Context: an optimization exercise on an open-source flow, tuned for small area, a short achievable clock period and few clock cycles per item. The choices shown serve that exercise and are no tape-out recipe.
At most, simulation tests tie the RTL to the original design; equivalence was not proved.
The series may have gaps, and a smaller design here may also do less where the tests do not look.
Function not checked in runs 8 to 12: the RTL went through the layout flow alone.

`design.v`:
```
module ascon_round #(parameter [7:0] RC = 8'h00) (si, so);
    input  [319:0] si;
    output [319:0] so;
    wire [63:0] x0 = si[319:256], x1 = si[255:192], x2 = si[191:128] ^ {56'd0, RC},
                x3 = si[127:64], x4 = si[63:0];
    wire [63:0] a0 = x0 ^ x4, a4 = x4 ^ x3, a2 = x2 ^ x1;
    wire [63:0] b0 = a0 ^ (~x1 & a2), b1 = x1 ^ (~a2 & x3), b2 = a2 ^ (~x3 & a4),
                b3 = x3 ^ (~a4 & a0), b4 = a4 ^ (~a0 & x1);
    wire [63:0] y0 = b0 ^ b4, y1 = b1 ^ b0, y2 = ~b2, y3 = b3 ^ b2, y4 = b4;
    assign so[319:256] = y0 ^ {y0[18:0], y0[63:19]} ^ {y0[27:0], y0[63:28]};
    assign so[255:192] = y1 ^ {y1[60:0], y1[63:61]} ^ {y1[38:0], y1[63:39]};
    assign so[191:128] = y2 ^ {y2[0:0], y2[63:1]} ^ {y2[5:0], y2[63:6]};
    assign so[127:64]  = y3 ^ {y3[9:0], y3[63:10]} ^ {y3[16:0], y3[63:17]};
    assign so[63:0]    = y4 ^ {y4[6:0], y4[63:7]} ^ {y4[40:0], y4[63:41]};
endmodule
module ascon128a_top(CLK, RST, IN_VALID, IN_READY, SK, N, A, P, OUT_VALID, C, T);
    input CLK;
    input RST;
    input IN_VALID;
    output IN_READY;
    input [127:0] SK, N;
    input [127:0] A;
    input [127:0] P;
    output reg OUT_VALID;
    output reg [127:0] C;
    output reg [127:0] T;
    assign IN_READY = 1'b1;
    reg [127:0] k_0, n_0, a_0, p_0;
    reg v_0;
    always @(posedge CLK) begin
        k_0 <= SK; n_0 <= N; a_0 <= A; p_0 <= P;
        v_0 <= RST ? 1'b0 : IN_VALID;
    end
    wire [319:0] s_0 = {64'h80800c0800000000, k_0, n_0};
    wire [319:0] s_1;
    ascon_round #(.RC(8'hf0)) u_r1 (.si(s_0), .so(s_1));
    wire [319:0] s_2;
    ascon_round #(.RC(8'he1)) u_r2 (.si(s_1), .so(s_2));
    wire [319:0] s_3;
    ascon_round #(.RC(8'hd2)) u_r3 (.si(s_2), .so(s_3));
    wire [319:0] s_4;
    ascon_round #(.RC(8'hc3)) u_r4 (.si(s_3), .so(s_4));
    wire [319:0] s_5;
    ascon_round #(.RC(8'hb4)) u_r5 (.si(s_4), .so(s_5));
    wire [319:0] s_6;
    ascon_round #(.RC(8'ha5)) u_r6 (.si(s_5), .so(s_6));
    wire [319:0] s_7;
    ascon_round #(.RC(8'h96)) u_r7 (.si(s_6), .so(s_7));
    wire [319:0] s_8;
    ascon_round #(.RC(8'h87)) u_r8 (.si(s_7), .so(s_8));
    wire [319:0] s_9;
    ascon_round #(.RC(8'h78)) u_r9 (.si(s_8), .so(s_9));
    wire [319:0] s_10;
    ascon_round #(.RC(8'h69)) u_r10 (.si(s_9), .so(s_10));
    reg [319:0] s_1r;
    reg [127:0] k_1;
    reg v_1;
    reg [127:0] a_1;
    reg [127:0] p_1;
    always @(posedge CLK) begin
        s_1r <= s_10; k_1 <= k_0;
        v_1 <= RST ? 1'b0 : v_0;
        a_1 <= a_0;
        p_1 <= p_0;
    end
    wire [319:0] s_11;
    ascon_round #(.RC(8'h5a)) u_r11 (.si(s_1r), .so(s_11));
    wire [319:0] s_12;
    ascon_round #(.RC(8'h4b)) u_r12 (.si(s_11), .so(s_12));
    wire [319:0] s_13 = s_12 ^ {a_1, 64'd0, k_1};
    wire [319:0] s_14;
    ascon_round #(.RC(8'hb4)) u_r13 (.si(s_13), .so(s_14));
    wire [319:0] s_15;
    ascon_round #(.RC(8'ha5)) u_r14 (.si(s_14), .so(s_15));
    wire [319:0] s_16;
    ascon_round #(.RC(8'h96)) u_r15 (.si(s_15), .so(s_16));
    wire [319:0] s_17;
    ascon_round #(.RC(8'h87)) u_r16 (.si(s_16), .so(s_17));
    wire [319:0] s_18;
    ascon_round #(.RC(8'h78)) u_r17 (.si(s_17), .so(s_18));
    wire [319:0] s_19;
    ascon_round #(.RC(8'h69)) u_r18 (.si(s_18), .so(s_19));
    wire [319:0] s_20;
    ascon_round #(.RC(8'h5a)) u_r19 (.si(s_19), .so(s_20));
    wire [319:0] s_21;
    ascon_round #(.RC(8'h4b)) u_r20 (.si(s_20), .so(s_21));
    wire [319:0] s_22 = s_21 ^ {p_1, 191'd0, 1'b1};
    reg [319:0] s_2r;
    reg [127:0] k_2;
    reg v_2;
    always @(posedge CLK) begin
        s_2r <= s_22; k_2 <= k_1;
        v_2 <= RST ? 1'b0 : v_1;
    end
    wire [319:0] s_23;
    ascon_round #(.RC(8'hb4)) u_r21 (.si(s_2r), .so(s_23));
    wire [319:0] s_24;
    ascon_round #(.RC(8'ha5)) u_r22 (.si(s_23), .so(s_24));
    wire [319:0] s_25;
    ascon_round #(.RC(8'h96)) u_r23 (.si(s_24), .so(s_25));
    wire [319:0] s_26;
    ascon_round #(.RC(8'h87)) u_r24 (.si(s_25), .so(s_26));
    wire [319:0] s_27;
    ascon_round #(.RC(8'h78)) u_r25 (.si(s_26), .so(s_27));
    wire [319:0] s_28;
    ascon_round #(.RC(8'h69)) u_r26 (.si(s_27), .so(s_28));
    wire [319:0] s_29;
    ascon_round #(.RC(8'h5a)) u_r27 (.si(s_28), .so(s_29));
    wire [319:0] s_30;
    ascon_round #(.RC(8'h4b)) u_r28 (.si(s_29), .so(s_30));
    wire [319:0] s_31 = s_30 ^ {128'd0, k_2, 64'd0};
    wire [319:0] s_32;
    ascon_round #(.RC(8'hf0)) u_r29 (.si(s_31), .so(s_32));
    wire [319:0] s_33;
    ascon_round #(.RC(8'he1)) u_r30 (.si(s_32), .so(s_33));
    reg [319:0] s_3r;
    reg [127:0] k_3;
    reg v_3;
    reg [127:0] c_3;
    always @(posedge CLK) begin
        s_3r <= s_33; k_3 <= k_2;
        v_3 <= RST ? 1'b0 : v_2;
        c_3 <= s_2r[319:192];
    end
    wire [319:0] s_34;
    ascon_round #(.RC(8'hd2)) u_r31 (.si(s_3r), .so(s_34));
    wire [319:0] s_35;
    ascon_round #(.RC(8'hc3)) u_r32 (.si(s_34), .so(s_35));
    wire [319:0] s_36;
    ascon_round #(.RC(8'hb4)) u_r33 (.si(s_35), .so(s_36));
    wire [319:0] s_37;
    ascon_round #(.RC(8'ha5)) u_r34 (.si(s_36), .so(s_37));
    wire [319:0] s_38;
    ascon_round #(.RC(8'h96)) u_r35 (.si(s_37), .so(s_38));
    wire [319:0] s_39;
    ascon_round #(.RC(8'h87)) u_r36 (.si(s_38), .so(s_39));
    wire [319:0] s_40;
    ascon_round #(.RC(8'h78)) u_r37 (.si(s_39), .so(s_40));
    wire [319:0] s_41;
    ascon_round #(.RC(8'h69)) u_r38 (.si(s_40), .so(s_41));
    wire [319:0] s_42;
    ascon_round #(.RC(8'h5a)) u_r39 (.si(s_41), .so(s_42));
    wire [319:0] s_43;
    ascon_round #(.RC(8'h4b)) u_r40 (.si(s_42), .so(s_43));
    always @(posedge CLK) begin
        C <= c_3;
        T <= s_43[127:0] ^ k_3;
        OUT_VALID <= RST ? 1'b0 : v_3;
    end
endmodule
```
`run.sh`:
```
#!/bin/bash
# synth_recipe.tcl (not shown) runs the flow's synth.tcl, then flattens the netlist and writes it again
# the make line also repeats each setting of config.mk as NAME=value (left out here)
make -C /OpenROAD-flow-scripts/flow DESIGN_CONFIG=/design/flow/config.mk WORK_HOME=/design/flow/orfs CLKGATE_MAP_FILE= SYNTH_SCRIPT=/design/flow/synth_recipe.tcl finish
```
`config.mk`:
```
export PLATFORM = sky130hd
export DESIGN_NAME = ascon128a_top
export DESIGN_NICKNAME = ascon128a_top
export VERILOG_FILES = /design/flow/design.v
export SDC_FILE = /design/flow/constraint.sdc
export NUM_CORES = 8
export LEC_CHECK = 0
export CAP_MARGIN = 40
export CORE_MARGIN = 2
export CORE_UTILIZATION = 35
export SLEW_MARGIN = 40
```
`constraint.sdc`:
```
create_clock -name core_clock -period 82.0 [get_ports {CLK}]
set_input_delay 16.4000 -clock core_clock [delete_from_list [all_inputs] [get_ports {CLK}]]
set_output_delay 16.4000 -clock core_clock [all_outputs]
set_load 0.01 [all_outputs]
```
==> impl_results.md, run 1 <==
- Pre-CTS setup slack: 59.08 ns
- Synthesis Warnings: 1
- Post-route cell area: 0.780 mm2
- Slew HR: 15.6%
- Max-Cap Viols: 0
- Final Hold Vio Count: 0
- Post-Syn Nets: 70100
- Yosys cell types: 69
- IO Port Bufs: 771
- Setup Skew: 0.172 ns
- Area growth syn-to-layout: 15.9%
- CTS buffer count: 310
- Filler instances: 186000
- Die area: 1.93 mm2
- Post-synth EDFFs: 0
- TNS Setup: 0 ns
- Clock insertion delay at the later pin of the skew report: 1.25 ns
- # setup viols final: 0
- Outcome: no timing/DRC/antenna violations
- Via/cell ratio: 5.70
- CTS tree: built
- CP top delay family: XOR/XNOR gates
- Clock Path Buffers: 5
- GP Congestion: 1.15
- Top Registers: s_1r x320, s_2r x320, s_3r x320
- Kind of end point of the critical path: register
- DRT antenna net count: 0
- H-tree levels: 5
- Placed Area: 0.762 mm2
- Mapped Cells: 64500
- CTS resizes: 0
- Die span in x: 1390 um
- Ys flop type: dfxtp_1
- Worst Path Buf+Inv: 11
- Layout cells sized above 1: 16.0%
- Num rows: 509
- CP max FO: 7
- Vias: 540000
- Tcrit/Tclk final: 29.7%
- CORE AREA: 1.92 mm2
- Slowest stage delay, CP: 0.96 ns
- Min Tclk post-route: 24.33 ns
Testbench counts for the RTL of run 1, summed over its fixed seeds: cycles 1,632, items 1,600.
run 1: final cells by class:
cell class | count | area (um2) | share of cell area [%]
Clock inverter | 152 | 2230 | 0.286
Multi-Input combinational cell | 56800 | 640000 | 82.1
Tap cell | 25600 | 32000 | 4.10
Antenna cell | 1131 | 2830 | 0.363
Sequential cell | 2501 | 50100 | 6.43
Clock buffer | 396 | 8570 | 1.10
Timing Repair Buffer | 2986 | 24700 | 3.16
Inverter | 5168 | 19400 | 2.49
run 1: metrics by stage:
stage,cells,hold WS (ns)
finish,94700,0.289
global route,94300,0.302
CTS,93600,0.286
detailed placement,93000,0.312
global placement,92900,0.310
floorplan,64500,0.310
run 1: cells in the final DEF, fill, tap and decap left out, drive strengths merged, types with 3 or more instances in the layout:
cell and count:
a31oi 7, and2b 387, a21oi 286, nand3 8, xnor3 5292, and3b 10
mux2 127, nor2 1419, xor2 9405, and2 37, nor3 16, o21bai 3
diode 1131, inv 5198, xnor2 25700, o21a 10, clkdlybuf4s50 733, nand3b 7
nand2 2385, dfxtp 2501, xor3 587, or2 6, bufinv 34, ha 5116
o211ai 3, nand2b 151, maj3 2173, and3 9, clkinv 71, mux2i 2166
or3 9, clkbuf 396, o21ai 248, o211a 5, a21o 4, clkinvlp 17
a211oi 6, nor2b 1219, buf 2253
run 1: worst register-to-register path, delay by kind of cell, from the launching register on:
family | cells | cell delay, ns
adder cells (fa/ha/maj) | 10 | 2.73
buffers and inverters | 11 | 1.65
flip-flops | 1 | 0.96
XOR/XNOR | 40 | 18.88
run 1: Yosys cell counts, types with 29 or more instances:
library cell	count	area, um2
a21oi_1	284	1420
and2_1	34	213
and2b_1	326	2450
and2b_4	43	430
dfxtp_1	2501	50100
ha_1	5116	64000
inv_1	5072	19000
inv_2	86	323
maj3_1	2089	20900
maj3_2	84	946
mux2_2	122	1370
mux2i_1	2163	21700
nand2_1	2374	8910
nand2b_1	148	926
nor2_1	1360	5100
nor2_2	54	338
nor2b_1	1145	7160
nor2b_2	43	377
nor2b_4	31	427
o21ai_0	230	1150
xnor2_1	22900	201000
xnor2_2	2751	44700
xnor2_4	51	1400
xnor3_1	5168	116000
xnor3_2	119	2830
xor2_1	9181	80400
xor2_2	223	3630
xor3_1	557	13200
xor3_2	29	726
run 1: logic make-up (layout without fill, tap and decap cells):
kind of cell	after synthesis	after routing	share of synthesized area, %
buffers and inverters	5170	8702	2.88
XOR/XNOR	41000	41000	69.0
other	1	1132	0.000557
adder cells (fa/ha/maj)	7289	7289	12.8
multiplexers	2293	2293	3.44
AND/OR/NAND/NOR	5666	5666	4.03
flip-flops	2501	2501	7.44
AO/OA/AOI/OAI	575	575	0.446
run 1: final timing paths:
path,from,cells after the start,slack [ns],end
worst max-delay path,s_2r[241],61,57.67,s_3r[278]
worst min-delay path,p_0[81],0,0.29,p_1[81]
worst max register to register,s_2r[241],61,57.67,s_3r[278]
worst min register to register,p_0[81],0,0.29,p_1[81]
run 1: routing by layer:
metal	wire (um)	GRT usage, %	vias to the layer above
li1	-	-	213000
met1	1770000	56.9	274000
met2	1740000	61.4	42800
met3	664000	20.8	10200
met4	388000	30.4	324
met5	3260	0.246	-
### M4 wires, run 1

Scale: 0.5 px per um. Supply wires on this layer in grey.
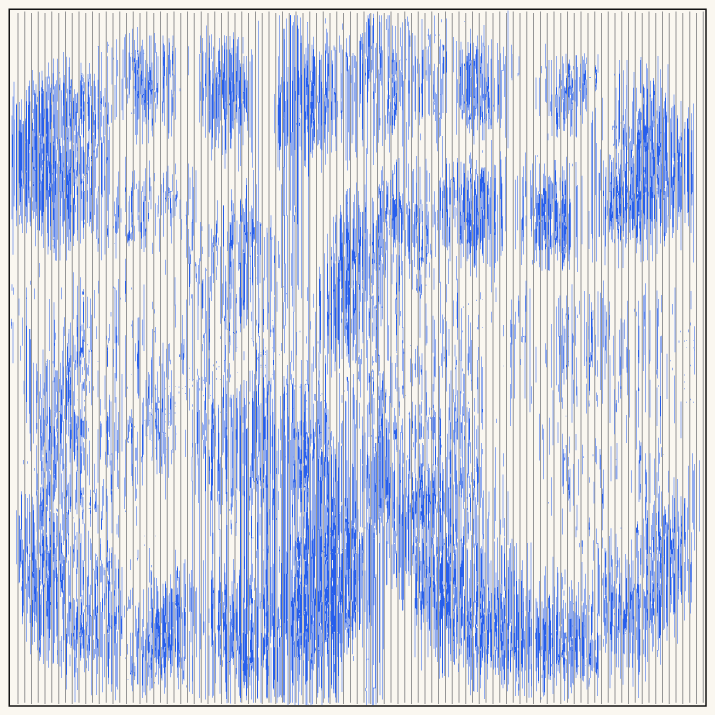
- longest straight run: 698 um
- nets with wire on the layer: 3970

### Congestion heat map, run 1

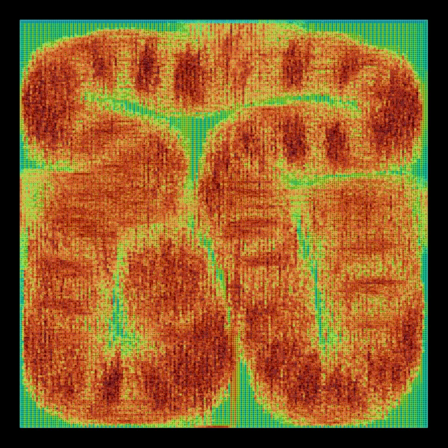
grt met2 use: 61.4%
post-layout util: 40.6%
grt met3 use: 20.8%
met1 Resource Use GR: 56.9%
Routed wire per std cell: 48.2 um

### Routed clock nets over the placement, run 1

Scale: 0.5 px per um.
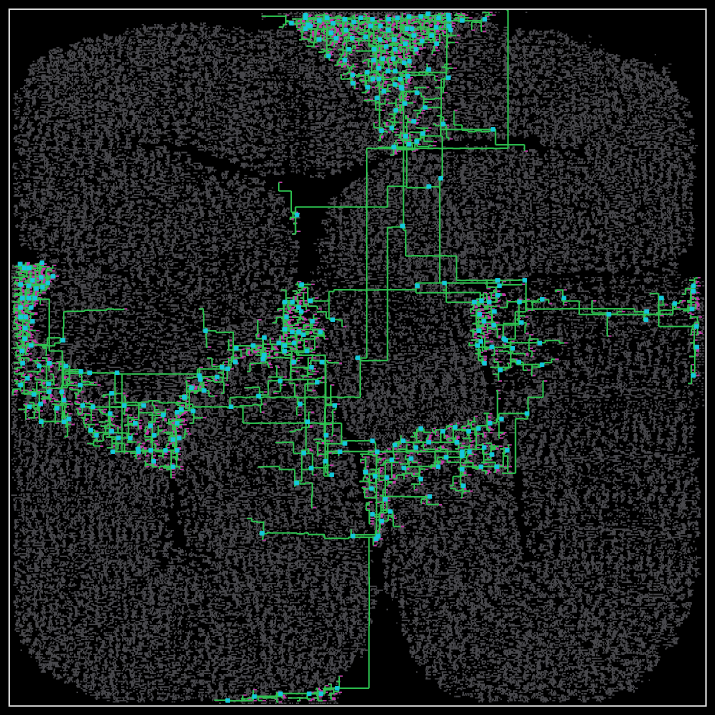
- clock-net drivers: cyan (count 310)
- flip-flops: magenta (count 2501)
- clock wires: green (length 40.9 mm)
- routed clock nets: 311
- flops lie: all over the die

==> run 2: a larger rewrite; changed files in full <==
removed: run.sh
==> design.v <==
module ascon_round #(parameter [7:0] RC = 8'h00) (si, so);
    input  [319:0] si;
    output [319:0] so;
    wire [63:0] x0 = si[319:256], x1 = si[255:192], x2 = si[191:128] ^ {56'd0, RC},
                x3 = si[127:64], x4 = si[63:0];
    wire [63:0] a0 = x0 ^ x4, a4 = x4 ^ x3, a2 = x2 ^ x1;
    wire [63:0] b0 = a0 ^ (~x1 & a2), b1 = x1 ^ (~a2 & x3), b2 = a2 ^ (~x3 & a4),
                b3 = x3 ^ (~a4 & a0), b4 = a4 ^ (~a0 & x1);
    wire [63:0] y0 = b0 ^ b4, y1 = b1 ^ b0, y2 = ~b2, y3 = b3 ^ b2, y4 = b4;
    assign so[319:256] = y0 ^ {y0[18:0], y0[63:19]} ^ {y0[27:0], y0[63:28]};
    assign so[255:192] = y1 ^ {y1[60:0], y1[63:61]} ^ {y1[38:0], y1[63:39]};
    assign so[191:128] = y2 ^ {y2[0:0], y2[63:1]} ^ {y2[5:0], y2[63:6]};
    assign so[127:64]  = y3 ^ {y3[9:0], y3[63:10]} ^ {y3[16:0], y3[63:17]};
    assign so[63:0]    = y4 ^ {y4[6:0], y4[63:7]} ^ {y4[40:0], y4[63:41]};
endmodule
module ascon128a_top(CLK, RST, IN_VALID, IN_READY, SK, N, A, P, OUT_VALID, C, T);
    input CLK;
    input RST;
    input IN_VALID;
    output IN_READY;
    input [127:0] SK, N;
    input [127:0] A;
    input [127:0] P;
    output reg OUT_VALID;
    output reg [127:0] C;
    output reg [127:0] T;
    assign IN_READY = 1'b1;
    reg [127:0] k_0, n_0, a_0, p_0;
    reg v_0;
    always @(posedge CLK) begin
        k_0 <= SK; n_0 <= N; a_0 <= A; p_0 <= P;
        v_0 <= RST ? 1'b0 : IN_VALID;
    end
    wire [319:0] s_0 = {64'h80800c0800000000, k_0, n_0};
    wire [319:0] s_1;
    ascon_round #(.RC(8'hf0)) u_r1 (.si(s_0), .so(s_1));
    wire [319:0] s_2;
    ascon_round #(.RC(8'he1)) u_r2 (.si(s_1), .so(s_2));
    wire [319:0] s_3;
    ascon_round #(.RC(8'hd2)) u_r3 (.si(s_2), .so(s_3));
    wire [319:0] s_4;
    ascon_round #(.RC(8'hc3)) u_r4 (.si(s_3), .so(s_4));
    wire [319:0] s_5;
    ascon_round #(.RC(8'hb4)) u_r5 (.si(s_4), .so(s_5));
    wire [319:0] s_6;
    ascon_round #(.RC(8'ha5)) u_r6 (.si(s_5), .so(s_6));
    wire [319:0] s_7;
    ascon_round #(.RC(8'h96)) u_r7 (.si(s_6), .so(s_7));
    reg [319:0] s_1r;
    reg [127:0] k_1;
    reg v_1;
    reg [127:0] a_1;
    reg [127:0] p_1;
    always @(posedge CLK) begin
        s_1r <= s_7; k_1 <= k_0;
        v_1 <= RST ? 1'b0 : v_0;
        a_1 <= a_0;
        p_1 <= p_0;
    end
    wire [319:0] s_8;
    ascon_round #(.RC(8'h87)) u_r8 (.si(s_1r), .so(s_8));
    wire [319:0] s_9;
    ascon_round #(.RC(8'h78)) u_r9 (.si(s_8), .so(s_9));
    wire [319:0] s_10;
    ascon_round #(.RC(8'h69)) u_r10 (.si(s_9), .so(s_10));
    wire [319:0] s_11;
    ascon_round #(.RC(8'h5a)) u_r11 (.si(s_10), .so(s_11));
    wire [319:0] s_12;
    ascon_round #(.RC(8'h4b)) u_r12 (.si(s_11), .so(s_12));
    wire [319:0] s_13 = s_12 ^ {a_1, 64'd0, k_1};
    wire [319:0] s_14;
    ascon_round #(.RC(8'hb4)) u_r13 (.si(s_13), .so(s_14));
    wire [319:0] s_15;
    ascon_round #(.RC(8'ha5)) u_r14 (.si(s_14), .so(s_15));
    reg [319:0] s_2r;
    reg [127:0] k_2;
    reg v_2;
    reg [127:0] p_2;
    always @(posedge CLK) begin
        s_2r <= s_15; k_2 <= k_1;
        v_2 <= RST ? 1'b0 : v_1;
        p_2 <= p_1;
    end
    wire [319:0] s_16;
    ascon_round #(.RC(8'h96)) u_r15 (.si(s_2r), .so(s_16));
    wire [319:0] s_17;
    ascon_round #(.RC(8'h87)) u_r16 (.si(s_16), .so(s_17));
    wire [319:0] s_18;
    ascon_round #(.RC(8'h78)) u_r17 (.si(s_17), .so(s_18));
    wire [319:0] s_19;
    ascon_round #(.RC(8'h69)) u_r18 (.si(s_18), .so(s_19));
    wire [319:0] s_20;
    ascon_round #(.RC(8'h5a)) u_r19 (.si(s_19), .so(s_20));
    wire [319:0] s_21;
    ascon_round #(.RC(8'h4b)) u_r20 (.si(s_20), .so(s_21));
    wire [319:0] s_22 = s_21 ^ {p_2, 191'd0, 1'b1};
    reg [319:0] s_3r;
    reg [127:0] k_3;
    reg v_3;
    always @(posedge CLK) begin
        s_3r <= s_22; k_3 <= k_2;
        v_3 <= RST ? 1'b0 : v_2;
    end
    wire [319:0] s_23;
    ascon_round #(.RC(8'hb4)) u_r21 (.si(s_3r), .so(s_23));
    wire [319:0] s_24;
    ascon_round #(.RC(8'ha5)) u_r22 (.si(s_23), .so(s_24));
    wire [319:0] s_25;
    ascon_round #(.RC(8'h96)) u_r23 (.si(s_24), .so(s_25));
    wire [319:0] s_26;
    ascon_round #(.RC(8'h87)) u_r24 (.si(s_25), .so(s_26));
    wire [319:0] s_27;
    ascon_round #(.RC(8'h78)) u_r25 (.si(s_26), .so(s_27));
    wire [319:0] s_28;
    ascon_round #(.RC(8'h69)) u_r26 (.si(s_27), .so(s_28));
    wire [319:0] s_29;
    ascon_round #(.RC(8'h5a)) u_r27 (.si(s_28), .so(s_29));
    reg [319:0] s_4r;
    reg [127:0] k_4;
    reg v_4;
    reg [127:0] c_4;
    always @(posedge CLK) begin
        s_4r <= s_29; k_4 <= k_3;
        v_4 <= RST ? 1'b0 : v_3;
        c_4 <= s_3r[319:192];
    end
    wire [319:0] s_30;
    ascon_round #(.RC(8'h4b)) u_r28 (.si(s_4r), .so(s_30));
    wire [319:0] s_31 = s_30 ^ {128'd0, k_4, 64'd0};
    wire [319:0] s_32;
    ascon_round #(.RC(8'hf0)) u_r29 (.si(s_31), .so(s_32));
    wire [319:0] s_33;
    ascon_round #(.RC(8'he1)) u_r30 (.si(s_32), .so(s_33));
    wire [319:0] s_34;
    ascon_round #(.RC(8'hd2)) u_r31 (.si(s_33), .so(s_34));
    wire [319:0] s_35;
    ascon_round #(.RC(8'hc3)) u_r32 (.si(s_34), .so(s_35));
    wire [319:0] s_36;
    ascon_round #(.RC(8'hb4)) u_r33 (.si(s_35), .so(s_36));
    wire [319:0] s_37;
    ascon_round #(.RC(8'ha5)) u_r34 (.si(s_36), .so(s_37));
    reg [319:0] s_5r;
    reg [127:0] k_5;
    reg v_5;
    reg [127:0] c_5;
    always @(posedge CLK) begin
        s_5r <= s_37; k_5 <= k_4;
        v_5 <= RST ? 1'b0 : v_4;
        c_5 <= c_4;
    end
    wire [319:0] s_38;
    ascon_round #(.RC(8'h96)) u_r35 (.si(s_5r), .so(s_38));
    wire [319:0] s_39;
    ascon_round #(.RC(8'h87)) u_r36 (.si(s_38), .so(s_39));
    wire [319:0] s_40;
    ascon_round #(.RC(8'h78)) u_r37 (.si(s_39), .so(s_40));
    wire [319:0] s_41;
    ascon_round #(.RC(8'h69)) u_r38 (.si(s_40), .so(s_41));
    wire [319:0] s_42;
    ascon_round #(.RC(8'h5a)) u_r39 (.si(s_41), .so(s_42));
    wire [319:0] s_43;
    ascon_round #(.RC(8'h4b)) u_r40 (.si(s_42), .so(s_43));
    always @(posedge CLK) begin
        C <= c_5;
        T <= s_43[127:0] ^ k_5;
        OUT_VALID <= RST ? 1'b0 : v_5;
    end
endmodule
==> flow/run.sh <==
#!/bin/bash
# Own layout flow: the standard ORFS flow, run step by step, with
#  - synthesis without Yosys's half/full-adder extraction (extract_fa), which on this
#    XOR/AND-heavy design yields slower and larger netlists; registers are unchanged;
#  - timing repair after placement aimed at the period the design can reach (a setup
#    slack margin), instead of only at the 82 ns clock, so the IO and stage paths get sized.
# Each step's full output goes to a log file of its own in the work folder.
set -euo pipefail
export ADDER_MAP_FILE=
bash standard.sh synth > log_synth.txt 2>&1
bash standard.sh floorplan > log_floorplan.txt 2>&1
export SETUP_SLACK_MARGIN=${MARGIN:-64}
bash standard.sh place > log_place.txt 2>&1
bash standard.sh cts > log_cts.txt 2>&1
bash standard.sh route > log_route.txt 2>&1
bash standard.sh finish > log_finish.txt 2>&1
test -f out/final.def
==> standard.sh <==
#!/bin/bash
# synth_recipe.tcl (not shown) runs the flow's synth.tcl, then flattens the netlist and writes it again
# the make line also repeats each setting of config.mk as NAME=value (left out here)
make -C /OpenROAD-flow-scripts/flow DESIGN_CONFIG=/design/flow/config.mk WORK_HOME=/design/flow/orfs CLKGATE_MAP_FILE= SYNTH_SCRIPT=/design/flow/synth_recipe.tcl "${@:-finish}"
==> config.mk <==
export PLATFORM = sky130hd
export DESIGN_NAME = ascon128a_top
export DESIGN_NICKNAME = ascon128a_top
export VERILOG_FILES = /design/flow/design.v
export SDC_FILE = /design/flow/constraint.sdc
export NUM_CORES = 8
export LEC_CHECK = 0
export CAP_MARGIN = 40
export CORE_MARGIN = 2
export CORE_UTILIZATION = 55
export SLEW_MARGIN = 40
==> impl_results.md, run 2 <==
- Mux contribution to synthesized area: 5.39%
- Area share of and/or/nand/nor cells after synthesis: 9.36%
- Top cells by area, synth: xnor2_1 29%, xnor3_1 20%, xor2_1 11%, dfxtp_1 11%, xor3_1 5.8%
- Sequential fraction of the synthesis area: 10.5%
- Synth Area in Compound Gates: 2.36%
- Yosys cell types: 81
- Clock Path Buffers: 5
- Placed Area: 0.764 mm2
- Synth top area share: 28.6%
- Avg Inst Size Synth: 10.6 um2
- Sink Count: 3655
- Most instantiated cells after synthesis: 22700 x xnor2_1, 8573 x xor2_1, 6306 x xnor3_1
- Die span in x: 1130 um
- Seq cells post-synth: 3655
- Vias in the first global route: 565000
- Total track usage: 70.5%
- Synthesis Warnings: 1
- CTS buffer count: 397
- Grt total ovfl: 496
- Post-detail-place hpwl: 3790000 um
- CTS resizes: 1259
- Error: [ERROR GRT-0116] Global routing finished with congestion. Check the congestion regions in the DRC Viewer.
- Stopped at: global routing (5_1_grt)
- Mapped Cells: 65700
- Synth Area in Adders: 0.0924%
- Post-synth top area cell: xnor2_1
- Die H: 1130 um
- Num rows: 412
- Post-Syn Nets: 66200
- Outcome: aborted with a tool error
- Post-CTS Setup Bufs: 0
- GP Congestion: 1.29
- Cts-stage hold buffer count: 0
- Starting Density: 55.1%
- Post-synth EDFFs: 0
- H-tree levels: 5
- Largest net degree at the start of global routing: 23
- CTS Root Cell: clkbuf_16
- IO Port Bufs: 771
- Post-Syn Area: 0.694 mm2
- Ys flop type: dfxtp_1
- IO Pins: 773
- Largest family of logic cells by synthesized area: XOR/XNOR gates
- Post-synthesis xor/xnor area fraction: 72.0%
- Most frequent cell after synthesis: xnor2_1
- Ys async rst share: 0%
- First-pass GRT wire length: 5900000 um
Testbench counts for the RTL of run 2, summed over its fixed seeds: cycles 1,648, items 1,600.
[run 2: cell count changes after synthesis, moves of 608 or more]
cell | before | now
xor2_1 | 9181 | 8573
dfxtp_1 | 2501 | 3655
nor3_1 | 12 | 1426
mux2i_1 | 2163 | 3637
xnor2_2 | 2751 | 2064
ha_1 | 5116 | 0
xnor3_1 | 5168 | 6306
nor2b_1 | 1145 | 1771
xor3_1 | 557 | 1701
nor2_1 | 1360 | 4789
a21oi_1 | 284 | 1206
inv_1 | 5072 | 288
maj3_1 | 2089 | 64
[run 2: kinds of logic after synthesis]
logic type	count (synthesis)
fa+ha+maj	64
other cells	1
simple gates	13200
flops	3655
mux	3711
xor+xnor	41800
buf+inv	435
compound gates	2817
[run 2: worst min-delay path by stage]
| stage | end | slack (ns) |
|---|---|---|
| after floorplan | C[0] | 0.31 |
| after global placement | c_5[7] | 0.31 |
| after detailed placement | p_2[119] | 0.31 |
| after CTS | k_4[15] | 0.25 |
[run 2: routing by layer]
metal  GRT overflow  GRT usage, %
met3             14          53.8
met5              1          21.2
met1              2          71.5
met2            275          87.2
met4            204          70.2
[run 2: metrics by stage]
stage                     setup slack (ns)  cells  hold WS (ns)
after floorplan                      65.27  65700         0.310
after global placement               64.71  85200         0.310
after CTS                            63.81  85900         0.253
after detailed placement             64.68  85200         0.312
==> run 2 -> run 3 <==
==> flow/run.sh (replaced) <==
#!/bin/bash
# Own layout flow: the standard ORFS flow, run step by step, with
#  - synthesis without Yosys's half/full-adder extraction (extract_fa), and with an
#    area-oriented ABC mapping script (flow/abc_area.script, used through ABC_AREA=1 and a
#    copy of the ORFS scripts folder); registers and their names are unchanged;
#  - timing repair after placement aimed at the period the design can reach (a setup
#    slack margin), instead of only at the 82 ns clock, so the IO and stage paths get sized;
#  - a last repair_design pass on the final global routes (flow/post_grt.tcl), so no net
#    is left near its slew or capacitance limit before detailed routing.
# Each step's full output goes to a log file of its own in the work folder.
set -euo pipefail
W=$(pwd)
rm -rf "$W/orfs_scripts"
cp -r "$FLOW_HOME/scripts" "$W/orfs_scripts"
cp "$W/flow/abc_area.script" "$W/orfs_scripts/abc_area.script"
ADDER_MAP_FILE= ABC_AREA=1 SCRIPTS_DIR="$W/orfs_scripts" bash standard.sh synth > log_synth.txt 2>&1
bash standard.sh floorplan > log_floorplan.txt 2>&1
export SETUP_SLACK_MARGIN=${MARGIN:-64}
bash standard.sh place > log_place.txt 2>&1
bash standard.sh cts > log_cts.txt 2>&1
POST_GLOBAL_ROUTE_TCL="$W/flow/post_grt.tcl" bash standard.sh route > log_route.txt 2>&1
bash standard.sh finish > log_finish.txt 2>&1
test -f out/final.def
==> flow/abc_area.script (new file) <==
&get -n
&st
&syn2
&dch
&nf -a -R 1000
&put
topo
stime -c
==> flow/post_grt.tcl (new file) <==
# Post-global-route pass (POST_GLOBAL_ROUTE hook): repair_timing and the incremental
# reroutes after it can leave a net slower than the repair margins aim for, and detailed
# routing adds more. Re-run repair_design (with margins of POST_GRT_MARGIN percent, 30 by
# default), then repair_timing, on the final global routes, rerouting what each
# changes, until repair_design finds nothing left to fix.
set_propagated_clock [all_clocks]
proc post_grt_reroute {} {
  detailed_placement
  global_route -end_incremental -congestion_report_file $::env(REPORTS_DIR)/congestion_post_grt_hook.rpt
  estimate_parasitics -global_routing
}
for {set eco_pass 0} {$eco_pass < 4} {incr eco_pass} {
  estimate_parasitics -global_routing
  puts "POST-GRT pass $eco_pass: [sta::max_slew_violation_count] max-slew, [sta::max_capacitance_violation_count] max-cap violations, worst slack [worst_slack -max]"
  global_route -start_incremental
  utl::teeStringBegin
  set eco_margin [expr {[info exists ::env(POST_GRT_MARGIN)] ? $::env(POST_GRT_MARGIN) : 30}]
  repair_design -verbose -slew_margin $eco_margin -cap_margin $eco_margin -match_cell_footprint
  set said [utl::teeStringEnd]
  post_grt_reroute
  if {![regexp {RSZ-00(38|39)} $said]} { break }
  global_route -start_incremental
  repair_timing_helper -setup
  post_grt_reroute
}
puts "POST-GRT final: [sta::max_slew_violation_count] max-slew, [sta::max_capacitance_violation_count] max-cap violations, worst slack [worst_slack -max]"
==> config.mk (replaced) <==
export PLATFORM = sky130hd
export DESIGN_NAME = ascon128a_top
export DESIGN_NICKNAME = ascon128a_top
export VERILOG_FILES = /design/flow/design.v
export SDC_FILE = /design/flow/constraint.sdc
export NUM_CORES = 8
export LEC_CHECK = 0
export CAP_MARGIN = 15
export CORE_MARGIN = 15
export CORE_UTILIZATION = 45
export SLEW_MARGIN = 15
### Routed clock nets over the placement, run 3

Scale: 0.5 px per um.
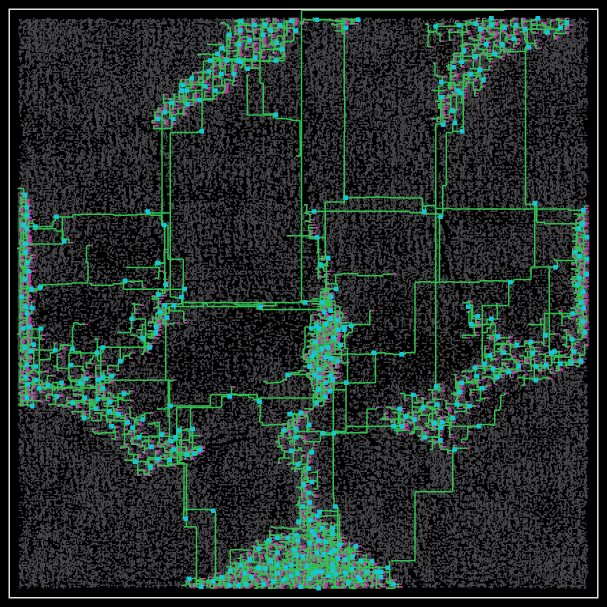
- clock-net drivers: cyan (count 389)
- clock wires: green (length 52.2 mm)
- flip-flops: magenta (count 3655)
- routed clock nets: 390

### M4 wires, run 3

Scale: 0.5 px per um. Supply wires on this layer in grey.
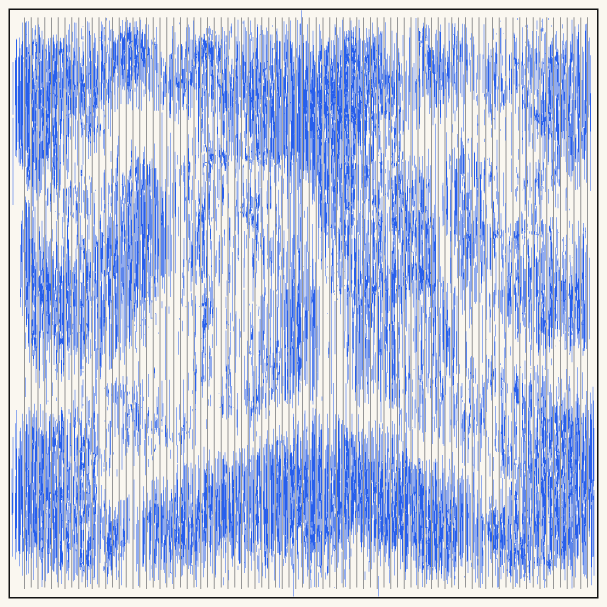
DRT Wirelength: 3960000 um
vias: 564000

### Congestion heat map, run 3

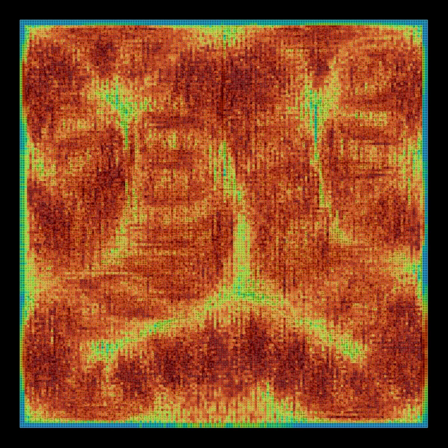
met1 Resource Use GR: 62.7%
grt met2 use: 71.3%
post-layout util: 50.8%
Routed wire per std cell: 42.4 um
GR peak layer: met2

==> impl_results.md, run 3 <==
- Sequential fraction of the synthesis area: 12.4%
- Ys async rst share: 0%
- First-pass DRT Iterations: 10
- Avg Inst Size Synth: 8.21 um2
- Min Tclk post-route: 18.10 ns
- Post-CTS Setup Bufs: 0
- Post-route cell area: 0.664 mm2
- Filler instances: 128000
- Post-synth top area cell: xnor2_1
- Most common cell after layout, fill and taps aside: xnor2_1
- GP Congestion: 1.22
- Mapped Cells: 71800
- Setup Skew: 0.181 ns
- Most frequent cells in the layout: 31400 x xnor2_1, 12600 x xor2_1, 6417 x nor2_1
- Non-Filler Instances: 93500
- Slew HR: 7.78%
- Max-Cap Viols: 0
- Die span in x: 1170 um
- Post-Syn Nets: 72300
- TNS Setup: 0 ns
- CTS Root Cell: clkbuf_16
- CTS buffer count: 389
- Post-Syn Area: 0.589 mm2
- Total track usage: 53.7%
- Final Hold Vio Count: 0
- CTS resizes: 1305
- # setup viols final: 0
- Most frequent cell after synthesis: xnor2_1
- Worst Path Buf+Inv: 1
- H-tree levels: 5
- Dpl cells: 92000
- Vias in the first global route: 494000
- Synthesis Warnings: 1
- Outcome: no timing/DRC/antenna violations
- CP max FO: 1
- Placed Area: 0.636 mm2
- Clock Path Buffers: 5
- Area growth syn-to-layout: 12.7%
- First-pass GRT wire length: 4920000 um
- Min Hold Slack: 0.251 ns
- Die area: 1.38 mm2
- DRT antenna net count: 0
- Cts-stage hold buffer count: 0
- Tcrit/Tclk final: 22.1%
- Num rows: 420
- CTS tree: built
- CP top delay family: flip-flops
- IO Port Bufs: 771
- Clock insertion delay at the later pin of the skew report: 1.28 ns
- Post-synth EDFFs: 0
- Top cells by area, synth: xnor2_1 49%, xor2_1 19%, dfxtp_1 12%, nor2_1 4.1%, mux2i_1 2.9%
- Layout cells sized above 1: 6.72%
- Sink Count: 3655
- Slowest stage delay, CP: 0.36 ns
- Synth top area share: 48.7%
run 3: final timing paths:
check             depth (start not counted)  slack, ns         to      start
setup / recovery                          1      63.90      T[90]      T[90]
setup reg to reg                         36      65.11  s_5r[317]  s_4r[202]
hold / removal                            0       0.25   k_3[104]   k_2[104]
hold reg to reg                           0       0.25   k_3[104]   k_2[104]
run 3: layout make-up:
cell class              count  area share [%]
diodes                    692           0.261
clock buffers             513            1.63
clock inverters           196           0.419
inverters                 920           0.520
multi-input cells       67200            79.1
flip-flops and latches   3655            11.1
well taps               17300            3.26
repair buffers           2990            3.69
run 3: cells by family after synthesis:
| group | Yosys count | synth area share [%] |
|---|---|---|
| multiplexers | 1752 | 2.99 |
| XOR/XNOR | 45700 | 68.0 |
| AO/OA/AOI/OAI | 3363 | 3.03 |
| buffers and inverters | 921 | 0.588 |
| AND/OR/NAND/NOR | 16100 | 12.5 |
| flip-flops | 3655 | 12.4 |
| adder cells (fa/ha/maj) | 267 | 0.454 |
| other | 1 | 0.000637 |
run 3: per-layer routing:
metal	track usage, %	share of wire [%]	routed length [um]	up-vias
li1	-	-	-	230000
met1	62.7	36	1420000	270000
met2	71.3	37	1460000	49600
met3	29.6	17	667000	14000
met4	42.4	10	406000	265
met5	1.57	0.18	6990	-
run 3: per-stage QoR:
step | setup slack (ns)
finish | 63.90
floorplan | 65.27
detailed placement | 64.72
global placement | 64.74
CTS | 63.82
==> run 3 -> run 4 <==
--- a/config.mk
+++ b/config.mk
@@ -8,4 +8,5 @@
 export CAP_MARGIN = 15
 export CORE_MARGIN = 15
 export CORE_UTILIZATION = 45
+export GPL_TIMING_DRIVEN = 0
 export SLEW_MARGIN = 15
### Congestion heat map, run 4

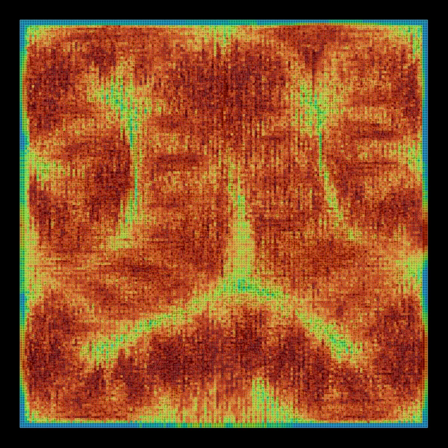
Routed wire per std cell: 42.5 um
grt met3 use: 30.7%
post-layout util: 50.6%
met1 Resource Use GR: 61.1%

### M4 wires, run 4

Scale: 0.5 px per um. Supply wires on this layer in grey.
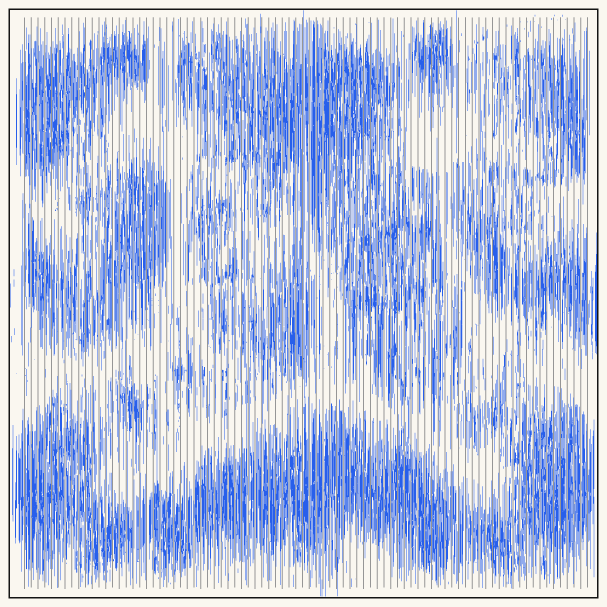
- nets with wire on the layer: 5033
- wire length on this layer: 385 mm
- longest straight run: 550 um
- main direction: vertical
- share of all routed wire: 9.9%

### Routed clock nets over the placement, run 4

Scale: 0.5 px per um.
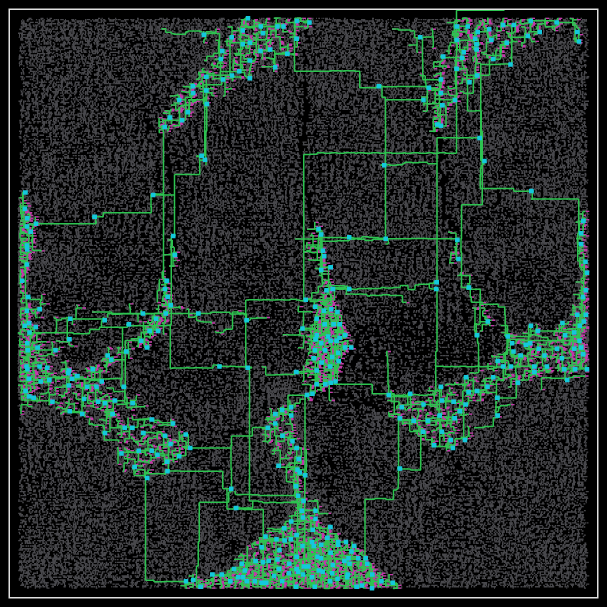
- clock wires: green (length 51.7 mm)
- clock-net drivers: cyan (count 394)
- flip-flops: magenta (count 3655)
- routed clock nets: 395

==> impl_results.md, run 4 <==
- Final Hold Vio Count: 0
- Worst reg-to-reg path cell count: 37
- Worst Path Buf+Inv: 1
- CTS buffer count: 394
- First-pass DRT Iterations: 12
- Avg Inst Size Synth: 8.21 um2
- Sink Count: 3655
- Starting Density: 45.1%
- Kind of end point of the critical path: output port
- First-pass GRT wire length: 4830000 um
- Setup Skew: 0.191 ns
- Post-synth EDFFs: 0
- DRT antenna net count: 0
- Post-Syn Area: 0.589 mm2
- Die H: 1170 um
- IO Pins: 773
- Met3 WL: 663000 um
- GP Congestion: 1.24
- Hold Path Cell Cnt: 0
- Sequential fraction of the synthesis area: 12.4%
- Synthesis Warnings: 1
- Via/cell ratio: 6.02
- Most frequent cells in the layout: 30200 x xnor2_1, 12400 x xor2_1, 6417 x nor2_1
- Most common cell after layout, fill and taps aside: xnor2_1
- Dpl cells: 90000
- Yosys cell types: 40
- CP max FO: 1
- Clock insertion delay at the later pin of the skew report: 1.28 ns
- Slowest stage delay, CP: 0.46 ns
- Mapped Cells: 71800
- CTS tree: built
- CTS resizes: 1557
- IO Port Bufs: 771
- DR top layer: met5
- Post-Syn Nets: 72300
- Min Tclk post-route: 18.13 ns
- Post-synth top area cell: xnor2_1
- Grt total ovfl: 0
- Area growth syn-to-layout: 12.2%
- Outcome: no timing/DRC/antenna violations
- Min Hold Slack: 0.266 ns
- Most frequent cell after synthesis: xnor2_1
- F_max: 55.1 MHz
- Routed met2 length: 1440000 um
- Ys async rst share: 0%
- Non-Filler Instances: 91700
- Top cells by area, synth: xnor2_1 49%, xor2_1 19%, dfxtp_1 12%, nor2_1 4.1%, mux2i_1 2.9%
- # setup viols final: 0
- CP top delay family: flip-flops
- Vias in the first global route: 476000
- CP cell instances: buf_6
- Total track usage: 52.9%
- TNS Setup: 0 ns
- Most instantiated cells after synthesis: 32800 x xnor2_1, 12900 x xor2_1, 6417 x nor2_1
- CORE AREA: 1.31 mm2
- Num rows: 420
- Die area: 1.38 mm2
- Met1 WL: 1400000 um
- Cts-stage hold buffer count: 0
- H-tree levels: 5
- Post-CTS Setup Bufs: 0
- Max-Cap Viols: 0
- Ys flop type: dfxtp_1
- Die span in x: 1170 um
- Tcrit/Tclk final: 22.1%
- CTS Root Cell: clkbuf_16
- Largest net degree at the start of global routing: 22
- Seq cells post-synth: 3655
==> run 4: cell families after synthesis <==
kind of cell / synth area share (%)
muxes: 2.99
other: 0.000637
xor gates and xnor gates: 68.0
buffers and inverters: 0.588
adders and majority gates: 0.454
and+or+nand+nor: 12.5
DFF: 12.4
AOI/OAI and AO/OA: 3.03
==> run 4: area by class of cell <==
cell class | instances | area (um2)
clock buffers | 523 | 11100
plain buffers | 1 | 7.51
clock inverters | 185 | 2630
inverters | 920 | 3450
diodes | 921 | 2300
repair buffers | 1026 | 10200
fillers | 128000 | 646000
multi-input cells | 67200 | 536000
flip-flops and latches | 3655 | 73500
well taps | 17300 | 21600
==> run 4: through the flow <==
stage               instance area, um2  setup slack (ns)
floorplan                       589000             65.27
CTS                             640000             63.87
global placement                618000             64.02
detailed placement              626000             64.04
finish                          661000             63.87
==> run 4: path summary, 6_finish.rpt <==
path	slack, ns	from	end
max reg2reg	64.65	s_1r[88]	s_2r[313]
max	63.87	T[70]	T[70]
min reg2reg	0.27	c_5[24]	C[24]
min	0.27	c_5[24]	C[24]
==> run 4: layer usage <==
metal  global-route usage, %  up-vias
met5                    2.44        -
met4                    40.3      310
met3                    30.7    13100
met2                    70.4    48200
met1                    61.1   264000
li1                        -   227000
==> run 4 -> run 5 <==
--- a/config.mk
+++ b/config.mk
@@ -5,8 +5,8 @@
 export SDC_FILE = /design/flow/constraint.sdc
 export NUM_CORES = 8
 export LEC_CHECK = 0
-export CAP_MARGIN = 15
+export CAP_MARGIN = 5
 export CORE_MARGIN = 15
 export CORE_UTILIZATION = 45
 export GPL_TIMING_DRIVEN = 0
-export SLEW_MARGIN = 15
+export SLEW_MARGIN = 5
### Routed clock nets over the placement, run 5

Scale: 0.5 px per um.
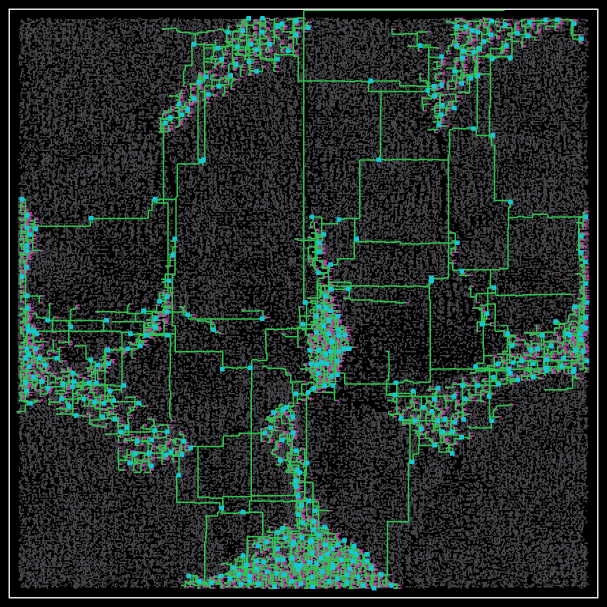
- clock-net drivers: cyan (count 389)
- clock wires: green (length 50.7 mm)
- flip-flops: magenta (count 3655)
- routed clock nets: 390
- flops lie: all over the die

### Congestion heat map, run 5

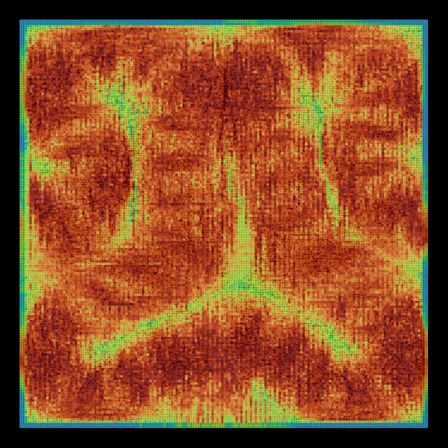
Routed wire per std cell: 42.6 um
post-layout util: 50.5%
met1 Resource Use GR: 61.1%
total track usage: 52.8%
grt met3 use: 30.6%

### M4 wires, run 5

Scale: 0.5 px per um. Supply wires on this layer in grey.
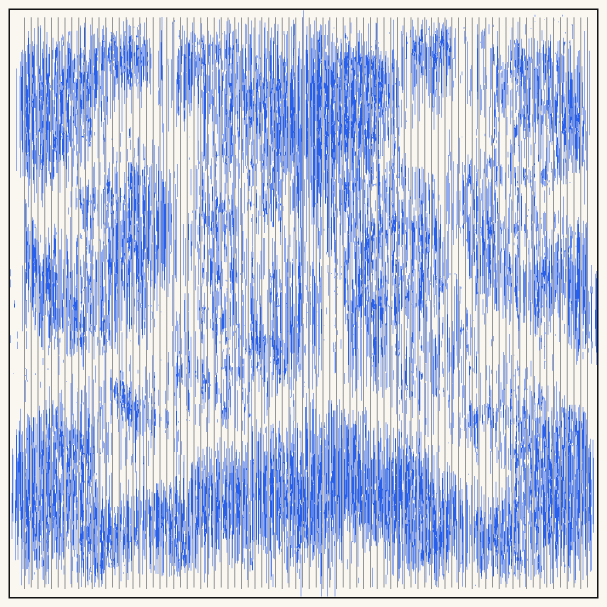
- nets with wire on the layer: 5137
- share of all routed wire: 9.9%
- longest straight run: 586 um
- main direction: vertical

==> impl_results.md, run 5 <==
- Post-CTS Setup Bufs: 0
- Crit path DAT: 1.70 ns
- Synth top area share: 48.7%
- Vias: 554000
- Top cells by area, synth: xnor2_1 49%, xor2_1 19%, dfxtp_1 12%, nor2_1 4.1%, mux2i_1 2.9%
- Via/cell ratio: 6.03
- Worst-Margin Slew: 1.36 ns
- H-tree levels: 5
- Worst Path Buf+Inv: 1
- CTS Root Cell: clkbuf_16
- Final Hold Vio Count: 0
- CP top delay family: flip-flops
- Worst path required time: 65.60 ns
- Slew HR: 9.22%
- Max Slew Vio Count: 0
- CORE AREA: 1.31 mm2
- Worst reg-to-reg path cell count: 34
- F_max: 55.3 MHz
- DRT antenna net count: 0
- CP Launch Type: register
- HP Class: reg -> reg
- Most frequent cell after synthesis: xnor2_1
- Nets: 73600
- CP cell instances: buf_6
- First-pass DRT Iterations: 28
- Post-synth EDFFs: 0
- Grt total ovfl: 0
- Initial antenna violation count: 426
- IO Pins: 773
- DRT Wirelength: 3900000 um
- # DRC: 0
- Mapped Cells: 71800
- First-pass GRT wire length: 4820000 um
- Vias in the first global route: 475000
- Most instantiated cells after synthesis: 32800 x xnor2_1, 12900 x xor2_1, 6417 x nor2_1
- DRT iter0 DRCs: 96200
- Post-synth top area cell: xnor2_1
- Kind of end point of the critical path: output port
- Avg Inst Size Synth: 8.21 um2
- Cts-stage hold buffer count: 0
- TNS Setup: 0 ns
- Setup Skew: 0.221 ns
- Most common cell after layout, fill and taps aside: xnor2_1
- GP Congestion: 1.24
- Outcome: no timing/DRC/antenna violations
- CP max FO: 1
- Max-Cap Viols: 0
- Ys async rst share: 0%
- Die span in x: 1170 um
- Largest net degree at the start of global routing: 22
- CTS resizes: 1499
- Filler instances: 129000
- Post-detail-place hpwl: 3500000 um
- CP max stage cell: dfxtp_4
- Critical setup path kind: reg -> out
- IO Port Bufs: 771
- Starting Density: 45.1%
- Ys flop type: dfxtp_1
- Post-Syn Nets: 72300
- Clock insertion delay at the later pin of the skew report: 1.29 ns
- Min Tclk post-route: 18.10 ns
- Most frequent cells in the layout: 30300 x xnor2_1, 12400 x xor2_1, 6417 x nor2_1
- Sequential fraction of the synthesis area: 12.4%
- Num rows: 420
- CTS tree: built
- Min Hold Slack: 0.266 ns
- Die H: 1170 um
- Sink Count: 3655
- Clock Path Buffers: 5
- CTS buffer count: 389
- Clock Pin Slew Worst Setup and Hold Paths: 0.07 ns
- Critical path depth: 1
- Post-Syn Area: 0.589 mm2
- Die area: 1.38 mm2
- Area growth syn-to-layout: 12.1%
- Tcrit/Tclk final: 22.1%
- Synthesis Warnings: 1
- # setup viols final: 0
- Layout cells sized above 1: 6.06%
- Slowest stage delay, CP: 0.44 ns
- Seq cells post-synth: 3655
- Hold Path Cell Cnt: 0
- Yosys cell types: 40
## run 5: cell types whose count changed in the layout (fill, tap and decap cells not counted), moves of 6 or more
| cell | before | now |
|---|---|---|
| clkbuf_4 | 10 | 1 |
| xor2_2 | 538 | 564 |
| buf_6 | 345 | 264 |
| clkbuf_1 | 53 | 62 |
| diode_2 | 921 | 1017 |
| xnor2_4 | 14 | 21 |
| xor2_1 | 12382 | 12356 |
| buf_2 | 77 | 67 |
| xnor2_1 | 30248 | 30277 |
| bufinv_16 | 41 | 35 |
| buf_8 | 22 | 30 |
| clkinvlp_4 | 20 | 27 |
| xnor2_2 | 2512 | 2476 |
| inv_6 | 26 | 15 |
## run 5: final cells by class
type                       count  area, um2  share of cell area, %
sequential                  3655      73500                   11.1
antenna                     1017       2540                  0.386
tap                        17300      21600                   3.28
clock inverter               182       2490                  0.378
buffer                         1       7.51                0.00114
inverter                     920       3450                  0.523
multi-input combinational  67200     536000                   81.2
timing repair buffer         937       9480                   1.44
clock buffer                 521      11000                   1.66
## run 5: cells by family (layout without fill, tap and decap cells)
group | Yosys count | after routing | synth area share [%]
compound gates | 3363 | 3363 | 3.03
mux | 1752 | 1752 | 2.99
other cells | 1 | 1018 | 0.000637
buf+inv | 921 | 2561 | 0.588
xor+xnor | 45700 | 45700 | 68.0
flops | 3655 | 3655 | 12.4
simple gates | 16100 | 16100 | 12.5
fa+ha+maj | 267 | 267 | 0.454
## run 5: per-stage QoR
stage | worst slack [ns] | area [um2] | cells
final | 63.90 | 660000 | 91700
after floorplan | 65.27 | 589000 | 71800
after CTS | 63.88 | 635000 | 90700
after global placement | 64.02 | 618000 | 89800
after detailed placement | 64.04 | 621000 | 90000
## run 5: layer usage
| layer | GRT usage [%] | wire length (um) |
|---|---|---|
| met4 | 40.1 | 385000 |
| met2 | 70.3 | 1450000 |
| met3 | 30.6 | 663000 |
| met1 | 61.1 | 1400000 |
| met5 | 2.05 | 10900 |
## run 5: final timing paths
path / from / endpoint / slack [ns]
worst max-delay path: T[103] / T[103] / 63.90
worst min-delay path: a_0[81] / a_1[81] / 0.27
worst max register to register: s_4r[40] / s_5r[84] / 64.57
worst min register to register: a_0[81] / a_1[81] / 0.27
==> run 5 -> run 6 <==
==> config.mk (replaced) <==
export PLATFORM = sky130hd
export DESIGN_NAME = ascon128a_top
export DESIGN_NICKNAME = ascon128a_top
export VERILOG_FILES = /design/flow/design.v
export SDC_FILE = /design/flow/constraint.sdc
export NUM_CORES = 8
export LEC_CHECK = 0
export CAP_MARGIN = 25
export CORE_MARGIN = 15
export CORE_UTILIZATION = 40
export SLEW_MARGIN = 25
### M4 wires, run 6

Scale: 0.5 px per um. Supply wires on this layer in grey.
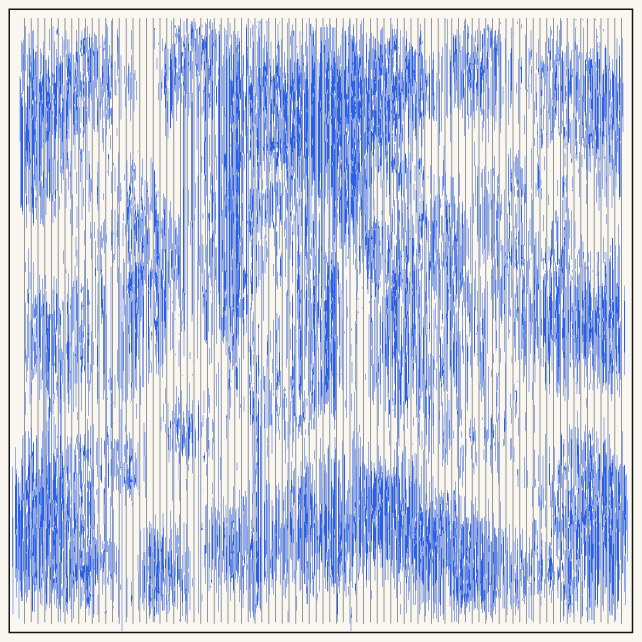
- main direction: vertical
- wire length on this layer: 394 mm
- longest straight run: 624 um
- nets with wire on the layer: 4320
- share of all routed wire: 9.5%

### Congestion heat map, run 6

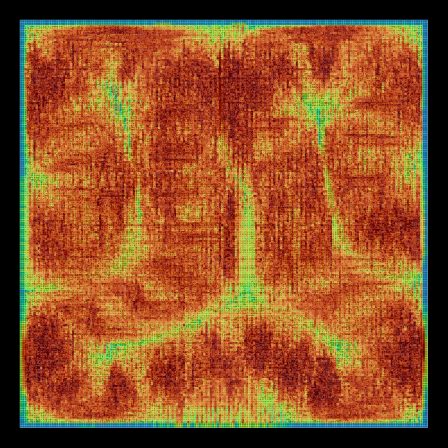
grt met3 use: 24.3%
met1 Resource Use GR: 61.0%
Routed wire per std cell: 43.2 um

### Routed clock nets over the placement, run 6

Scale: 0.5 px per um.
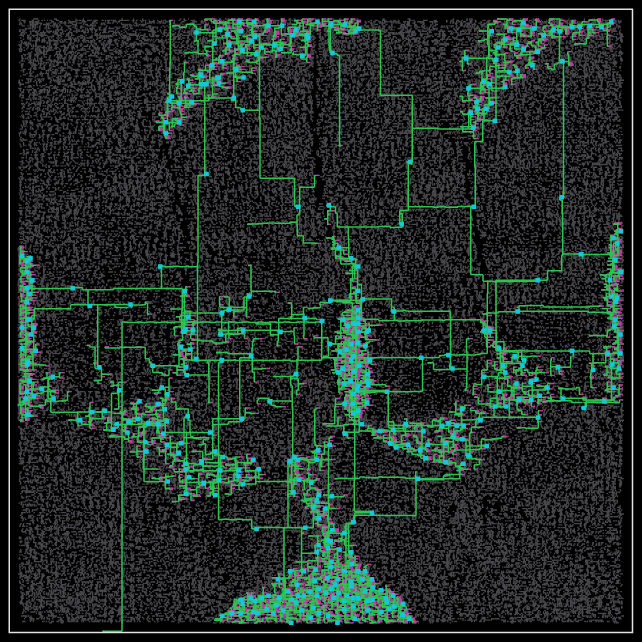
- flip-flops: magenta (count 3655)
- clock wires: green (length 55.0 mm)
- clock-net drivers: cyan (count 407)
- flops lie: all over the die
- routed clock nets: 408

==> impl_results.md, run 6 <==
- Sink Count: 3655
- First-pass GRT wire length: 5130000 um
- IO Pins: 773
- Crit path DAT: 1.70 ns
- Non-Filler Instances: 96400
- Post-detail-place hpwl: 3770000 um
- Post-Syn Nets: 72300
- Worst Path Buf+Inv: 1
- F_max: 55.2 MHz
- Layout cells sized above 1: 7.38%
- Worst Min Path Start: k_2[74]
- TNS Setup: 0 ns
- Dpl cells: 94500
- DRT iter0 DRCs: 94600
- Post-CTS Setup Bufs: 0
- Vias in the first global route: 488000
- Kind of end point of the critical path: output port
- CP top delay family: flip-flops
- Mapped Cells: 71800
- Ys async rst share: 0%
- Outcome: no timing/DRC/antenna violations
- GP Congestion: 1.19
- Most common cell after layout, fill and taps aside: xnor2_1
- Hold Path Cell Cnt: 0
- CTS buffer count: 407
- Slowest stage delay, CP: 0.32 ns
- Seq cells post-synth: 3655
- Area growth syn-to-layout: 14.1%
- Top cells by area, synth: xnor2_1 49%, xor2_1 19%, dfxtp_1 12%, nor2_1 4.1%, mux2i_1 2.9%
- CORE AREA: 1.47 mm2
- WHS Endpoint: k_3[74]
- Initial antenna violation count: 438
- Worst R2R End: s_5r[315]
- Yosys cell types: 40
- H-tree levels: 5
- Most frequent cells in the layout: 31300 x xnor2_1, 12600 x xor2_1, 6417 x nor2_1
- Largest net degree at the start of global routing: 19
- Tcrit/Tclk final: 22.1%
- Reg2Reg Setup Slack: 65.00 ns
- Total track usage: 50.5%
- Die H: 1240 um
- Max-Cap Viols: 0
- CP max FO: 1
- R2R Path Start: s_4r[96]
- HP Class: reg -> reg
- First-pass DRT Iterations: 9
- Min Tclk post-route: 18.10 ns
- Via/cell ratio: 5.79
- Most frequent cell after synthesis: xnor2_1
- CP max stage cell: dfxtp_2
run 6: cells by family after synthesis:
family	Yosys count	share of synthesized area (%)
AND/OR/NAND/NOR	16100	12.5
buffers and inverters	921	0.588
multiplexers	1752	2.99
flip-flops	3655	12.4
adder cells (fa/ha/maj)	267	0.454
XOR/XNOR	45700	68.0
AO/OA/AOI/OAI	3363	3.03
other	1	0.000637
run 6: area by class of cell:
class / instances / area share [%]
clock inverter: 209 / 0.458
sequential: 3655 / 10.9
multi-input combinational: 67200 / 78.4
timing repair buffer: 3353 / 3.97
inverter: 920 / 0.514
antenna: 1088 / 0.405
tap: 19400 / 3.62
clock buffer: 532 / 1.70
run 6: layer usage:
metal  share of wire, %  GRT usage, %
met1                 37          61.0
met2                 38          68.2
met3                 15          24.3
met4                9.5          38.0
met5              0.084         0.717
run 6: worst max-delay path by stage:
stage	slack (ns)	start	depth (start not counted)	end
after CTS	63.88	T[35]	1	T[35]
final	63.90	T[42]	1	T[42]
after detailed placement	64.72	C[93]	1	C[93]
after global placement	64.73	C[29]	1	C[29]
after floorplan	65.27	C[0]	0	C[0]
run 6: per-stage QoR:
stage	hold slack, ns	util, %	setup slack (ns)
after floorplan	0.310	-	65.27
final	0.196	45.8	63.90
after global placement	0.310	43.8	64.73
after CTS	0.205	45.0	63.88
after detailed placement	0.312	44.0	64.72
==> run 6 -> run 7 <==
--- a/flow/run.sh
+++ b/flow/run.sh
@@ -5,6 +5,8 @@
 #    copy of the ORFS scripts folder); registers and their names are unchanged;
 #  - timing repair after placement aimed at the period the design can reach (a setup
 #    slack margin), instead of only at the 82 ns clock, so the IO and stage paths get sized;
+#  - clock tree synthesis without dummy loads (CTS_ARGS), and input/output port buffers
+#    of the smallest buffer cell (BUFFER_PORTS_ARGS; timing repair upsizes those it must);
 #  - a last repair_design pass on the final global routes (flow/post_grt.tcl), so no net
 #    is left near its slew or capacitance limit before detailed routing.
 # Each step's full output goes to a log file of its own in the work folder.
@@ -16,6 +18,8 @@
 ADDER_MAP_FILE= ABC_AREA=1 SCRIPTS_DIR="$W/orfs_scripts" bash standard.sh synth > log_synth.txt 2>&1
 bash standard.sh floorplan > log_floorplan.txt 2>&1
 export SETUP_SLACK_MARGIN=${MARGIN:-64}
+export BUFFER_PORTS_ARGS="-buffer_cell sky130_fd_sc_hd__buf_1"
+export CTS_ARGS="-sink_clustering_enable -repair_clock_nets -dont_use_dummy_load"
 bash standard.sh place > log_place.txt 2>&1
 bash standard.sh cts > log_cts.txt 2>&1
 POST_GLOBAL_ROUTE_TCL="$W/flow/post_grt.tcl" bash standard.sh route > log_route.txt 2>&1
--- a/config.mk
+++ b/config.mk
@@ -8,4 +8,5 @@
 export CAP_MARGIN = 25
 export CORE_MARGIN = 15
 export CORE_UTILIZATION = 40
+export GPL_TIMING_DRIVEN = 0
 export SLEW_MARGIN = 25
### Routed clock nets over the placement, run 7

Scale: 0.5 px per um.
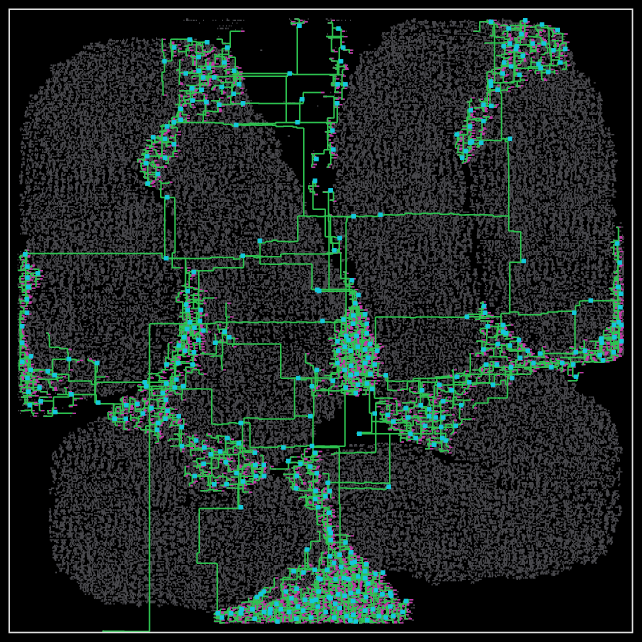
- clock-net drivers: cyan (count 398)
- flip-flops: magenta (count 3655)
- clock wires: green (length 51.0 mm)
- routed clock nets: 399

### M4 wires, run 7

Scale: 0.5 px per um. Supply wires on this layer in grey.
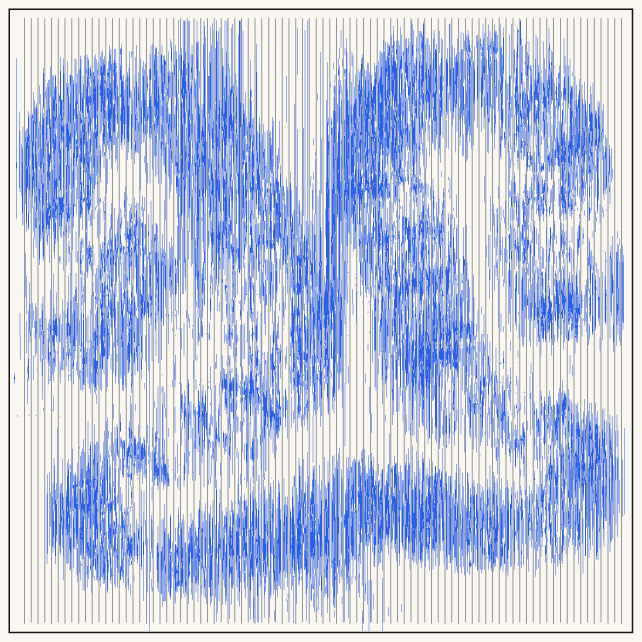
- wire length on this layer: 406 mm
- share of all routed wire: 11%

### Congestion heat map, run 7

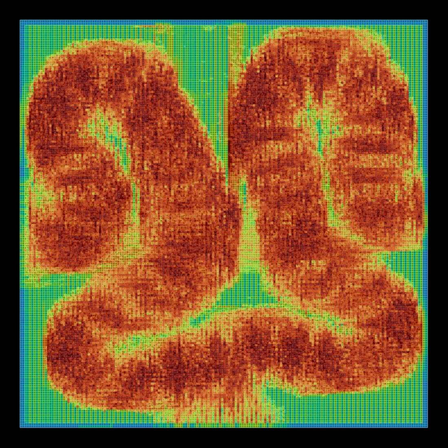
total track usage: 45.4%
met1 Resource Use GR: 51.3%
grt met2 use: 59.8%
grt met3 use: 27.0%

==> impl_results.md, run 7 <==
- Tcrit/Tclk final: 22.1%
- Post-detail-place hpwl: 3360000 um
- CP cell instances: buf_6
- Worst path required time: 65.60 ns
- Synthesis Warnings: 1
- Post-synth EDFFs: 0
- CP top delay family: flip-flops
- Seq cells post-synth: 3655
- Top cells by area, synth: xnor2_1 49%, xor2_1 19%, dfxtp_1 12%, nor2_1 4.1%, mux2i_1 2.9%
- Kind of end point of the critical path: output port
- Worst-Margin Slew: 1.35 ns
- HP Class: reg -> reg
- H-tree levels: 5
- Nets: 73600
- Mapped Cells: 71800
- Num rows: 445
- Area growth syn-to-layout: 11.0%
- Die area: 1.55 mm2
- CORE AREA: 1.47 mm2
- IO Pins: 773
- CTS tree: built
- Most common cell after layout, fill and taps aside: xnor2_1
- DRT iter0 DRCs: 102000
- Initial antenna violation count: 423
- Clock Path Buffers: 5
- Min Tclk post-route: 18.09 ns
- Yosys cell types: 40
- Synth top area share: 48.7%
- Vias in the first global route: 482000
- CP max FO: 1
- Most frequent cell after synthesis: xnor2_1
- Via/cell ratio: 5.95
- Most instantiated cells after synthesis: 32800 x xnor2_1, 12900 x xor2_1, 6417 x nor2_1
- Worst reg-to-reg path cell count: 36
- Post-route cell area: 0.654 mm2
- Ys async rst share: 0%
- Dpl cells: 92100
- Sequential fraction of the synthesis area: 12.4%
- CP max stage cell: dfxtp_4
- First-pass DRT Iterations: 17
- Max Slew Vio Count: 0
- Hold Path Cell Cnt: 0
- Critical setup path kind: reg -> out
- Post-Syn Area: 0.589 mm2
- Starting Density: 40.1%
- Grt total ovfl: 0
- CTS buffer count: 398
- Sink Count: 3655
- DRT Wirelength: 3770000 um
- Post-CTS Setup Bufs: 0
- Outcome: no timing/DRC/antenna violations
- Non-Filler Instances: 94100
- TNS Setup: 0 ns
- Avg Inst Size Synth: 8.21 um2
- # DRC: 0
- Max-Cap Viols: 0
- Placed Area: 0.627 mm2
- CTS resizes: 809
- Critical path depth: 1
- DRT antenna net count: 0
- F_max: 55.3 MHz
- Most frequent cells in the layout: 30600 x xnor2_1, 12500 x xor2_1, 6416 x nor2_1
- Ys flop type: dfxtp_1
- Clock insertion delay at the later pin of the skew report: 1.23 ns
- Worst Path Buf+Inv: 1
- # setup viols final: 0
- GP Congestion: 1.28
- Post-synth top area cell: xnor2_1
- Crit path DAT: 1.69 ns
- Clock Pin Slew Worst Setup and Hold Paths: 0.06 ns
- Setup Skew: 0.183 ns
- Die H: 1240 um
- Routed wire per std cell: 40.0 um
- Vias: 560000
- Final Hold Vio Count: 0
- Largest net degree at the start of global routing: 23
- Post-Syn Nets: 72300
- Cts-stage hold buffer count: 0
- CP Launch Type: register
- First-pass GRT wire length: 4670000 um
- IO Port Bufs: 771
- Layout cells sized above 1: 5.13%
- Slew HR: 9.14%
- Die span in x: 1240 um
- Slowest stage delay, CP: 0.40 ns
- CTS Root Cell: clkbuf_16
[run 7: cell types whose count changed in the layout (fill, tap and decap cells not counted), moves of 52 or more]
cell	previous run	this run
buf_4	2550	13
xnor2_2	1453	2170
xnor2_1	31282	30594
diode_2	1088	1629
clkdlybuf4s50_1	514	0
buf_1	0	469
buf_6	130	296
xor2_2	326	448
xor2_1	12588	12474
clkbuf_8	67	1
buf_2	147	89
clkbuf_1	55	0
clkinv_2	52	0
dfxtp_1	3449	3397
[run 7: final timing paths]
| kind | from | slack [ns] | end |
|---|---|---|---|
| min | k_2[116] | 0.20 | k_3[116] |
| max | T[68] | 63.91 | T[68] |
| min reg2reg | k_2[116] | 0.20 | k_3[116] |
| max reg2reg | s_3r[280] | 64.20 | s_4r[86] |
[run 7: cell type report]
cell class,count,area (um2)
Buffer,1,7.51
Inverter,920,3450
Antenna cell,1629,4080
Sequential cell,3655,73600
Timing Repair Buffer,881,5830
Multi-Input combinational cell,67200,532000
Fill cell,147000,815000
Tap cell,19400,24300
Clock buffer,398,9960
[run 7: cells by family after synthesis]
logic type               count (synthesis)  synth area share (%)
AND/OR/NAND/NOR                      16100                  12.5
other                                    1              0.000637
flip-flops                            3655                  12.4
multiplexers                          1752                  2.99
buffers and inverters                  921                 0.588
adder cells (fa/ha/maj)                267                 0.454
XOR/XNOR                             45700                  68.0
AO/OA/AOI/OAI                         3363                  3.03
[run 7: metal layers]
| metal | share of wire [%] | track usage [%] | vias up |
|---|---|---|---|
| met2 | 36 | 59.8 | 51900 |
| met3 | 18 | 27.0 | 15100 |
| met5 | 0.45 | 5.97 | - |
| li1 | - | - | 227000 |
| met1 | 35 | 51.3 | 265000 |
| met4 | 11 | 36.8 | 356 |
[run 7: stage by stage]
step,hold slack [ns],setup WS [ns],utilization [%]
floorplan,0.310,65.27,-
global placement,0.311,64.26,42.0
CTS,0.220,63.89,43.5
detailed placement,0.312,64.57,42.7
finish,0.203,63.91,44.5
==> run 7 -> run 8 <==
--- a/design.v
+++ b/design.v
@@ -46,21 +46,21 @@
     ascon_round #(.RC(8'ha5)) u_r6 (.si(s_5), .so(s_6));
     wire [319:0] s_7;
     ascon_round #(.RC(8'h96)) u_r7 (.si(s_6), .so(s_7));
+    wire [319:0] s_8;
+    ascon_round #(.RC(8'h87)) u_r8 (.si(s_7), .so(s_8));
     reg [319:0] s_1r;
     reg [127:0] k_1;
     reg v_1;
     reg [127:0] a_1;
     reg [127:0] p_1;
     always @(posedge CLK) begin
-        s_1r <= s_7; k_1 <= k_0;
+        s_1r <= s_8; k_1 <= k_0;
         v_1 <= RST ? 1'b0 : v_0;
         a_1 <= a_0;
         p_1 <= p_0;
     end
-    wire [319:0] s_8;
-    ascon_round #(.RC(8'h87)) u_r8 (.si(s_1r), .so(s_8));
     wire [319:0] s_9;
-    ascon_round #(.RC(8'h78)) u_r9 (.si(s_8), .so(s_9));
+    ascon_round #(.RC(8'h78)) u_r9 (.si(s_1r), .so(s_9));
     wire [319:0] s_10;
     ascon_round #(.RC(8'h69)) u_r10 (.si(s_9), .so(s_10));
     wire [319:0] s_11;
@@ -72,21 +72,21 @@
     ascon_round #(.RC(8'hb4)) u_r13 (.si(s_13), .so(s_14));
     wire [319:0] s_15;
     ascon_round #(.RC(8'ha5)) u_r14 (.si(s_14), .so(s_15));
+    wire [319:0] s_16;
+    ascon_round #(.RC(8'h96)) u_r15 (.si(s_15), .so(s_16));
+    wire [319:0] s_17;
+    ascon_round #(.RC(8'h87)) u_r16 (.si(s_16), .so(s_17));
     reg [319:0] s_2r;
     reg [127:0] k_2;
     reg v_2;
     reg [127:0] p_2;
     always @(posedge CLK) begin
-        s_2r <= s_15; k_2 <= k_1;
+        s_2r <= s_17; k_2 <= k_1;
         v_2 <= RST ? 1'b0 : v_1;
         p_2 <= p_1;
     end
-    wire [319:0] s_16;
-    ascon_round #(.RC(8'h96)) u_r15 (.si(s_2r), .so(s_16));
-    wire [319:0] s_17;
-    ascon_round #(.RC(8'h87)) u_r16 (.si(s_16), .so(s_17));
     wire [319:0] s_18;
-    ascon_round #(.RC(8'h78)) u_r17 (.si(s_17), .so(s_18));
+    ascon_round #(.RC(8'h78)) u_r17 (.si(s_2r), .so(s_18));
     wire [319:0] s_19;
     ascon_round #(.RC(8'h69)) u_r18 (.si(s_18), .so(s_19));
     wire [319:0] s_20;
@@ -94,39 +94,32 @@
     wire [319:0] s_21;
     ascon_round #(.RC(8'h4b)) u_r20 (.si(s_20), .so(s_21));
     wire [319:0] s_22 = s_21 ^ {p_2, 191'd0, 1'b1};
-    reg [319:0] s_3r;
-    reg [127:0] k_3;
-    reg v_3;
-    always @(posedge CLK) begin
-        s_3r <= s_22; k_3 <= k_2;
-        v_3 <= RST ? 1'b0 : v_2;
-    end
     wire [319:0] s_23;
-    ascon_round #(.RC(8'hb4)) u_r21 (.si(s_3r), .so(s_23));
+    ascon_round #(.RC(8'hb4)) u_r21 (.si(s_22), .so(s_23));
     wire [319:0] s_24;
     ascon_round #(.RC(8'ha5)) u_r22 (.si(s_23), .so(s_24));
     wire [319:0] s_25;
     ascon_round #(.RC(8'h96)) u_r23 (.si(s_24), .so(s_25));
     wire [319:0] s_26;
     ascon_round #(.RC(8'h87)) u_r24 (.si(s_25), .so(s_26));
+    reg [319:0] s_3r;
+    reg [127:0] k_3;
+    reg v_3;
+    reg [127:0] c_3;
+    always @(posedge CLK) begin
+        s_3r <= s_26; k_3 <= k_2;
+        v_3 <= RST ? 1'b0 : v_2;
+        c_3 <= s_22[319:192];
+    end
     wire [319:0] s_27;
-    ascon_round #(.RC(8'h78)) u_r25 (.si(s_26), .so(s_27));
+    ascon_round #(.RC(8'h78)) u_r25 (.si(s_3r), .so(s_27));
     wire [319:0] s_28;
     ascon_round #(.RC(8'h69)) u_r26 (.si(s_27), .so(s_28));
     wire [319:0] s_29;
     ascon_round #(.RC(8'h5a)) u_r27 (.si(s_28), .so(s_29));
-    reg [319:0] s_4r;
-    reg [127:0] k_4;
-    reg v_4;
-    reg [127:0] c_4;
-    always @(posedge CLK) begin
-        s_4r <= s_29; k_4 <= k_3;
-        v_4 <= RST ? 1'b0 : v_3;
-        c_4 <= s_3r[319:192];
-    end
     wire [319:0] s_30;
-    ascon_round #(.RC(8'h4b)) u_r28 (.si(s_4r), .so(s_30));
-    wire [319:0] s_31 = s_30 ^ {128'd0, k_4, 64'd0};
+    ascon_round #(.RC(8'h4b)) u_r28 (.si(s_29), .so(s_30));
+    wire [319:0] s_31 = s_30 ^ {128'd0, k_3, 64'd0};
     wire [319:0] s_32;
     ascon_round #(.RC(8'hf0)) u_r29 (.si(s_31), .so(s_32));
     wire [319:0] s_33;
@@ -135,21 +128,21 @@
     ascon_round #(.RC(8'hd2)) u_r31 (.si(s_33), .so(s_34));
     wire [319:0] s_35;
     ascon_round #(.RC(8'hc3)) u_r32 (.si(s_34), .so(s_35));
+    reg [319:0] s_4r;
+    reg [127:0] k_4;
+    reg v_4;
+    reg [127:0] c_4;
+    always @(posedge CLK) begin
+        s_4r <= s_35; k_4 <= k_3;
+        v_4 <= RST ? 1'b0 : v_3;
+        c_4 <= c_3;
+    end
     wire [319:0] s_36;
-    ascon_round #(.RC(8'hb4)) u_r33 (.si(s_35), .so(s_36));
+    ascon_round #(.RC(8'hb4)) u_r33 (.si(s_4r), .so(s_36));
     wire [319:0] s_37;
     ascon_round #(.RC(8'ha5)) u_r34 (.si(s_36), .so(s_37));
-    reg [319:0] s_5r;
-    reg [127:0] k_5;
-    reg v_5;
-    reg [127:0] c_5;
-    always @(posedge CLK) begin
-        s_5r <= s_37; k_5 <= k_4;
-        v_5 <= RST ? 1'b0 : v_4;
-        c_5 <= c_4;
-    end
     wire [319:0] s_38;
-    ascon_round #(.RC(8'h96)) u_r35 (.si(s_5r), .so(s_38));
+    ascon_round #(.RC(8'h96)) u_r35 (.si(s_37), .so(s_38));
     wire [319:0] s_39;
     ascon_round #(.RC(8'h87)) u_r36 (.si(s_38), .so(s_39));
     wire [319:0] s_40;
@@ -161,8 +154,8 @@
     wire [319:0] s_43;
     ascon_round #(.RC(8'h4b)) u_r40 (.si(s_42), .so(s_43));
     always @(posedge CLK) begin
-        C <= c_5;
-        T <= s_43[127:0] ^ k_5;
-        OUT_VALID <= RST ? 1'b0 : v_5;
+        C <= c_4;
+        T <= s_43[127:0] ^ k_4;
+        OUT_VALID <= RST ? 1'b0 : v_4;
     end
 endmodule
--- a/flow/run.sh
+++ b/flow/run.sh
@@ -17,7 +17,7 @@
 cp "$W/flow/abc_area.script" "$W/orfs_scripts/abc_area.script"
 ADDER_MAP_FILE= ABC_AREA=1 SCRIPTS_DIR="$W/orfs_scripts" bash standard.sh synth > log_synth.txt 2>&1
 bash standard.sh floorplan > log_floorplan.txt 2>&1
-export SETUP_SLACK_MARGIN=${MARGIN:-64}
+export SETUP_SLACK_MARGIN=${MARGIN:-64.5}
 export BUFFER_PORTS_ARGS="-buffer_cell sky130_fd_sc_hd__buf_1"
 export CTS_ARGS="-sink_clustering_enable -repair_clock_nets -dont_use_dummy_load"
 bash standard.sh place > log_place.txt 2>&1
==> impl_results.md, run 8 <==
- Outcome: aborted with a tool error
- Stopped at: global routing (5_1_grt)
- Error: [ERROR GRT-0232] Routing congestion too high. Check the congestion heatmap in the GUI.
- Post-detail-place hpwl: 3220000 um
- Seq cells post-synth: 3206
- Yosys cell types: 45
- WEP type: primary output
- Sink Count: 3206
- CTS Root Cell: clkbuf_16
- Grt total ovfl: 4
- Pre-CTS setup slack: 63.94 ns
- Dpl cells: 91700
- Starting Density: 40.1%
- Num rows: 442
- GRT worst endpoint: C[75]
- Die span in x: 1230 um
- Largest net degree at the start of global routing: 20
- Most instantiated cells after synthesis: 32800 x xnor2_1, 12800 x xor2_1, 6810 x nor2_1
- Mapped Cells: 71500
- GP Congestion: 1.42
- IO Port Bufs: 771
- Clock Path Buffers: 5
- Synthesis Warnings: 1
- Die H: 1230 um
- Ys async rst share: 0%
- Avg Inst Size Synth: 8.12 um2
- Synth top area share: 49.4%
- IO Pins: 773
- H-tree levels: 5
- Post-Syn Area: 0.580 mm2
- Sequential fraction of the synthesis area: 11.1%
- Post-synth top area cell: xnor2_1
- CTS buffer count: 370
- Post-CTS Setup Bufs: 0
- Total track usage: 50.1%
- Initial antenna violation count: 622
- Post-synth EDFFs: 0
- Post-Syn Nets: 72000
- Ys flop type: dfxtp_1
- Top cells by area, synth: xnor2_1 49%, xor2_1 19%, dfxtp_1 11%, nor2_1 4.4%, mux2i_1 3.1%
- Most frequent cell after synthesis: xnor2_1
-- run 8: cell count changes after synthesis, moves of 41 or more --
cell,delta
and2_0,+68
dfxtp_1,-449
xor2_1,-117
mux2i_1,+83
nor2b_1,-74
nor3_1,-68
nand2_1,-104
nor2_1,+393
nand2b_1,-41
clkinv_1,+103
-- run 8: how the worst min path moves through the flow --
stage	startpoint	to	slack [ns]	depth (start not counted)
3_5_place_dp	k_2[44]	k_3[44]	0.31	0
3_3_place_gp	k_2[55]	k_3[55]	0.31	0
2_1_floorplan	c_4[0]	C[0]	0.31	0
4_1_cts	k_2[27]	k_3[27]	0.23	0
-- run 8: what timing repair did --
action                                   CTS
resized for setup                       1096
endpoints found under the setup margin   336
hold buffers                               0
gates cloned                               0
-- run 8: logic make-up after synthesis --
logic type,Yosys count,share of synthesized area [%]
XOR/XNOR,45600,68.8
AND/OR/NAND/NOR,16300,12.8
buffers and inverters,1024,0.663
multiplexers,1854,3.21
adder cells (fa/ha/maj),249,0.429
AO/OA/AOI/OAI,3366,3.10
other,1,0.000646
flip-flops,3206,11.1
-- run 8: through the flow --
step,area (um2),hold slack (ns)
after global placement,607000,0.310
after floorplan,580000,0.310
after detailed placement,615000,0.312
after CTS,627000,0.227
-- run 8: metal layers --
layer	GRT usage, %	GRT overflow
met2	59.0	2
met5	29.0	0
met3	42.4	0
met4	47.5	2
met1	50.4	0
==> run 8 -> run 9 <==
==> flow/run.sh (replaced) <==
#!/bin/bash
# Own layout flow: the standard ORFS flow, run step by step, with
#  - synthesis without Yosys's half/full-adder extraction (extract_fa), and with an
#    area-oriented ABC mapping script (flow/abc_area.script, used through ABC_AREA=1 and a
#    copy of the ORFS scripts folder); registers and their names are unchanged;
#  - timing repair after placement aimed at the period the design can reach (a setup
#    slack margin), instead of only at the 82 ns clock, so the IO and stage paths get sized.
# Each step's full output goes to a log file of its own in the work folder.
set -euo pipefail
W=$(pwd)
rm -rf "$W/orfs_scripts"
cp -r "$FLOW_HOME/scripts" "$W/orfs_scripts"
cp "$W/flow/abc_area.script" "$W/orfs_scripts/abc_area.script"
ADDER_MAP_FILE= ABC_AREA=1 SCRIPTS_DIR="$W/orfs_scripts" bash standard.sh synth > log_synth.txt 2>&1
bash standard.sh floorplan > log_floorplan.txt 2>&1
export SETUP_SLACK_MARGIN=${MARGIN:-64}
bash standard.sh place > log_place.txt 2>&1
bash standard.sh cts > log_cts.txt 2>&1
bash standard.sh route > log_route.txt 2>&1
bash standard.sh finish > log_finish.txt 2>&1
test -f out/final.def
==> config.mk (replaced) <==
export PLATFORM = sky130hd
export DESIGN_NAME = ascon128a_top
export DESIGN_NICKNAME = ascon128a_top
export VERILOG_FILES = /design/flow/design.v
export SDC_FILE = /design/flow/constraint.sdc
export NUM_CORES = 8
export LEC_CHECK = 0
export CAP_MARGIN = 40
export CORE_MARGIN = 2
export CORE_UTILIZATION = 40
export SLEW_MARGIN = 40
removed: flow/post_grt.tcl
==> impl_results.md, run 9 <==
- Outcome: aborted with a tool error
- Stopped at: global routing (5_1_grt)
- Error: [ERROR GRT-0116] Global routing finished with congestion. Check the congestion regions in the DRC Viewer.
- Top cells by area, synth: xnor2_1 49%, xor2_1 19%, dfxtp_1 11%, nor2_1 4.4%, mux2i_1 3.1%
- Mapped Cells: 71500
- Avg Inst Size Synth: 8.12 um2
- Cts-stage hold buffer count: 0
- Num rows: 442
- Die H: 1210 um
- Yosys cell types: 45
- Ys flop type: dfxtp_1
- Post-synth EDFFs: 0
- Dpl cells: 94500
- First-pass GRT wire length: 5640000 um
- Seq cells post-synth: 3206
- Largest net degree at the start of global routing: 19
- CTS Root Cell: clkbuf_16
- Synthesis Warnings: 1
- IO Port Bufs: 771
- Pre-CTS setup slack: 64.42 ns
- Most instantiated cells after synthesis: 32800 x xnor2_1, 12800 x xor2_1, 6810 x nor2_1
- CTS buffer count: 379
- Post-Syn Area: 0.580 mm2
- Total track usage: 59.2%
- Clock Path Buffers: 5
- Starting Density: 40.1%
- Sink Count: 3206
- Grt total ovfl: 19
- Sequential fraction of the synthesis area: 11.1%
- GP Congestion: 1.25
- Vias in the first global route: 524000
- Post-synth top area cell: xnor2_1
- H-tree levels: 5
- Ys async rst share: 0%
- Post-CTS Setup Bufs: 0
- Synth top area share: 49.4%
- Post-detail-place hpwl: 3960000 um
- IO Pins: 773
- Die span in x: 1210 um
- Post-Syn Nets: 72000
- Most frequent cell after synthesis: xnor2_1
[run 9: cell counts after synthesis]
No cell type changed its count.
[run 9: per-layer routing]
| layer | GRT usage, % | GRT overflow |
|---|---|---|
| met4 | 55.4 | 16 |
| met5 | 4.15 | 0 |
| met3 | 36.0 | 0 |
| met2 | 77.1 | 3 |
| met1 | 65.0 | 0 |
[run 9: worst max-delay path by stage]
stage                    from         to  slack (ns)
CTS                     T[76]      T[76]       63.82
detailed placement      T[45]      T[45]       64.42
global placement    s_1r[284]  s_2r[284]       63.75
floorplan                C[0]       C[0]       65.27
[run 9: stage by stage]
step / hold slack, ns / cell area (um2)
after CTS: 0.218 / 682000
after detailed placement: 0.312 / 669000
after global placement: 0.310 / 638000
after floorplan: 0.310 / 580000
[run 9: cells by family after synthesis]
family	synth area share (%)
XOR/XNOR	68.8
AND/OR/NAND/NOR	12.8
AO/OA/AOI/OAI	3.10
flip-flops	11.1
multiplexers	3.21
buffers and inverters	0.663
adder cells (fa/ha/maj)	0.429
other	0.000646
[run 9: repair_timing]
item                        CTS
setup endpoints to repair   257
pin swaps                     0
gates resized for setup    1540
==> run 9 -> run 10 <==
--- a/flow/run.sh
+++ b/flow/run.sh
@@ -4,7 +4,9 @@
 #    area-oriented ABC mapping script (flow/abc_area.script, used through ABC_AREA=1 and a
 #    copy of the ORFS scripts folder); registers and their names are unchanged;
 #  - timing repair after placement aimed at the period the design can reach (a setup
-#    slack margin), instead of only at the 82 ns clock, so the IO and stage paths get sized.
+#    slack margin), instead of only at the 82 ns clock, so the IO and stage paths get sized;
+#  - a last repair_design pass on the final global routes (flow/post_grt.tcl), so no net
+#    is left near its slew or capacitance limit before detailed routing.
 # Each step's full output goes to a log file of its own in the work folder.
 set -euo pipefail
 W=$(pwd)
@@ -16,6 +18,6 @@
 export SETUP_SLACK_MARGIN=${MARGIN:-64}
 bash standard.sh place > log_place.txt 2>&1
 bash standard.sh cts > log_cts.txt 2>&1
-bash standard.sh route > log_route.txt 2>&1
+POST_GLOBAL_ROUTE_TCL="$W/flow/post_grt.tcl" bash standard.sh route > log_route.txt 2>&1
 bash standard.sh finish > log_finish.txt 2>&1
 test -f out/final.def
==> flow/post_grt.tcl (new file) <==
# Post-global-route check (POST_GLOBAL_ROUTE hook): repair_timing and the incremental
# reroutes after it can leave a net slower than the repair margins aim for; re-run
# repair_design on the final global routes until it finds nothing left to fix.
set_propagated_clock [all_clocks]
for {set eco_pass 0} {$eco_pass < 3} {incr eco_pass} {
  estimate_parasitics -global_routing
  puts "POST-GRT pass $eco_pass: [sta::max_slew_violation_count] max-slew, [sta::max_capacitance_violation_count] max-cap violations"
  global_route -start_incremental
  utl::teeStringBegin
  repair_design_helper
  set said [utl::teeStringEnd]
  set changed [regexp {RSZ-00(38|39)} $said]
  detailed_placement
  global_route -end_incremental -congestion_report_file $::env(REPORTS_DIR)/congestion_post_grt_hook.rpt
  if {!$changed} { break }
}
estimate_parasitics -global_routing
puts "POST-GRT final: [sta::max_slew_violation_count] max-slew, [sta::max_capacitance_violation_count] max-cap violations"
--- a/config.mk
+++ b/config.mk
@@ -6,6 +6,6 @@
 export NUM_CORES = 8
 export LEC_CHECK = 0
 export CAP_MARGIN = 40
-export CORE_MARGIN = 2
+export CORE_MARGIN = 15
 export CORE_UTILIZATION = 40
 export SLEW_MARGIN = 40
### Routed clock nets over the placement, run 10

Scale: 0.5 px per um.
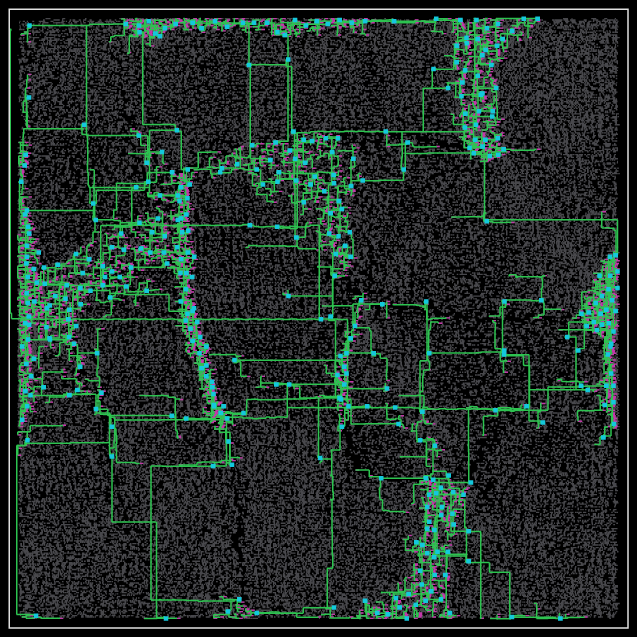
- clock wires: green (length 57.3 mm)
- clock-net drivers: cyan (count 379)
- flip-flops: magenta (count 3206)
- routed clock nets: 380

### M4 wires, run 10

Scale: 0.5 px per um. Supply wires on this layer in grey.
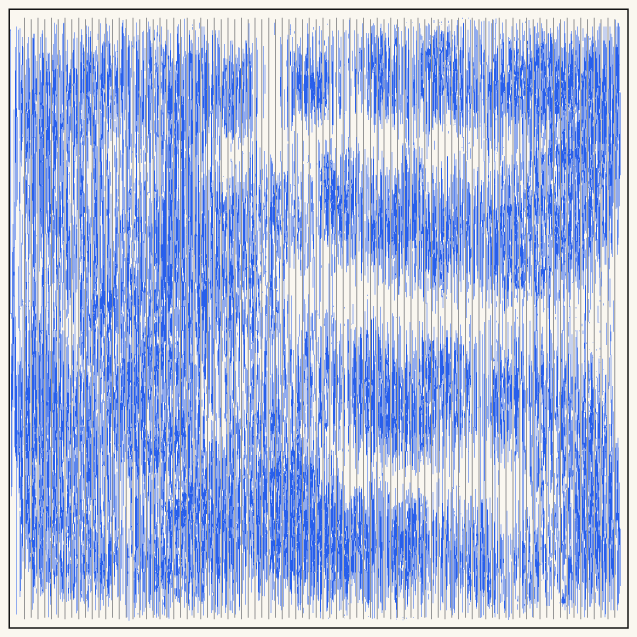
- share of all routed wire: 13%
- main direction: vertical
- nets with wire on the layer: 5921
- longest straight run: 619 um

### Congestion heat map, run 10

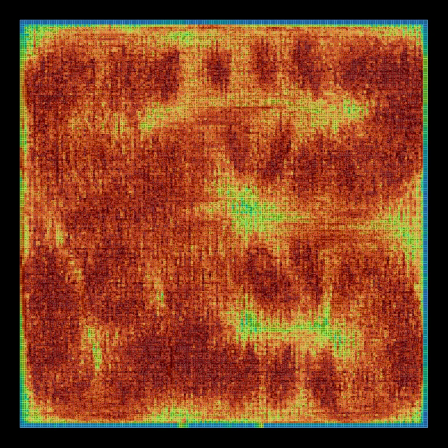
grt met2 use: 71.7%
post-layout util: 47.8%
total track usage: 55.1%
grt met3 use: 29.7%
met1 Resource Use GR: 61.0%

==> impl_results.md, run 10 <==
- Max Slew Vio Count: 0
- Final Hold Vio Count: 0
- Cts-stage hold buffer count: 0
- IO Pins: 773
- Met3 WL: 683000 um
- Ys async rst share: 0%
- Most instantiated cells after synthesis: 32800 x xnor2_1, 12800 x xor2_1, 6810 x nor2_1
- IO Port Bufs: 771
- First-pass DRT Iterations: 10
- Met1 WL: 1560000 um
- H-tree levels: 5
- CTS tree: built
- Clock insertion delay at the later pin of the skew report: 1.32 ns
- HP Class: reg -> reg
- Num rows: 442
- Critical setup path kind: reg -> out
- CP max FO: 1
- Nets: 75900
- Via/cell ratio: 5.92
- Sequential fraction of the synthesis area: 11.1%
- Post-synth EDFFs: 0
- CTS buffer count: 379
- Die area: 1.52 mm2
- Yosys cell types: 45
- Area growth syn-to-layout: 19.3%
- Sink Count: 3206
- Die H: 1230 um
- Kind of end point of the critical path: output port
- CP cell instances: buf_6
- Starting Density: 40.1%
- Outcome: no timing/DRC/antenna violations
- Worst path required time: 65.60 ns
- # setup viols final: 0
- DRT antenna net count: 0
- Most frequent cell after synthesis: xnor2_1
- Slowest stage delay, CP: 0.62 ns
- Min Tclk post-route: 18.39 ns
- Area share of and/or/nand/nor cells after synthesis: 12.8%
- Setup Skew: 0.209 ns
- Tcrit/Tclk final: 22.4%
- Die span in x: 1230 um
-- run 10: cell counts after synthesis --
No cell type changed its count.
-- run 10: cell families (layout without fill, tap and decap cells) --
family                   after synthesis  count (layout)
XOR/XNOR                           45600           45600
AO/OA/AOI/OAI                       3366            3366
multiplexers                        1854            1854
buffers and inverters               1024            5186
other                                  1            1420
adder cells (fa/ha/maj)              249             249
AND/OR/NAND/NOR                    16300           16300
flip-flops                          3206            3206
-- run 10: worst paths after layout --
kind,start,end,slack [ns],cells after the start
setup reg to reg,k_0[71],s_1r[279],63.75,46
hold / removal,k_2[118],k_3[118],0.20,0
setup / recovery,T[96],T[96],63.61,1
hold reg to reg,k_2[118],k_3[118],0.20,0
-- run 10: final cells by class --
type | count | area [um2]
Fill cell | 144000 | 755000
Clock buffer | 470 | 10300
Inverter | 1023 | 3850
Multi-Input combinational cell | 67300 | 554000
Clock inverter | 214 | 3040
Antenna cell | 1419 | 3550
Sequential cell | 3206 | 64800
Timing Repair Buffer | 3479 | 28400
Tap cell | 19300 | 24200
-- run 10: through the flow --
step                      setup WS, ns  cells  hold WS [ns]  instance area [um2]
after floorplan                  65.27  71500         0.310               580000
final                            63.61  96400         0.196               692000
after detailed placement         64.00  94300         0.312               668000
after global placement           63.52  94300         0.310               636000
after CTS                        63.70  95000         0.188               681000
-- run 10: routing by layer --
metal / global-route usage (%) / vias to the layer above
met3: 29.7 / 16300
met1: 61.0 / 273000
li1: - / 231000
met4: 56.6 / 298
met5: 2.53 / -
met2: 71.7 / 50100
==> run 10 -> run 11 <==
--- a/flow/run.sh
+++ b/flow/run.sh
@@ -15,7 +15,7 @@
 cp "$W/flow/abc_area.script" "$W/orfs_scripts/abc_area.script"
 ADDER_MAP_FILE= ABC_AREA=1 SCRIPTS_DIR="$W/orfs_scripts" bash standard.sh synth > log_synth.txt 2>&1
 bash standard.sh floorplan > log_floorplan.txt 2>&1
-export SETUP_SLACK_MARGIN=${MARGIN:-64}
+export SETUP_SLACK_MARGIN=${MARGIN:-63.8}
 bash standard.sh place > log_place.txt 2>&1
 bash standard.sh cts > log_cts.txt 2>&1
 POST_GLOBAL_ROUTE_TCL="$W/flow/post_grt.tcl" bash standard.sh route > log_route.txt 2>&1
--- a/config.mk
+++ b/config.mk
@@ -5,7 +5,7 @@
 export SDC_FILE = /design/flow/constraint.sdc
 export NUM_CORES = 8
 export LEC_CHECK = 0
-export CAP_MARGIN = 40
+export CAP_MARGIN = 25
 export CORE_MARGIN = 15
 export CORE_UTILIZATION = 40
-export SLEW_MARGIN = 40
+export SLEW_MARGIN = 25
### M4 wires, run 11

Scale: 0.5 px per um. Supply wires on this layer in grey.
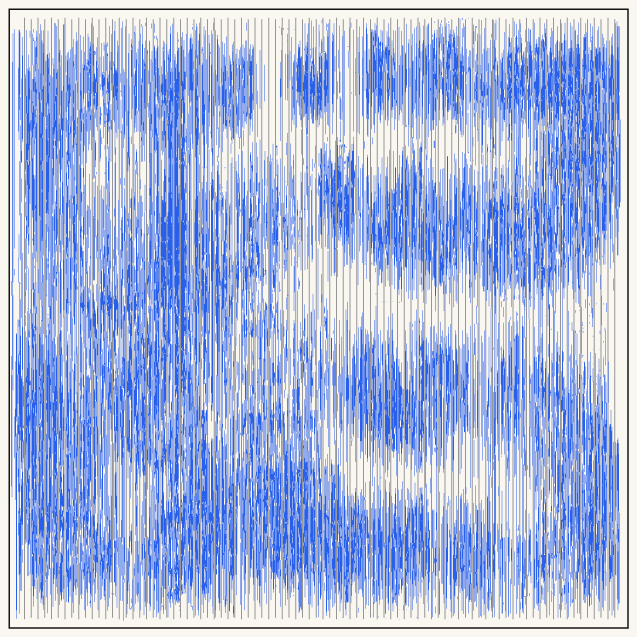
- main direction: vertical
- wire length on this layer: 569 mm
- share of all routed wire: 13%
- longest straight run: 690 um

### Congestion heat map, run 11

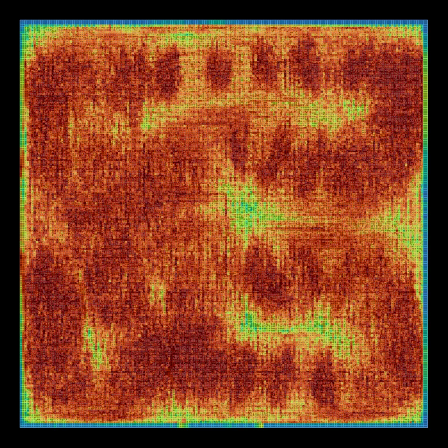
grt met2 use: 71.6%
Routed wire per std cell: 46.0 um
met1 Resource Use GR: 60.8%

### Routed clock nets over the placement, run 11

Scale: 0.5 px per um.
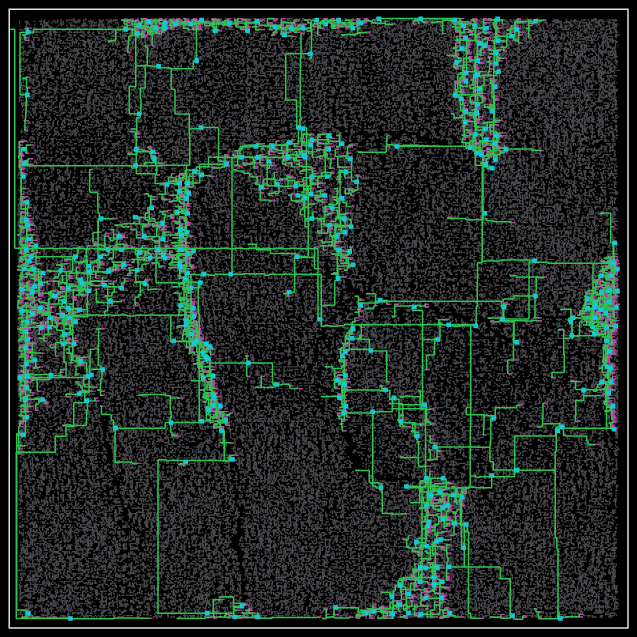
- clock-net drivers: cyan (count 383)
- clock wires: green (length 56.0 mm)
- flip-flops: magenta (count 3206)
- flops lie: all over the die
- routed clock nets: 384

==> impl_results.md, run 11 <==
- Outcome: no timing/DRC/antenna violations
- Most instantiated cells after synthesis: 32800 x xnor2_1, 12800 x xor2_1, 6810 x nor2_1
- Synthesis Warnings: 1
- Tcrit/Tclk final: 23.6%
- CTS buffer count: 383
- Starting Density: 40.1%
- CTS resizes: 636
- Total track usage: 54.9%
- Cts-stage hold buffer count: 0
- Grt total ovfl: 0
- H-tree levels: 5
- Min Tclk post-route: 19.38 ns
- Post-synth top area cell: xnor2_1
- CP Launch Type: register
- Post-Syn Area: 0.580 mm2
- Seq cells post-synth: 3206
- Ys async rst share: 0%
- Slowest stage delay, CP: 1.06 ns
- CP max stage cell: xor2_1
- Final worst slack: 62.62 ns
- IO Port Bufs: 771
- Largest net degree at the start of global routing: 21
- Vias: 571000
- Initial antenna violation count: 548
- GP Congestion: 1.24
- First-pass DRT Iterations: 15
- Post-route cell area: 0.664 mm2
- Placed Area: 0.641 mm2
- Via/cell ratio: 5.92
- Avg Inst Size Synth: 8.12 um2
- Critical setup path kind: reg -> reg
- Post-detail-place hpwl: 3970000 um
- Sink Count: 3206
- Mapped Cells: 71500
- Post-synth EDFFs: 0
- DRT antenna net count: 0
- F_max: 51.6 MHz
- WHS Endpoint: k_3[0]
- Most frequent cell after synthesis: xnor2_1
- Max-Cap Viols: 0
- Post-CTS Setup Bufs: 0
- CTS tree: built
- Post-Syn Nets: 72000
- Worst reg-to-reg path cell count: 41
- Kind of end point of the critical path: register
- CP max FO: 6
- CTS Root Cell: clkbuf_16
- Die area: 1.52 mm2
- # DRC: 0
- Synth top area share: 49.4%
- Layout cells sized above 1: 6.96%
- Die H: 1230 um
- Yosys cell types: 45
- Clock Path Buffers: 5
- Filler instances: 147000
- Ys flop type: dfxtp_1
[run 11: cell count changes in the layout (fill, tap and decap cells not counted), moves of 70 or more]
cell           before    now
xor2_1          11910  12528
xnor2_1         28792  31440
xnor2_4           370    132
buf_6             228     55
dfxtp_1          2805   3080
diode_2          1419   1349
dlygate4sd2_1       0    113
xor2_2            823    255
dfxtp_2           369    110
xnor2_2          3589   1179
[run 11: worst max-delay path by stage]
stage	startpoint	end	slack, ns	cells after the start
after floorplan	C[0]	C[0]	65.27	0
after global placement	s_2r[80]	s_3r[307]	63.52	43
after detailed placement	T[96]	T[96]	63.87	1
after CTS	T[103]	T[103]	63.58	1
final	k_0[91]	s_1r[300]	62.62	41
[run 11: cell families after synthesis]
group / Yosys count / synth area share, %
flops: 3206 / 11.1
simple gates: 16300 / 12.8
fa+ha+maj: 249 / 0.429
buf+inv: 1024 / 0.663
xor+xnor: 45600 / 68.8
other cells: 1 / 0.000646
compound gates: 3366 / 3.10
mux: 1854 / 3.21
[run 11: cell type report]
type | instances | area [um2] | area share [%]
Multi-Input combinational cell | 67300 | 526000 | 79.2
Sequential cell | 3206 | 64400 | 9.69
Timing Repair Buffer | 3538 | 28800 | 4.34
Tap cell | 19300 | 24200 | 3.64
Clock buffer | 477 | 10500 | 1.58
Inverter | 1023 | 3850 | 0.580
Antenna cell | 1349 | 3380 | 0.508
Clock inverter | 213 | 3040 | 0.458
[run 11: per-layer routing]
layer | part of all wire (%) | vias up | global-route usage [%] | wire, um
met5 | 0.12 | - | 1.86 | 5530
met3 | 15 | 16300 | 29.5 | 673000
li1 | - | 231000 | - | -
met4 | 13 | 309 | 56.2 | 569000
met1 | 35 | 272000 | 60.8 | 1560000
met2 | 37 | 50900 | 71.6 | 1620000
[run 11: worst max-delay path: cells and delay by family, from the launching register on]
| kind | cells | cell delay [ns] |
|---|---|---|
| buffers and inverters | 2 | 0.24 |
| DFF | 1 | 0.81 |
| and+or+nand+nor | 4 | 0.50 |
| xor gates and xnor gates | 31 | 16.30 |
| muxes | 4 | 1.21 |
[run 11: stage by stage]
step                      util [%]  hold slack (ns)
final                         45.9            0.273
after CTS                     45.2            0.291
after detailed placement      44.3            0.312
after global placement        43.9            0.310
after floorplan                  -            0.310
==> run 12: too many edits to list; what changed since run 11 <==
design.v: 161 -> 179 lines; modules unchanged: 1
  ascon128a_top: edited, 146 -> 164 lines
--- a/flow/run.sh
+++ b/flow/run.sh
@@ -16,5 +16,5 @@
 ADDER_MAP_FILE= ABC_AREA=1 SCRIPTS_DIR="$W/orfs_scripts" bash standard.sh synth > log_synth.txt 2>&1
 bash standard.sh floorplan > log_floorplan.txt 2>&1
-export SETUP_SLACK_MARGIN=${MARGIN:-63.8}
+export SETUP_SLACK_MARGIN=${MARGIN:-64}
 bash standard.sh place > log_place.txt 2>&1
 bash standard.sh cts > log_cts.txt 2>&1
==> flow/post_grt.tcl (replaced) <==
# Post-global-route pass (POST_GLOBAL_ROUTE hook): repair_timing and the incremental
# reroutes after it can leave a net slower than the repair margins aim for, and detailed
# routing adds more. Re-run repair_design (with margins of POST_GRT_MARGIN percent, 30 by
# default), then repair_timing, on the final global routes, rerouting what each
# changes, until repair_design finds nothing left to fix.
set_propagated_clock [all_clocks]
proc post_grt_reroute {} {
  detailed_placement
  global_route -end_incremental -congestion_report_file $::env(REPORTS_DIR)/congestion_post_grt_hook.rpt
  estimate_parasitics -global_routing
}
for {set eco_pass 0} {$eco_pass < 4} {incr eco_pass} {
  estimate_parasitics -global_routing
  puts "POST-GRT pass $eco_pass: [sta::max_slew_violation_count] max-slew, [sta::max_capacitance_violation_count] max-cap violations, worst slack [worst_slack -max]"
  global_route -start_incremental
  utl::teeStringBegin
  set eco_margin [expr {[info exists ::env(POST_GRT_MARGIN)] ? $::env(POST_GRT_MARGIN) : 30}]
  repair_design -verbose -slew_margin $eco_margin -cap_margin $eco_margin -match_cell_footprint
  set said [utl::teeStringEnd]
  post_grt_reroute
  if {![regexp {RSZ-00(38|39)} $said]} { break }
  global_route -start_incremental
  repair_timing_helper -setup
  post_grt_reroute
}
puts "POST-GRT final: [sta::max_slew_violation_count] max-slew, [sta::max_capacitance_violation_count] max-cap violations, worst slack [worst_slack -max]"
--- a/config.mk
+++ b/config.mk
@@ -6,6 +6,6 @@
 export NUM_CORES = 8
 export LEC_CHECK = 0
-export CAP_MARGIN = 25
+export CAP_MARGIN = 10
 export CORE_MARGIN = 15
 export CORE_UTILIZATION = 40
-export SLEW_MARGIN = 25
+export SLEW_MARGIN = 10
### Congestion heat map, run 12

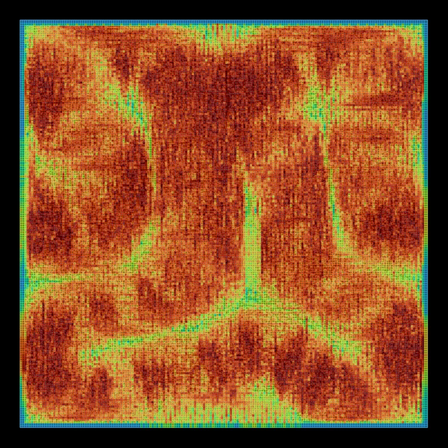
post-layout util: 46.0%
total track usage: 50.5%

### Routed clock nets over the placement, run 12

Scale: 0.5 px per um.
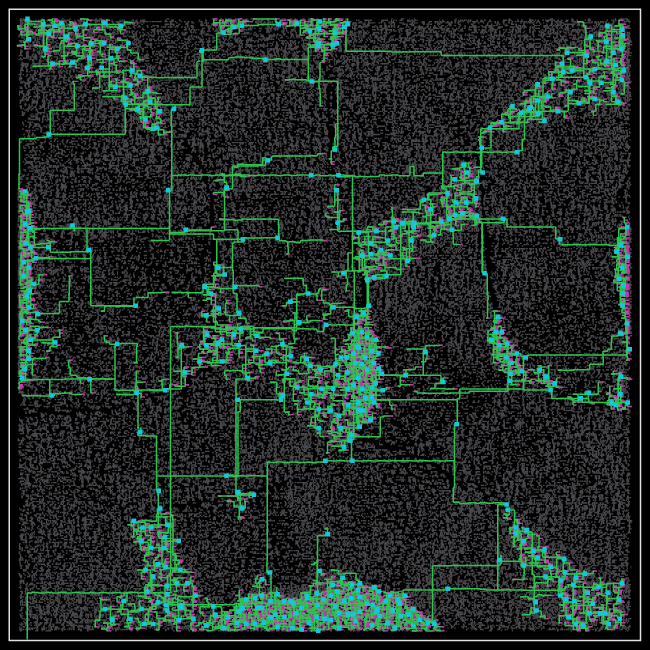
- clock wires: green (length 64.8 mm)
- flip-flops: magenta (count 4360)
- clock-net drivers: cyan (count 478)
- routed clock nets: 479
- flops lie: all over the die

### M4 wires, run 12

Scale: 0.5 px per um. Supply wires on this layer in grey.
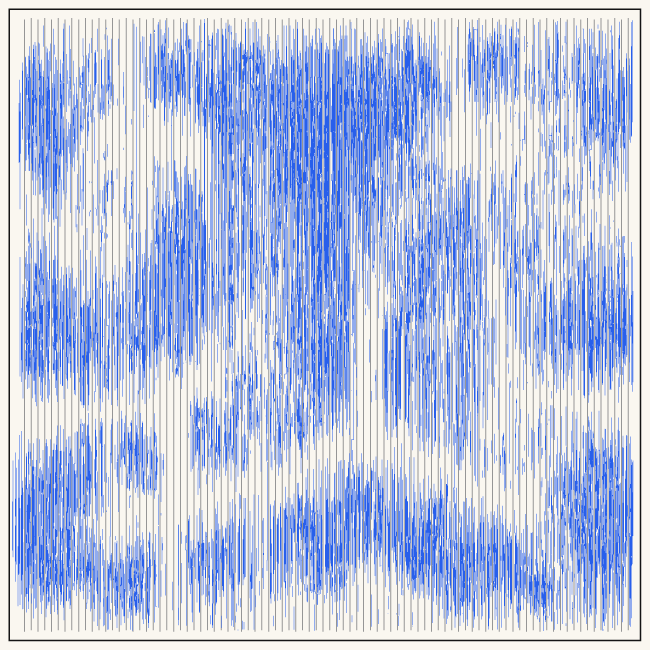
DRT Wirelength: 4250000 um
vias: 568000

==> impl_results.md, run 12 <==
- Die H: 1260 um
- Post-synth EDFFs: 0
- Synth top area share: 47.4%
- Nets: 77300
- Post-synth top area cell: xnor2_1
- DRT antenna net count: 1
- Worst Path Buf+Inv: 1
- Outcome: finished with violations
- IO Port Bufs: 771
- Tcrit/Tclk final: 22.3%
- CTS resizes: 1233
- CP max FO: 1
- CP top delay family: flip-flops
- H-tree levels: 5
- Met1 Resource Use GR: 60.4%
- F_max: 54.7 MHz
- CTS Root Cell: clkbuf_16
- HP Class: reg -> reg
- Slew HR: 3.69%
- CORE AREA: 1.51 mm2
- Worst-Margin Slew: 1.44 ns
- Post-Syn Nets: 73400
- Routed wire per std cell: 43.2 um
- Via/cell ratio: 5.78
- Grt met3 use: 22.4%
- Clock Pin Slew Worst Setup and Hold Paths: 0.07 ns
- First-pass DRT Iterations: 10
- Largest net degree at the start of global routing: 29
- R2R Path Start: s_1r[265]
- Violated checks: antenna rules
- Post-detail-place hpwl: 3830000 um
- Min Hold Slack: 0.207 ns
- IO Pins: 773
- Ys async rst share: 0%
- Critical setup path kind: reg -> out
- Most frequent cell after synthesis: xnor2_1
- Num rows: 451
- Yosys cell types: 43
- Seq cells post-synth: 4360
- Die span in x: 1260 um
- Mapped Cells: 72800
run 12: cell types whose count changed in the layout (fill, tap and decap cells not counted), sizes merged, moves of 85 or more:
cell	before	now
dfxtp	3206	4360
nor2	6810	6426
diode	1349	974
mux2i	1775	1539
xor2	12806	12997
nand2	3784	3971
buf	2818	2979
clkbuf	485	623
dlygate4sd2	113	0
o21ai	1405	1518
clkdlybuf4s15	86	0
or3	210	296
nor3	698	783
run 12: kinds of logic (layout without fill, tap and decap cells):
logic type | Yosys count | in the layout | share of synthesized area [%]
multiplexers | 1599 | 1599 | 2.66
AND/OR/NAND/NOR | 16300 | 16300 | 12.4
AO/OA/AOI/OAI | 3569 | 3569 | 3.14
adder cells (fa/ha/maj) | 314 | 314 | 0.520
buffers and inverters | 955 | 5331 | 0.594
other | 1 | 975 | 0.000620
flip-flops | 4360 | 4360 | 14.4
XOR/XNOR | 45800 | 45800 | 66.3
run 12: layout make-up:
type,count,area (um2)
Clock inverter,261,3430
Fill cell,152000,814000
Multi-Input combinational cell,67500,529000
Antenna cell,974,2440
Inverter,954,3580
Timing Repair Buffer,3495,28200
Sequential cell,4360,87600
Tap cell,20200,25200
Clock buffer,621,13400
run 12: through the flow:
stage | setup slack [ns] | cells
2_1_floorplan | 65.27 | 72800
3_3_place_gp | 64.74 | 96500
3_5_place_dp | 64.71 | 96500
4_1_cts | 63.77 | 97300
6_report | 63.72 | 98400
run 12: worst min-delay path by stage:
stage	startpoint	to	slack, ns
after floorplan	c_6[0]	C[0]	0.31
after global placement	p_2[24]	p_3[24]	0.31
after detailed placement	c_4[10]	c_5[10]	0.31
after CTS	c_5[92]	c_6[92]	0.19
final	c_5[92]	c_6[92]	0.21
run 12: routing by layer:
layer,vias up,routed length (um)
met5,-,4050
met4,194,441000
met3,12600,618000
met2,45200,1620000
met1,275000,1570000
li1,236000,-

[re-timing with driven ports]
In the flow no input, the clock included, has a driving cell. The finished layouts below were timed again as built, in two steps.
Step 1 (the two cells are an assumption about what drives the block):
set clk [get_ports {CLK}]
set_driving_cell -lib_cell sky130_fd_sc_hd__clkbuf_16 $clk
set_driving_cell -lib_cell sky130_fd_sc_hd__buf_2 [delete_from_list [all_inputs] $clk]
Step 2 moves the port delays by t, midway between the first and last clock arrival at a register: inputs arrive t later, outputs are due t later. That takes back most of the time a late clock gives input paths.
a / b / c = ideal / step 1 / step 2; a / b = the first two.
| run | shift t [ns] | slack for setup (ns) | worst register clock-pin slew, ns | worst slew at a driven data input, ns |
|---|---|---|---|---|
| run 1 | 1.381 | 57.672 / 57.672 / 57.672 | 0.10 / 0.10 | 0.82 |
| run 3 | 1.313 | 63.896 / 63.745 / 64.722 | 0.10 / 0.10 | 0.09 |
| run 4 | 1.374 | 63.865 / 63.680 / 63.962 | 0.09 / 0.09 | 0.67 |
| run 5 | 1.343 | 63.901 / 63.733 / 63.963 | 0.10 / 0.10 | 0.88 |
| run 6 | 1.398 | 63.900 / 63.697 / 64.817 | 0.10 / 0.10 | 0.08 |
| run 7 | 1.341 | 63.914 / 63.717 / 64.199 | 0.08 / 0.08 | 0.43 |
| run 10 | 1.418 | 63.610 / 63.405 / 63.746 | 0.11 / 0.11 | 0.20 |
| run 11 | 1.457 | 62.622 / 62.622 / 62.622 | 0.09 / 0.09 | 0.18 |
| run 12 | 1.539 | 63.716 / 63.546 / 64.752 | 0.11 / 0.11 | 0.07 |
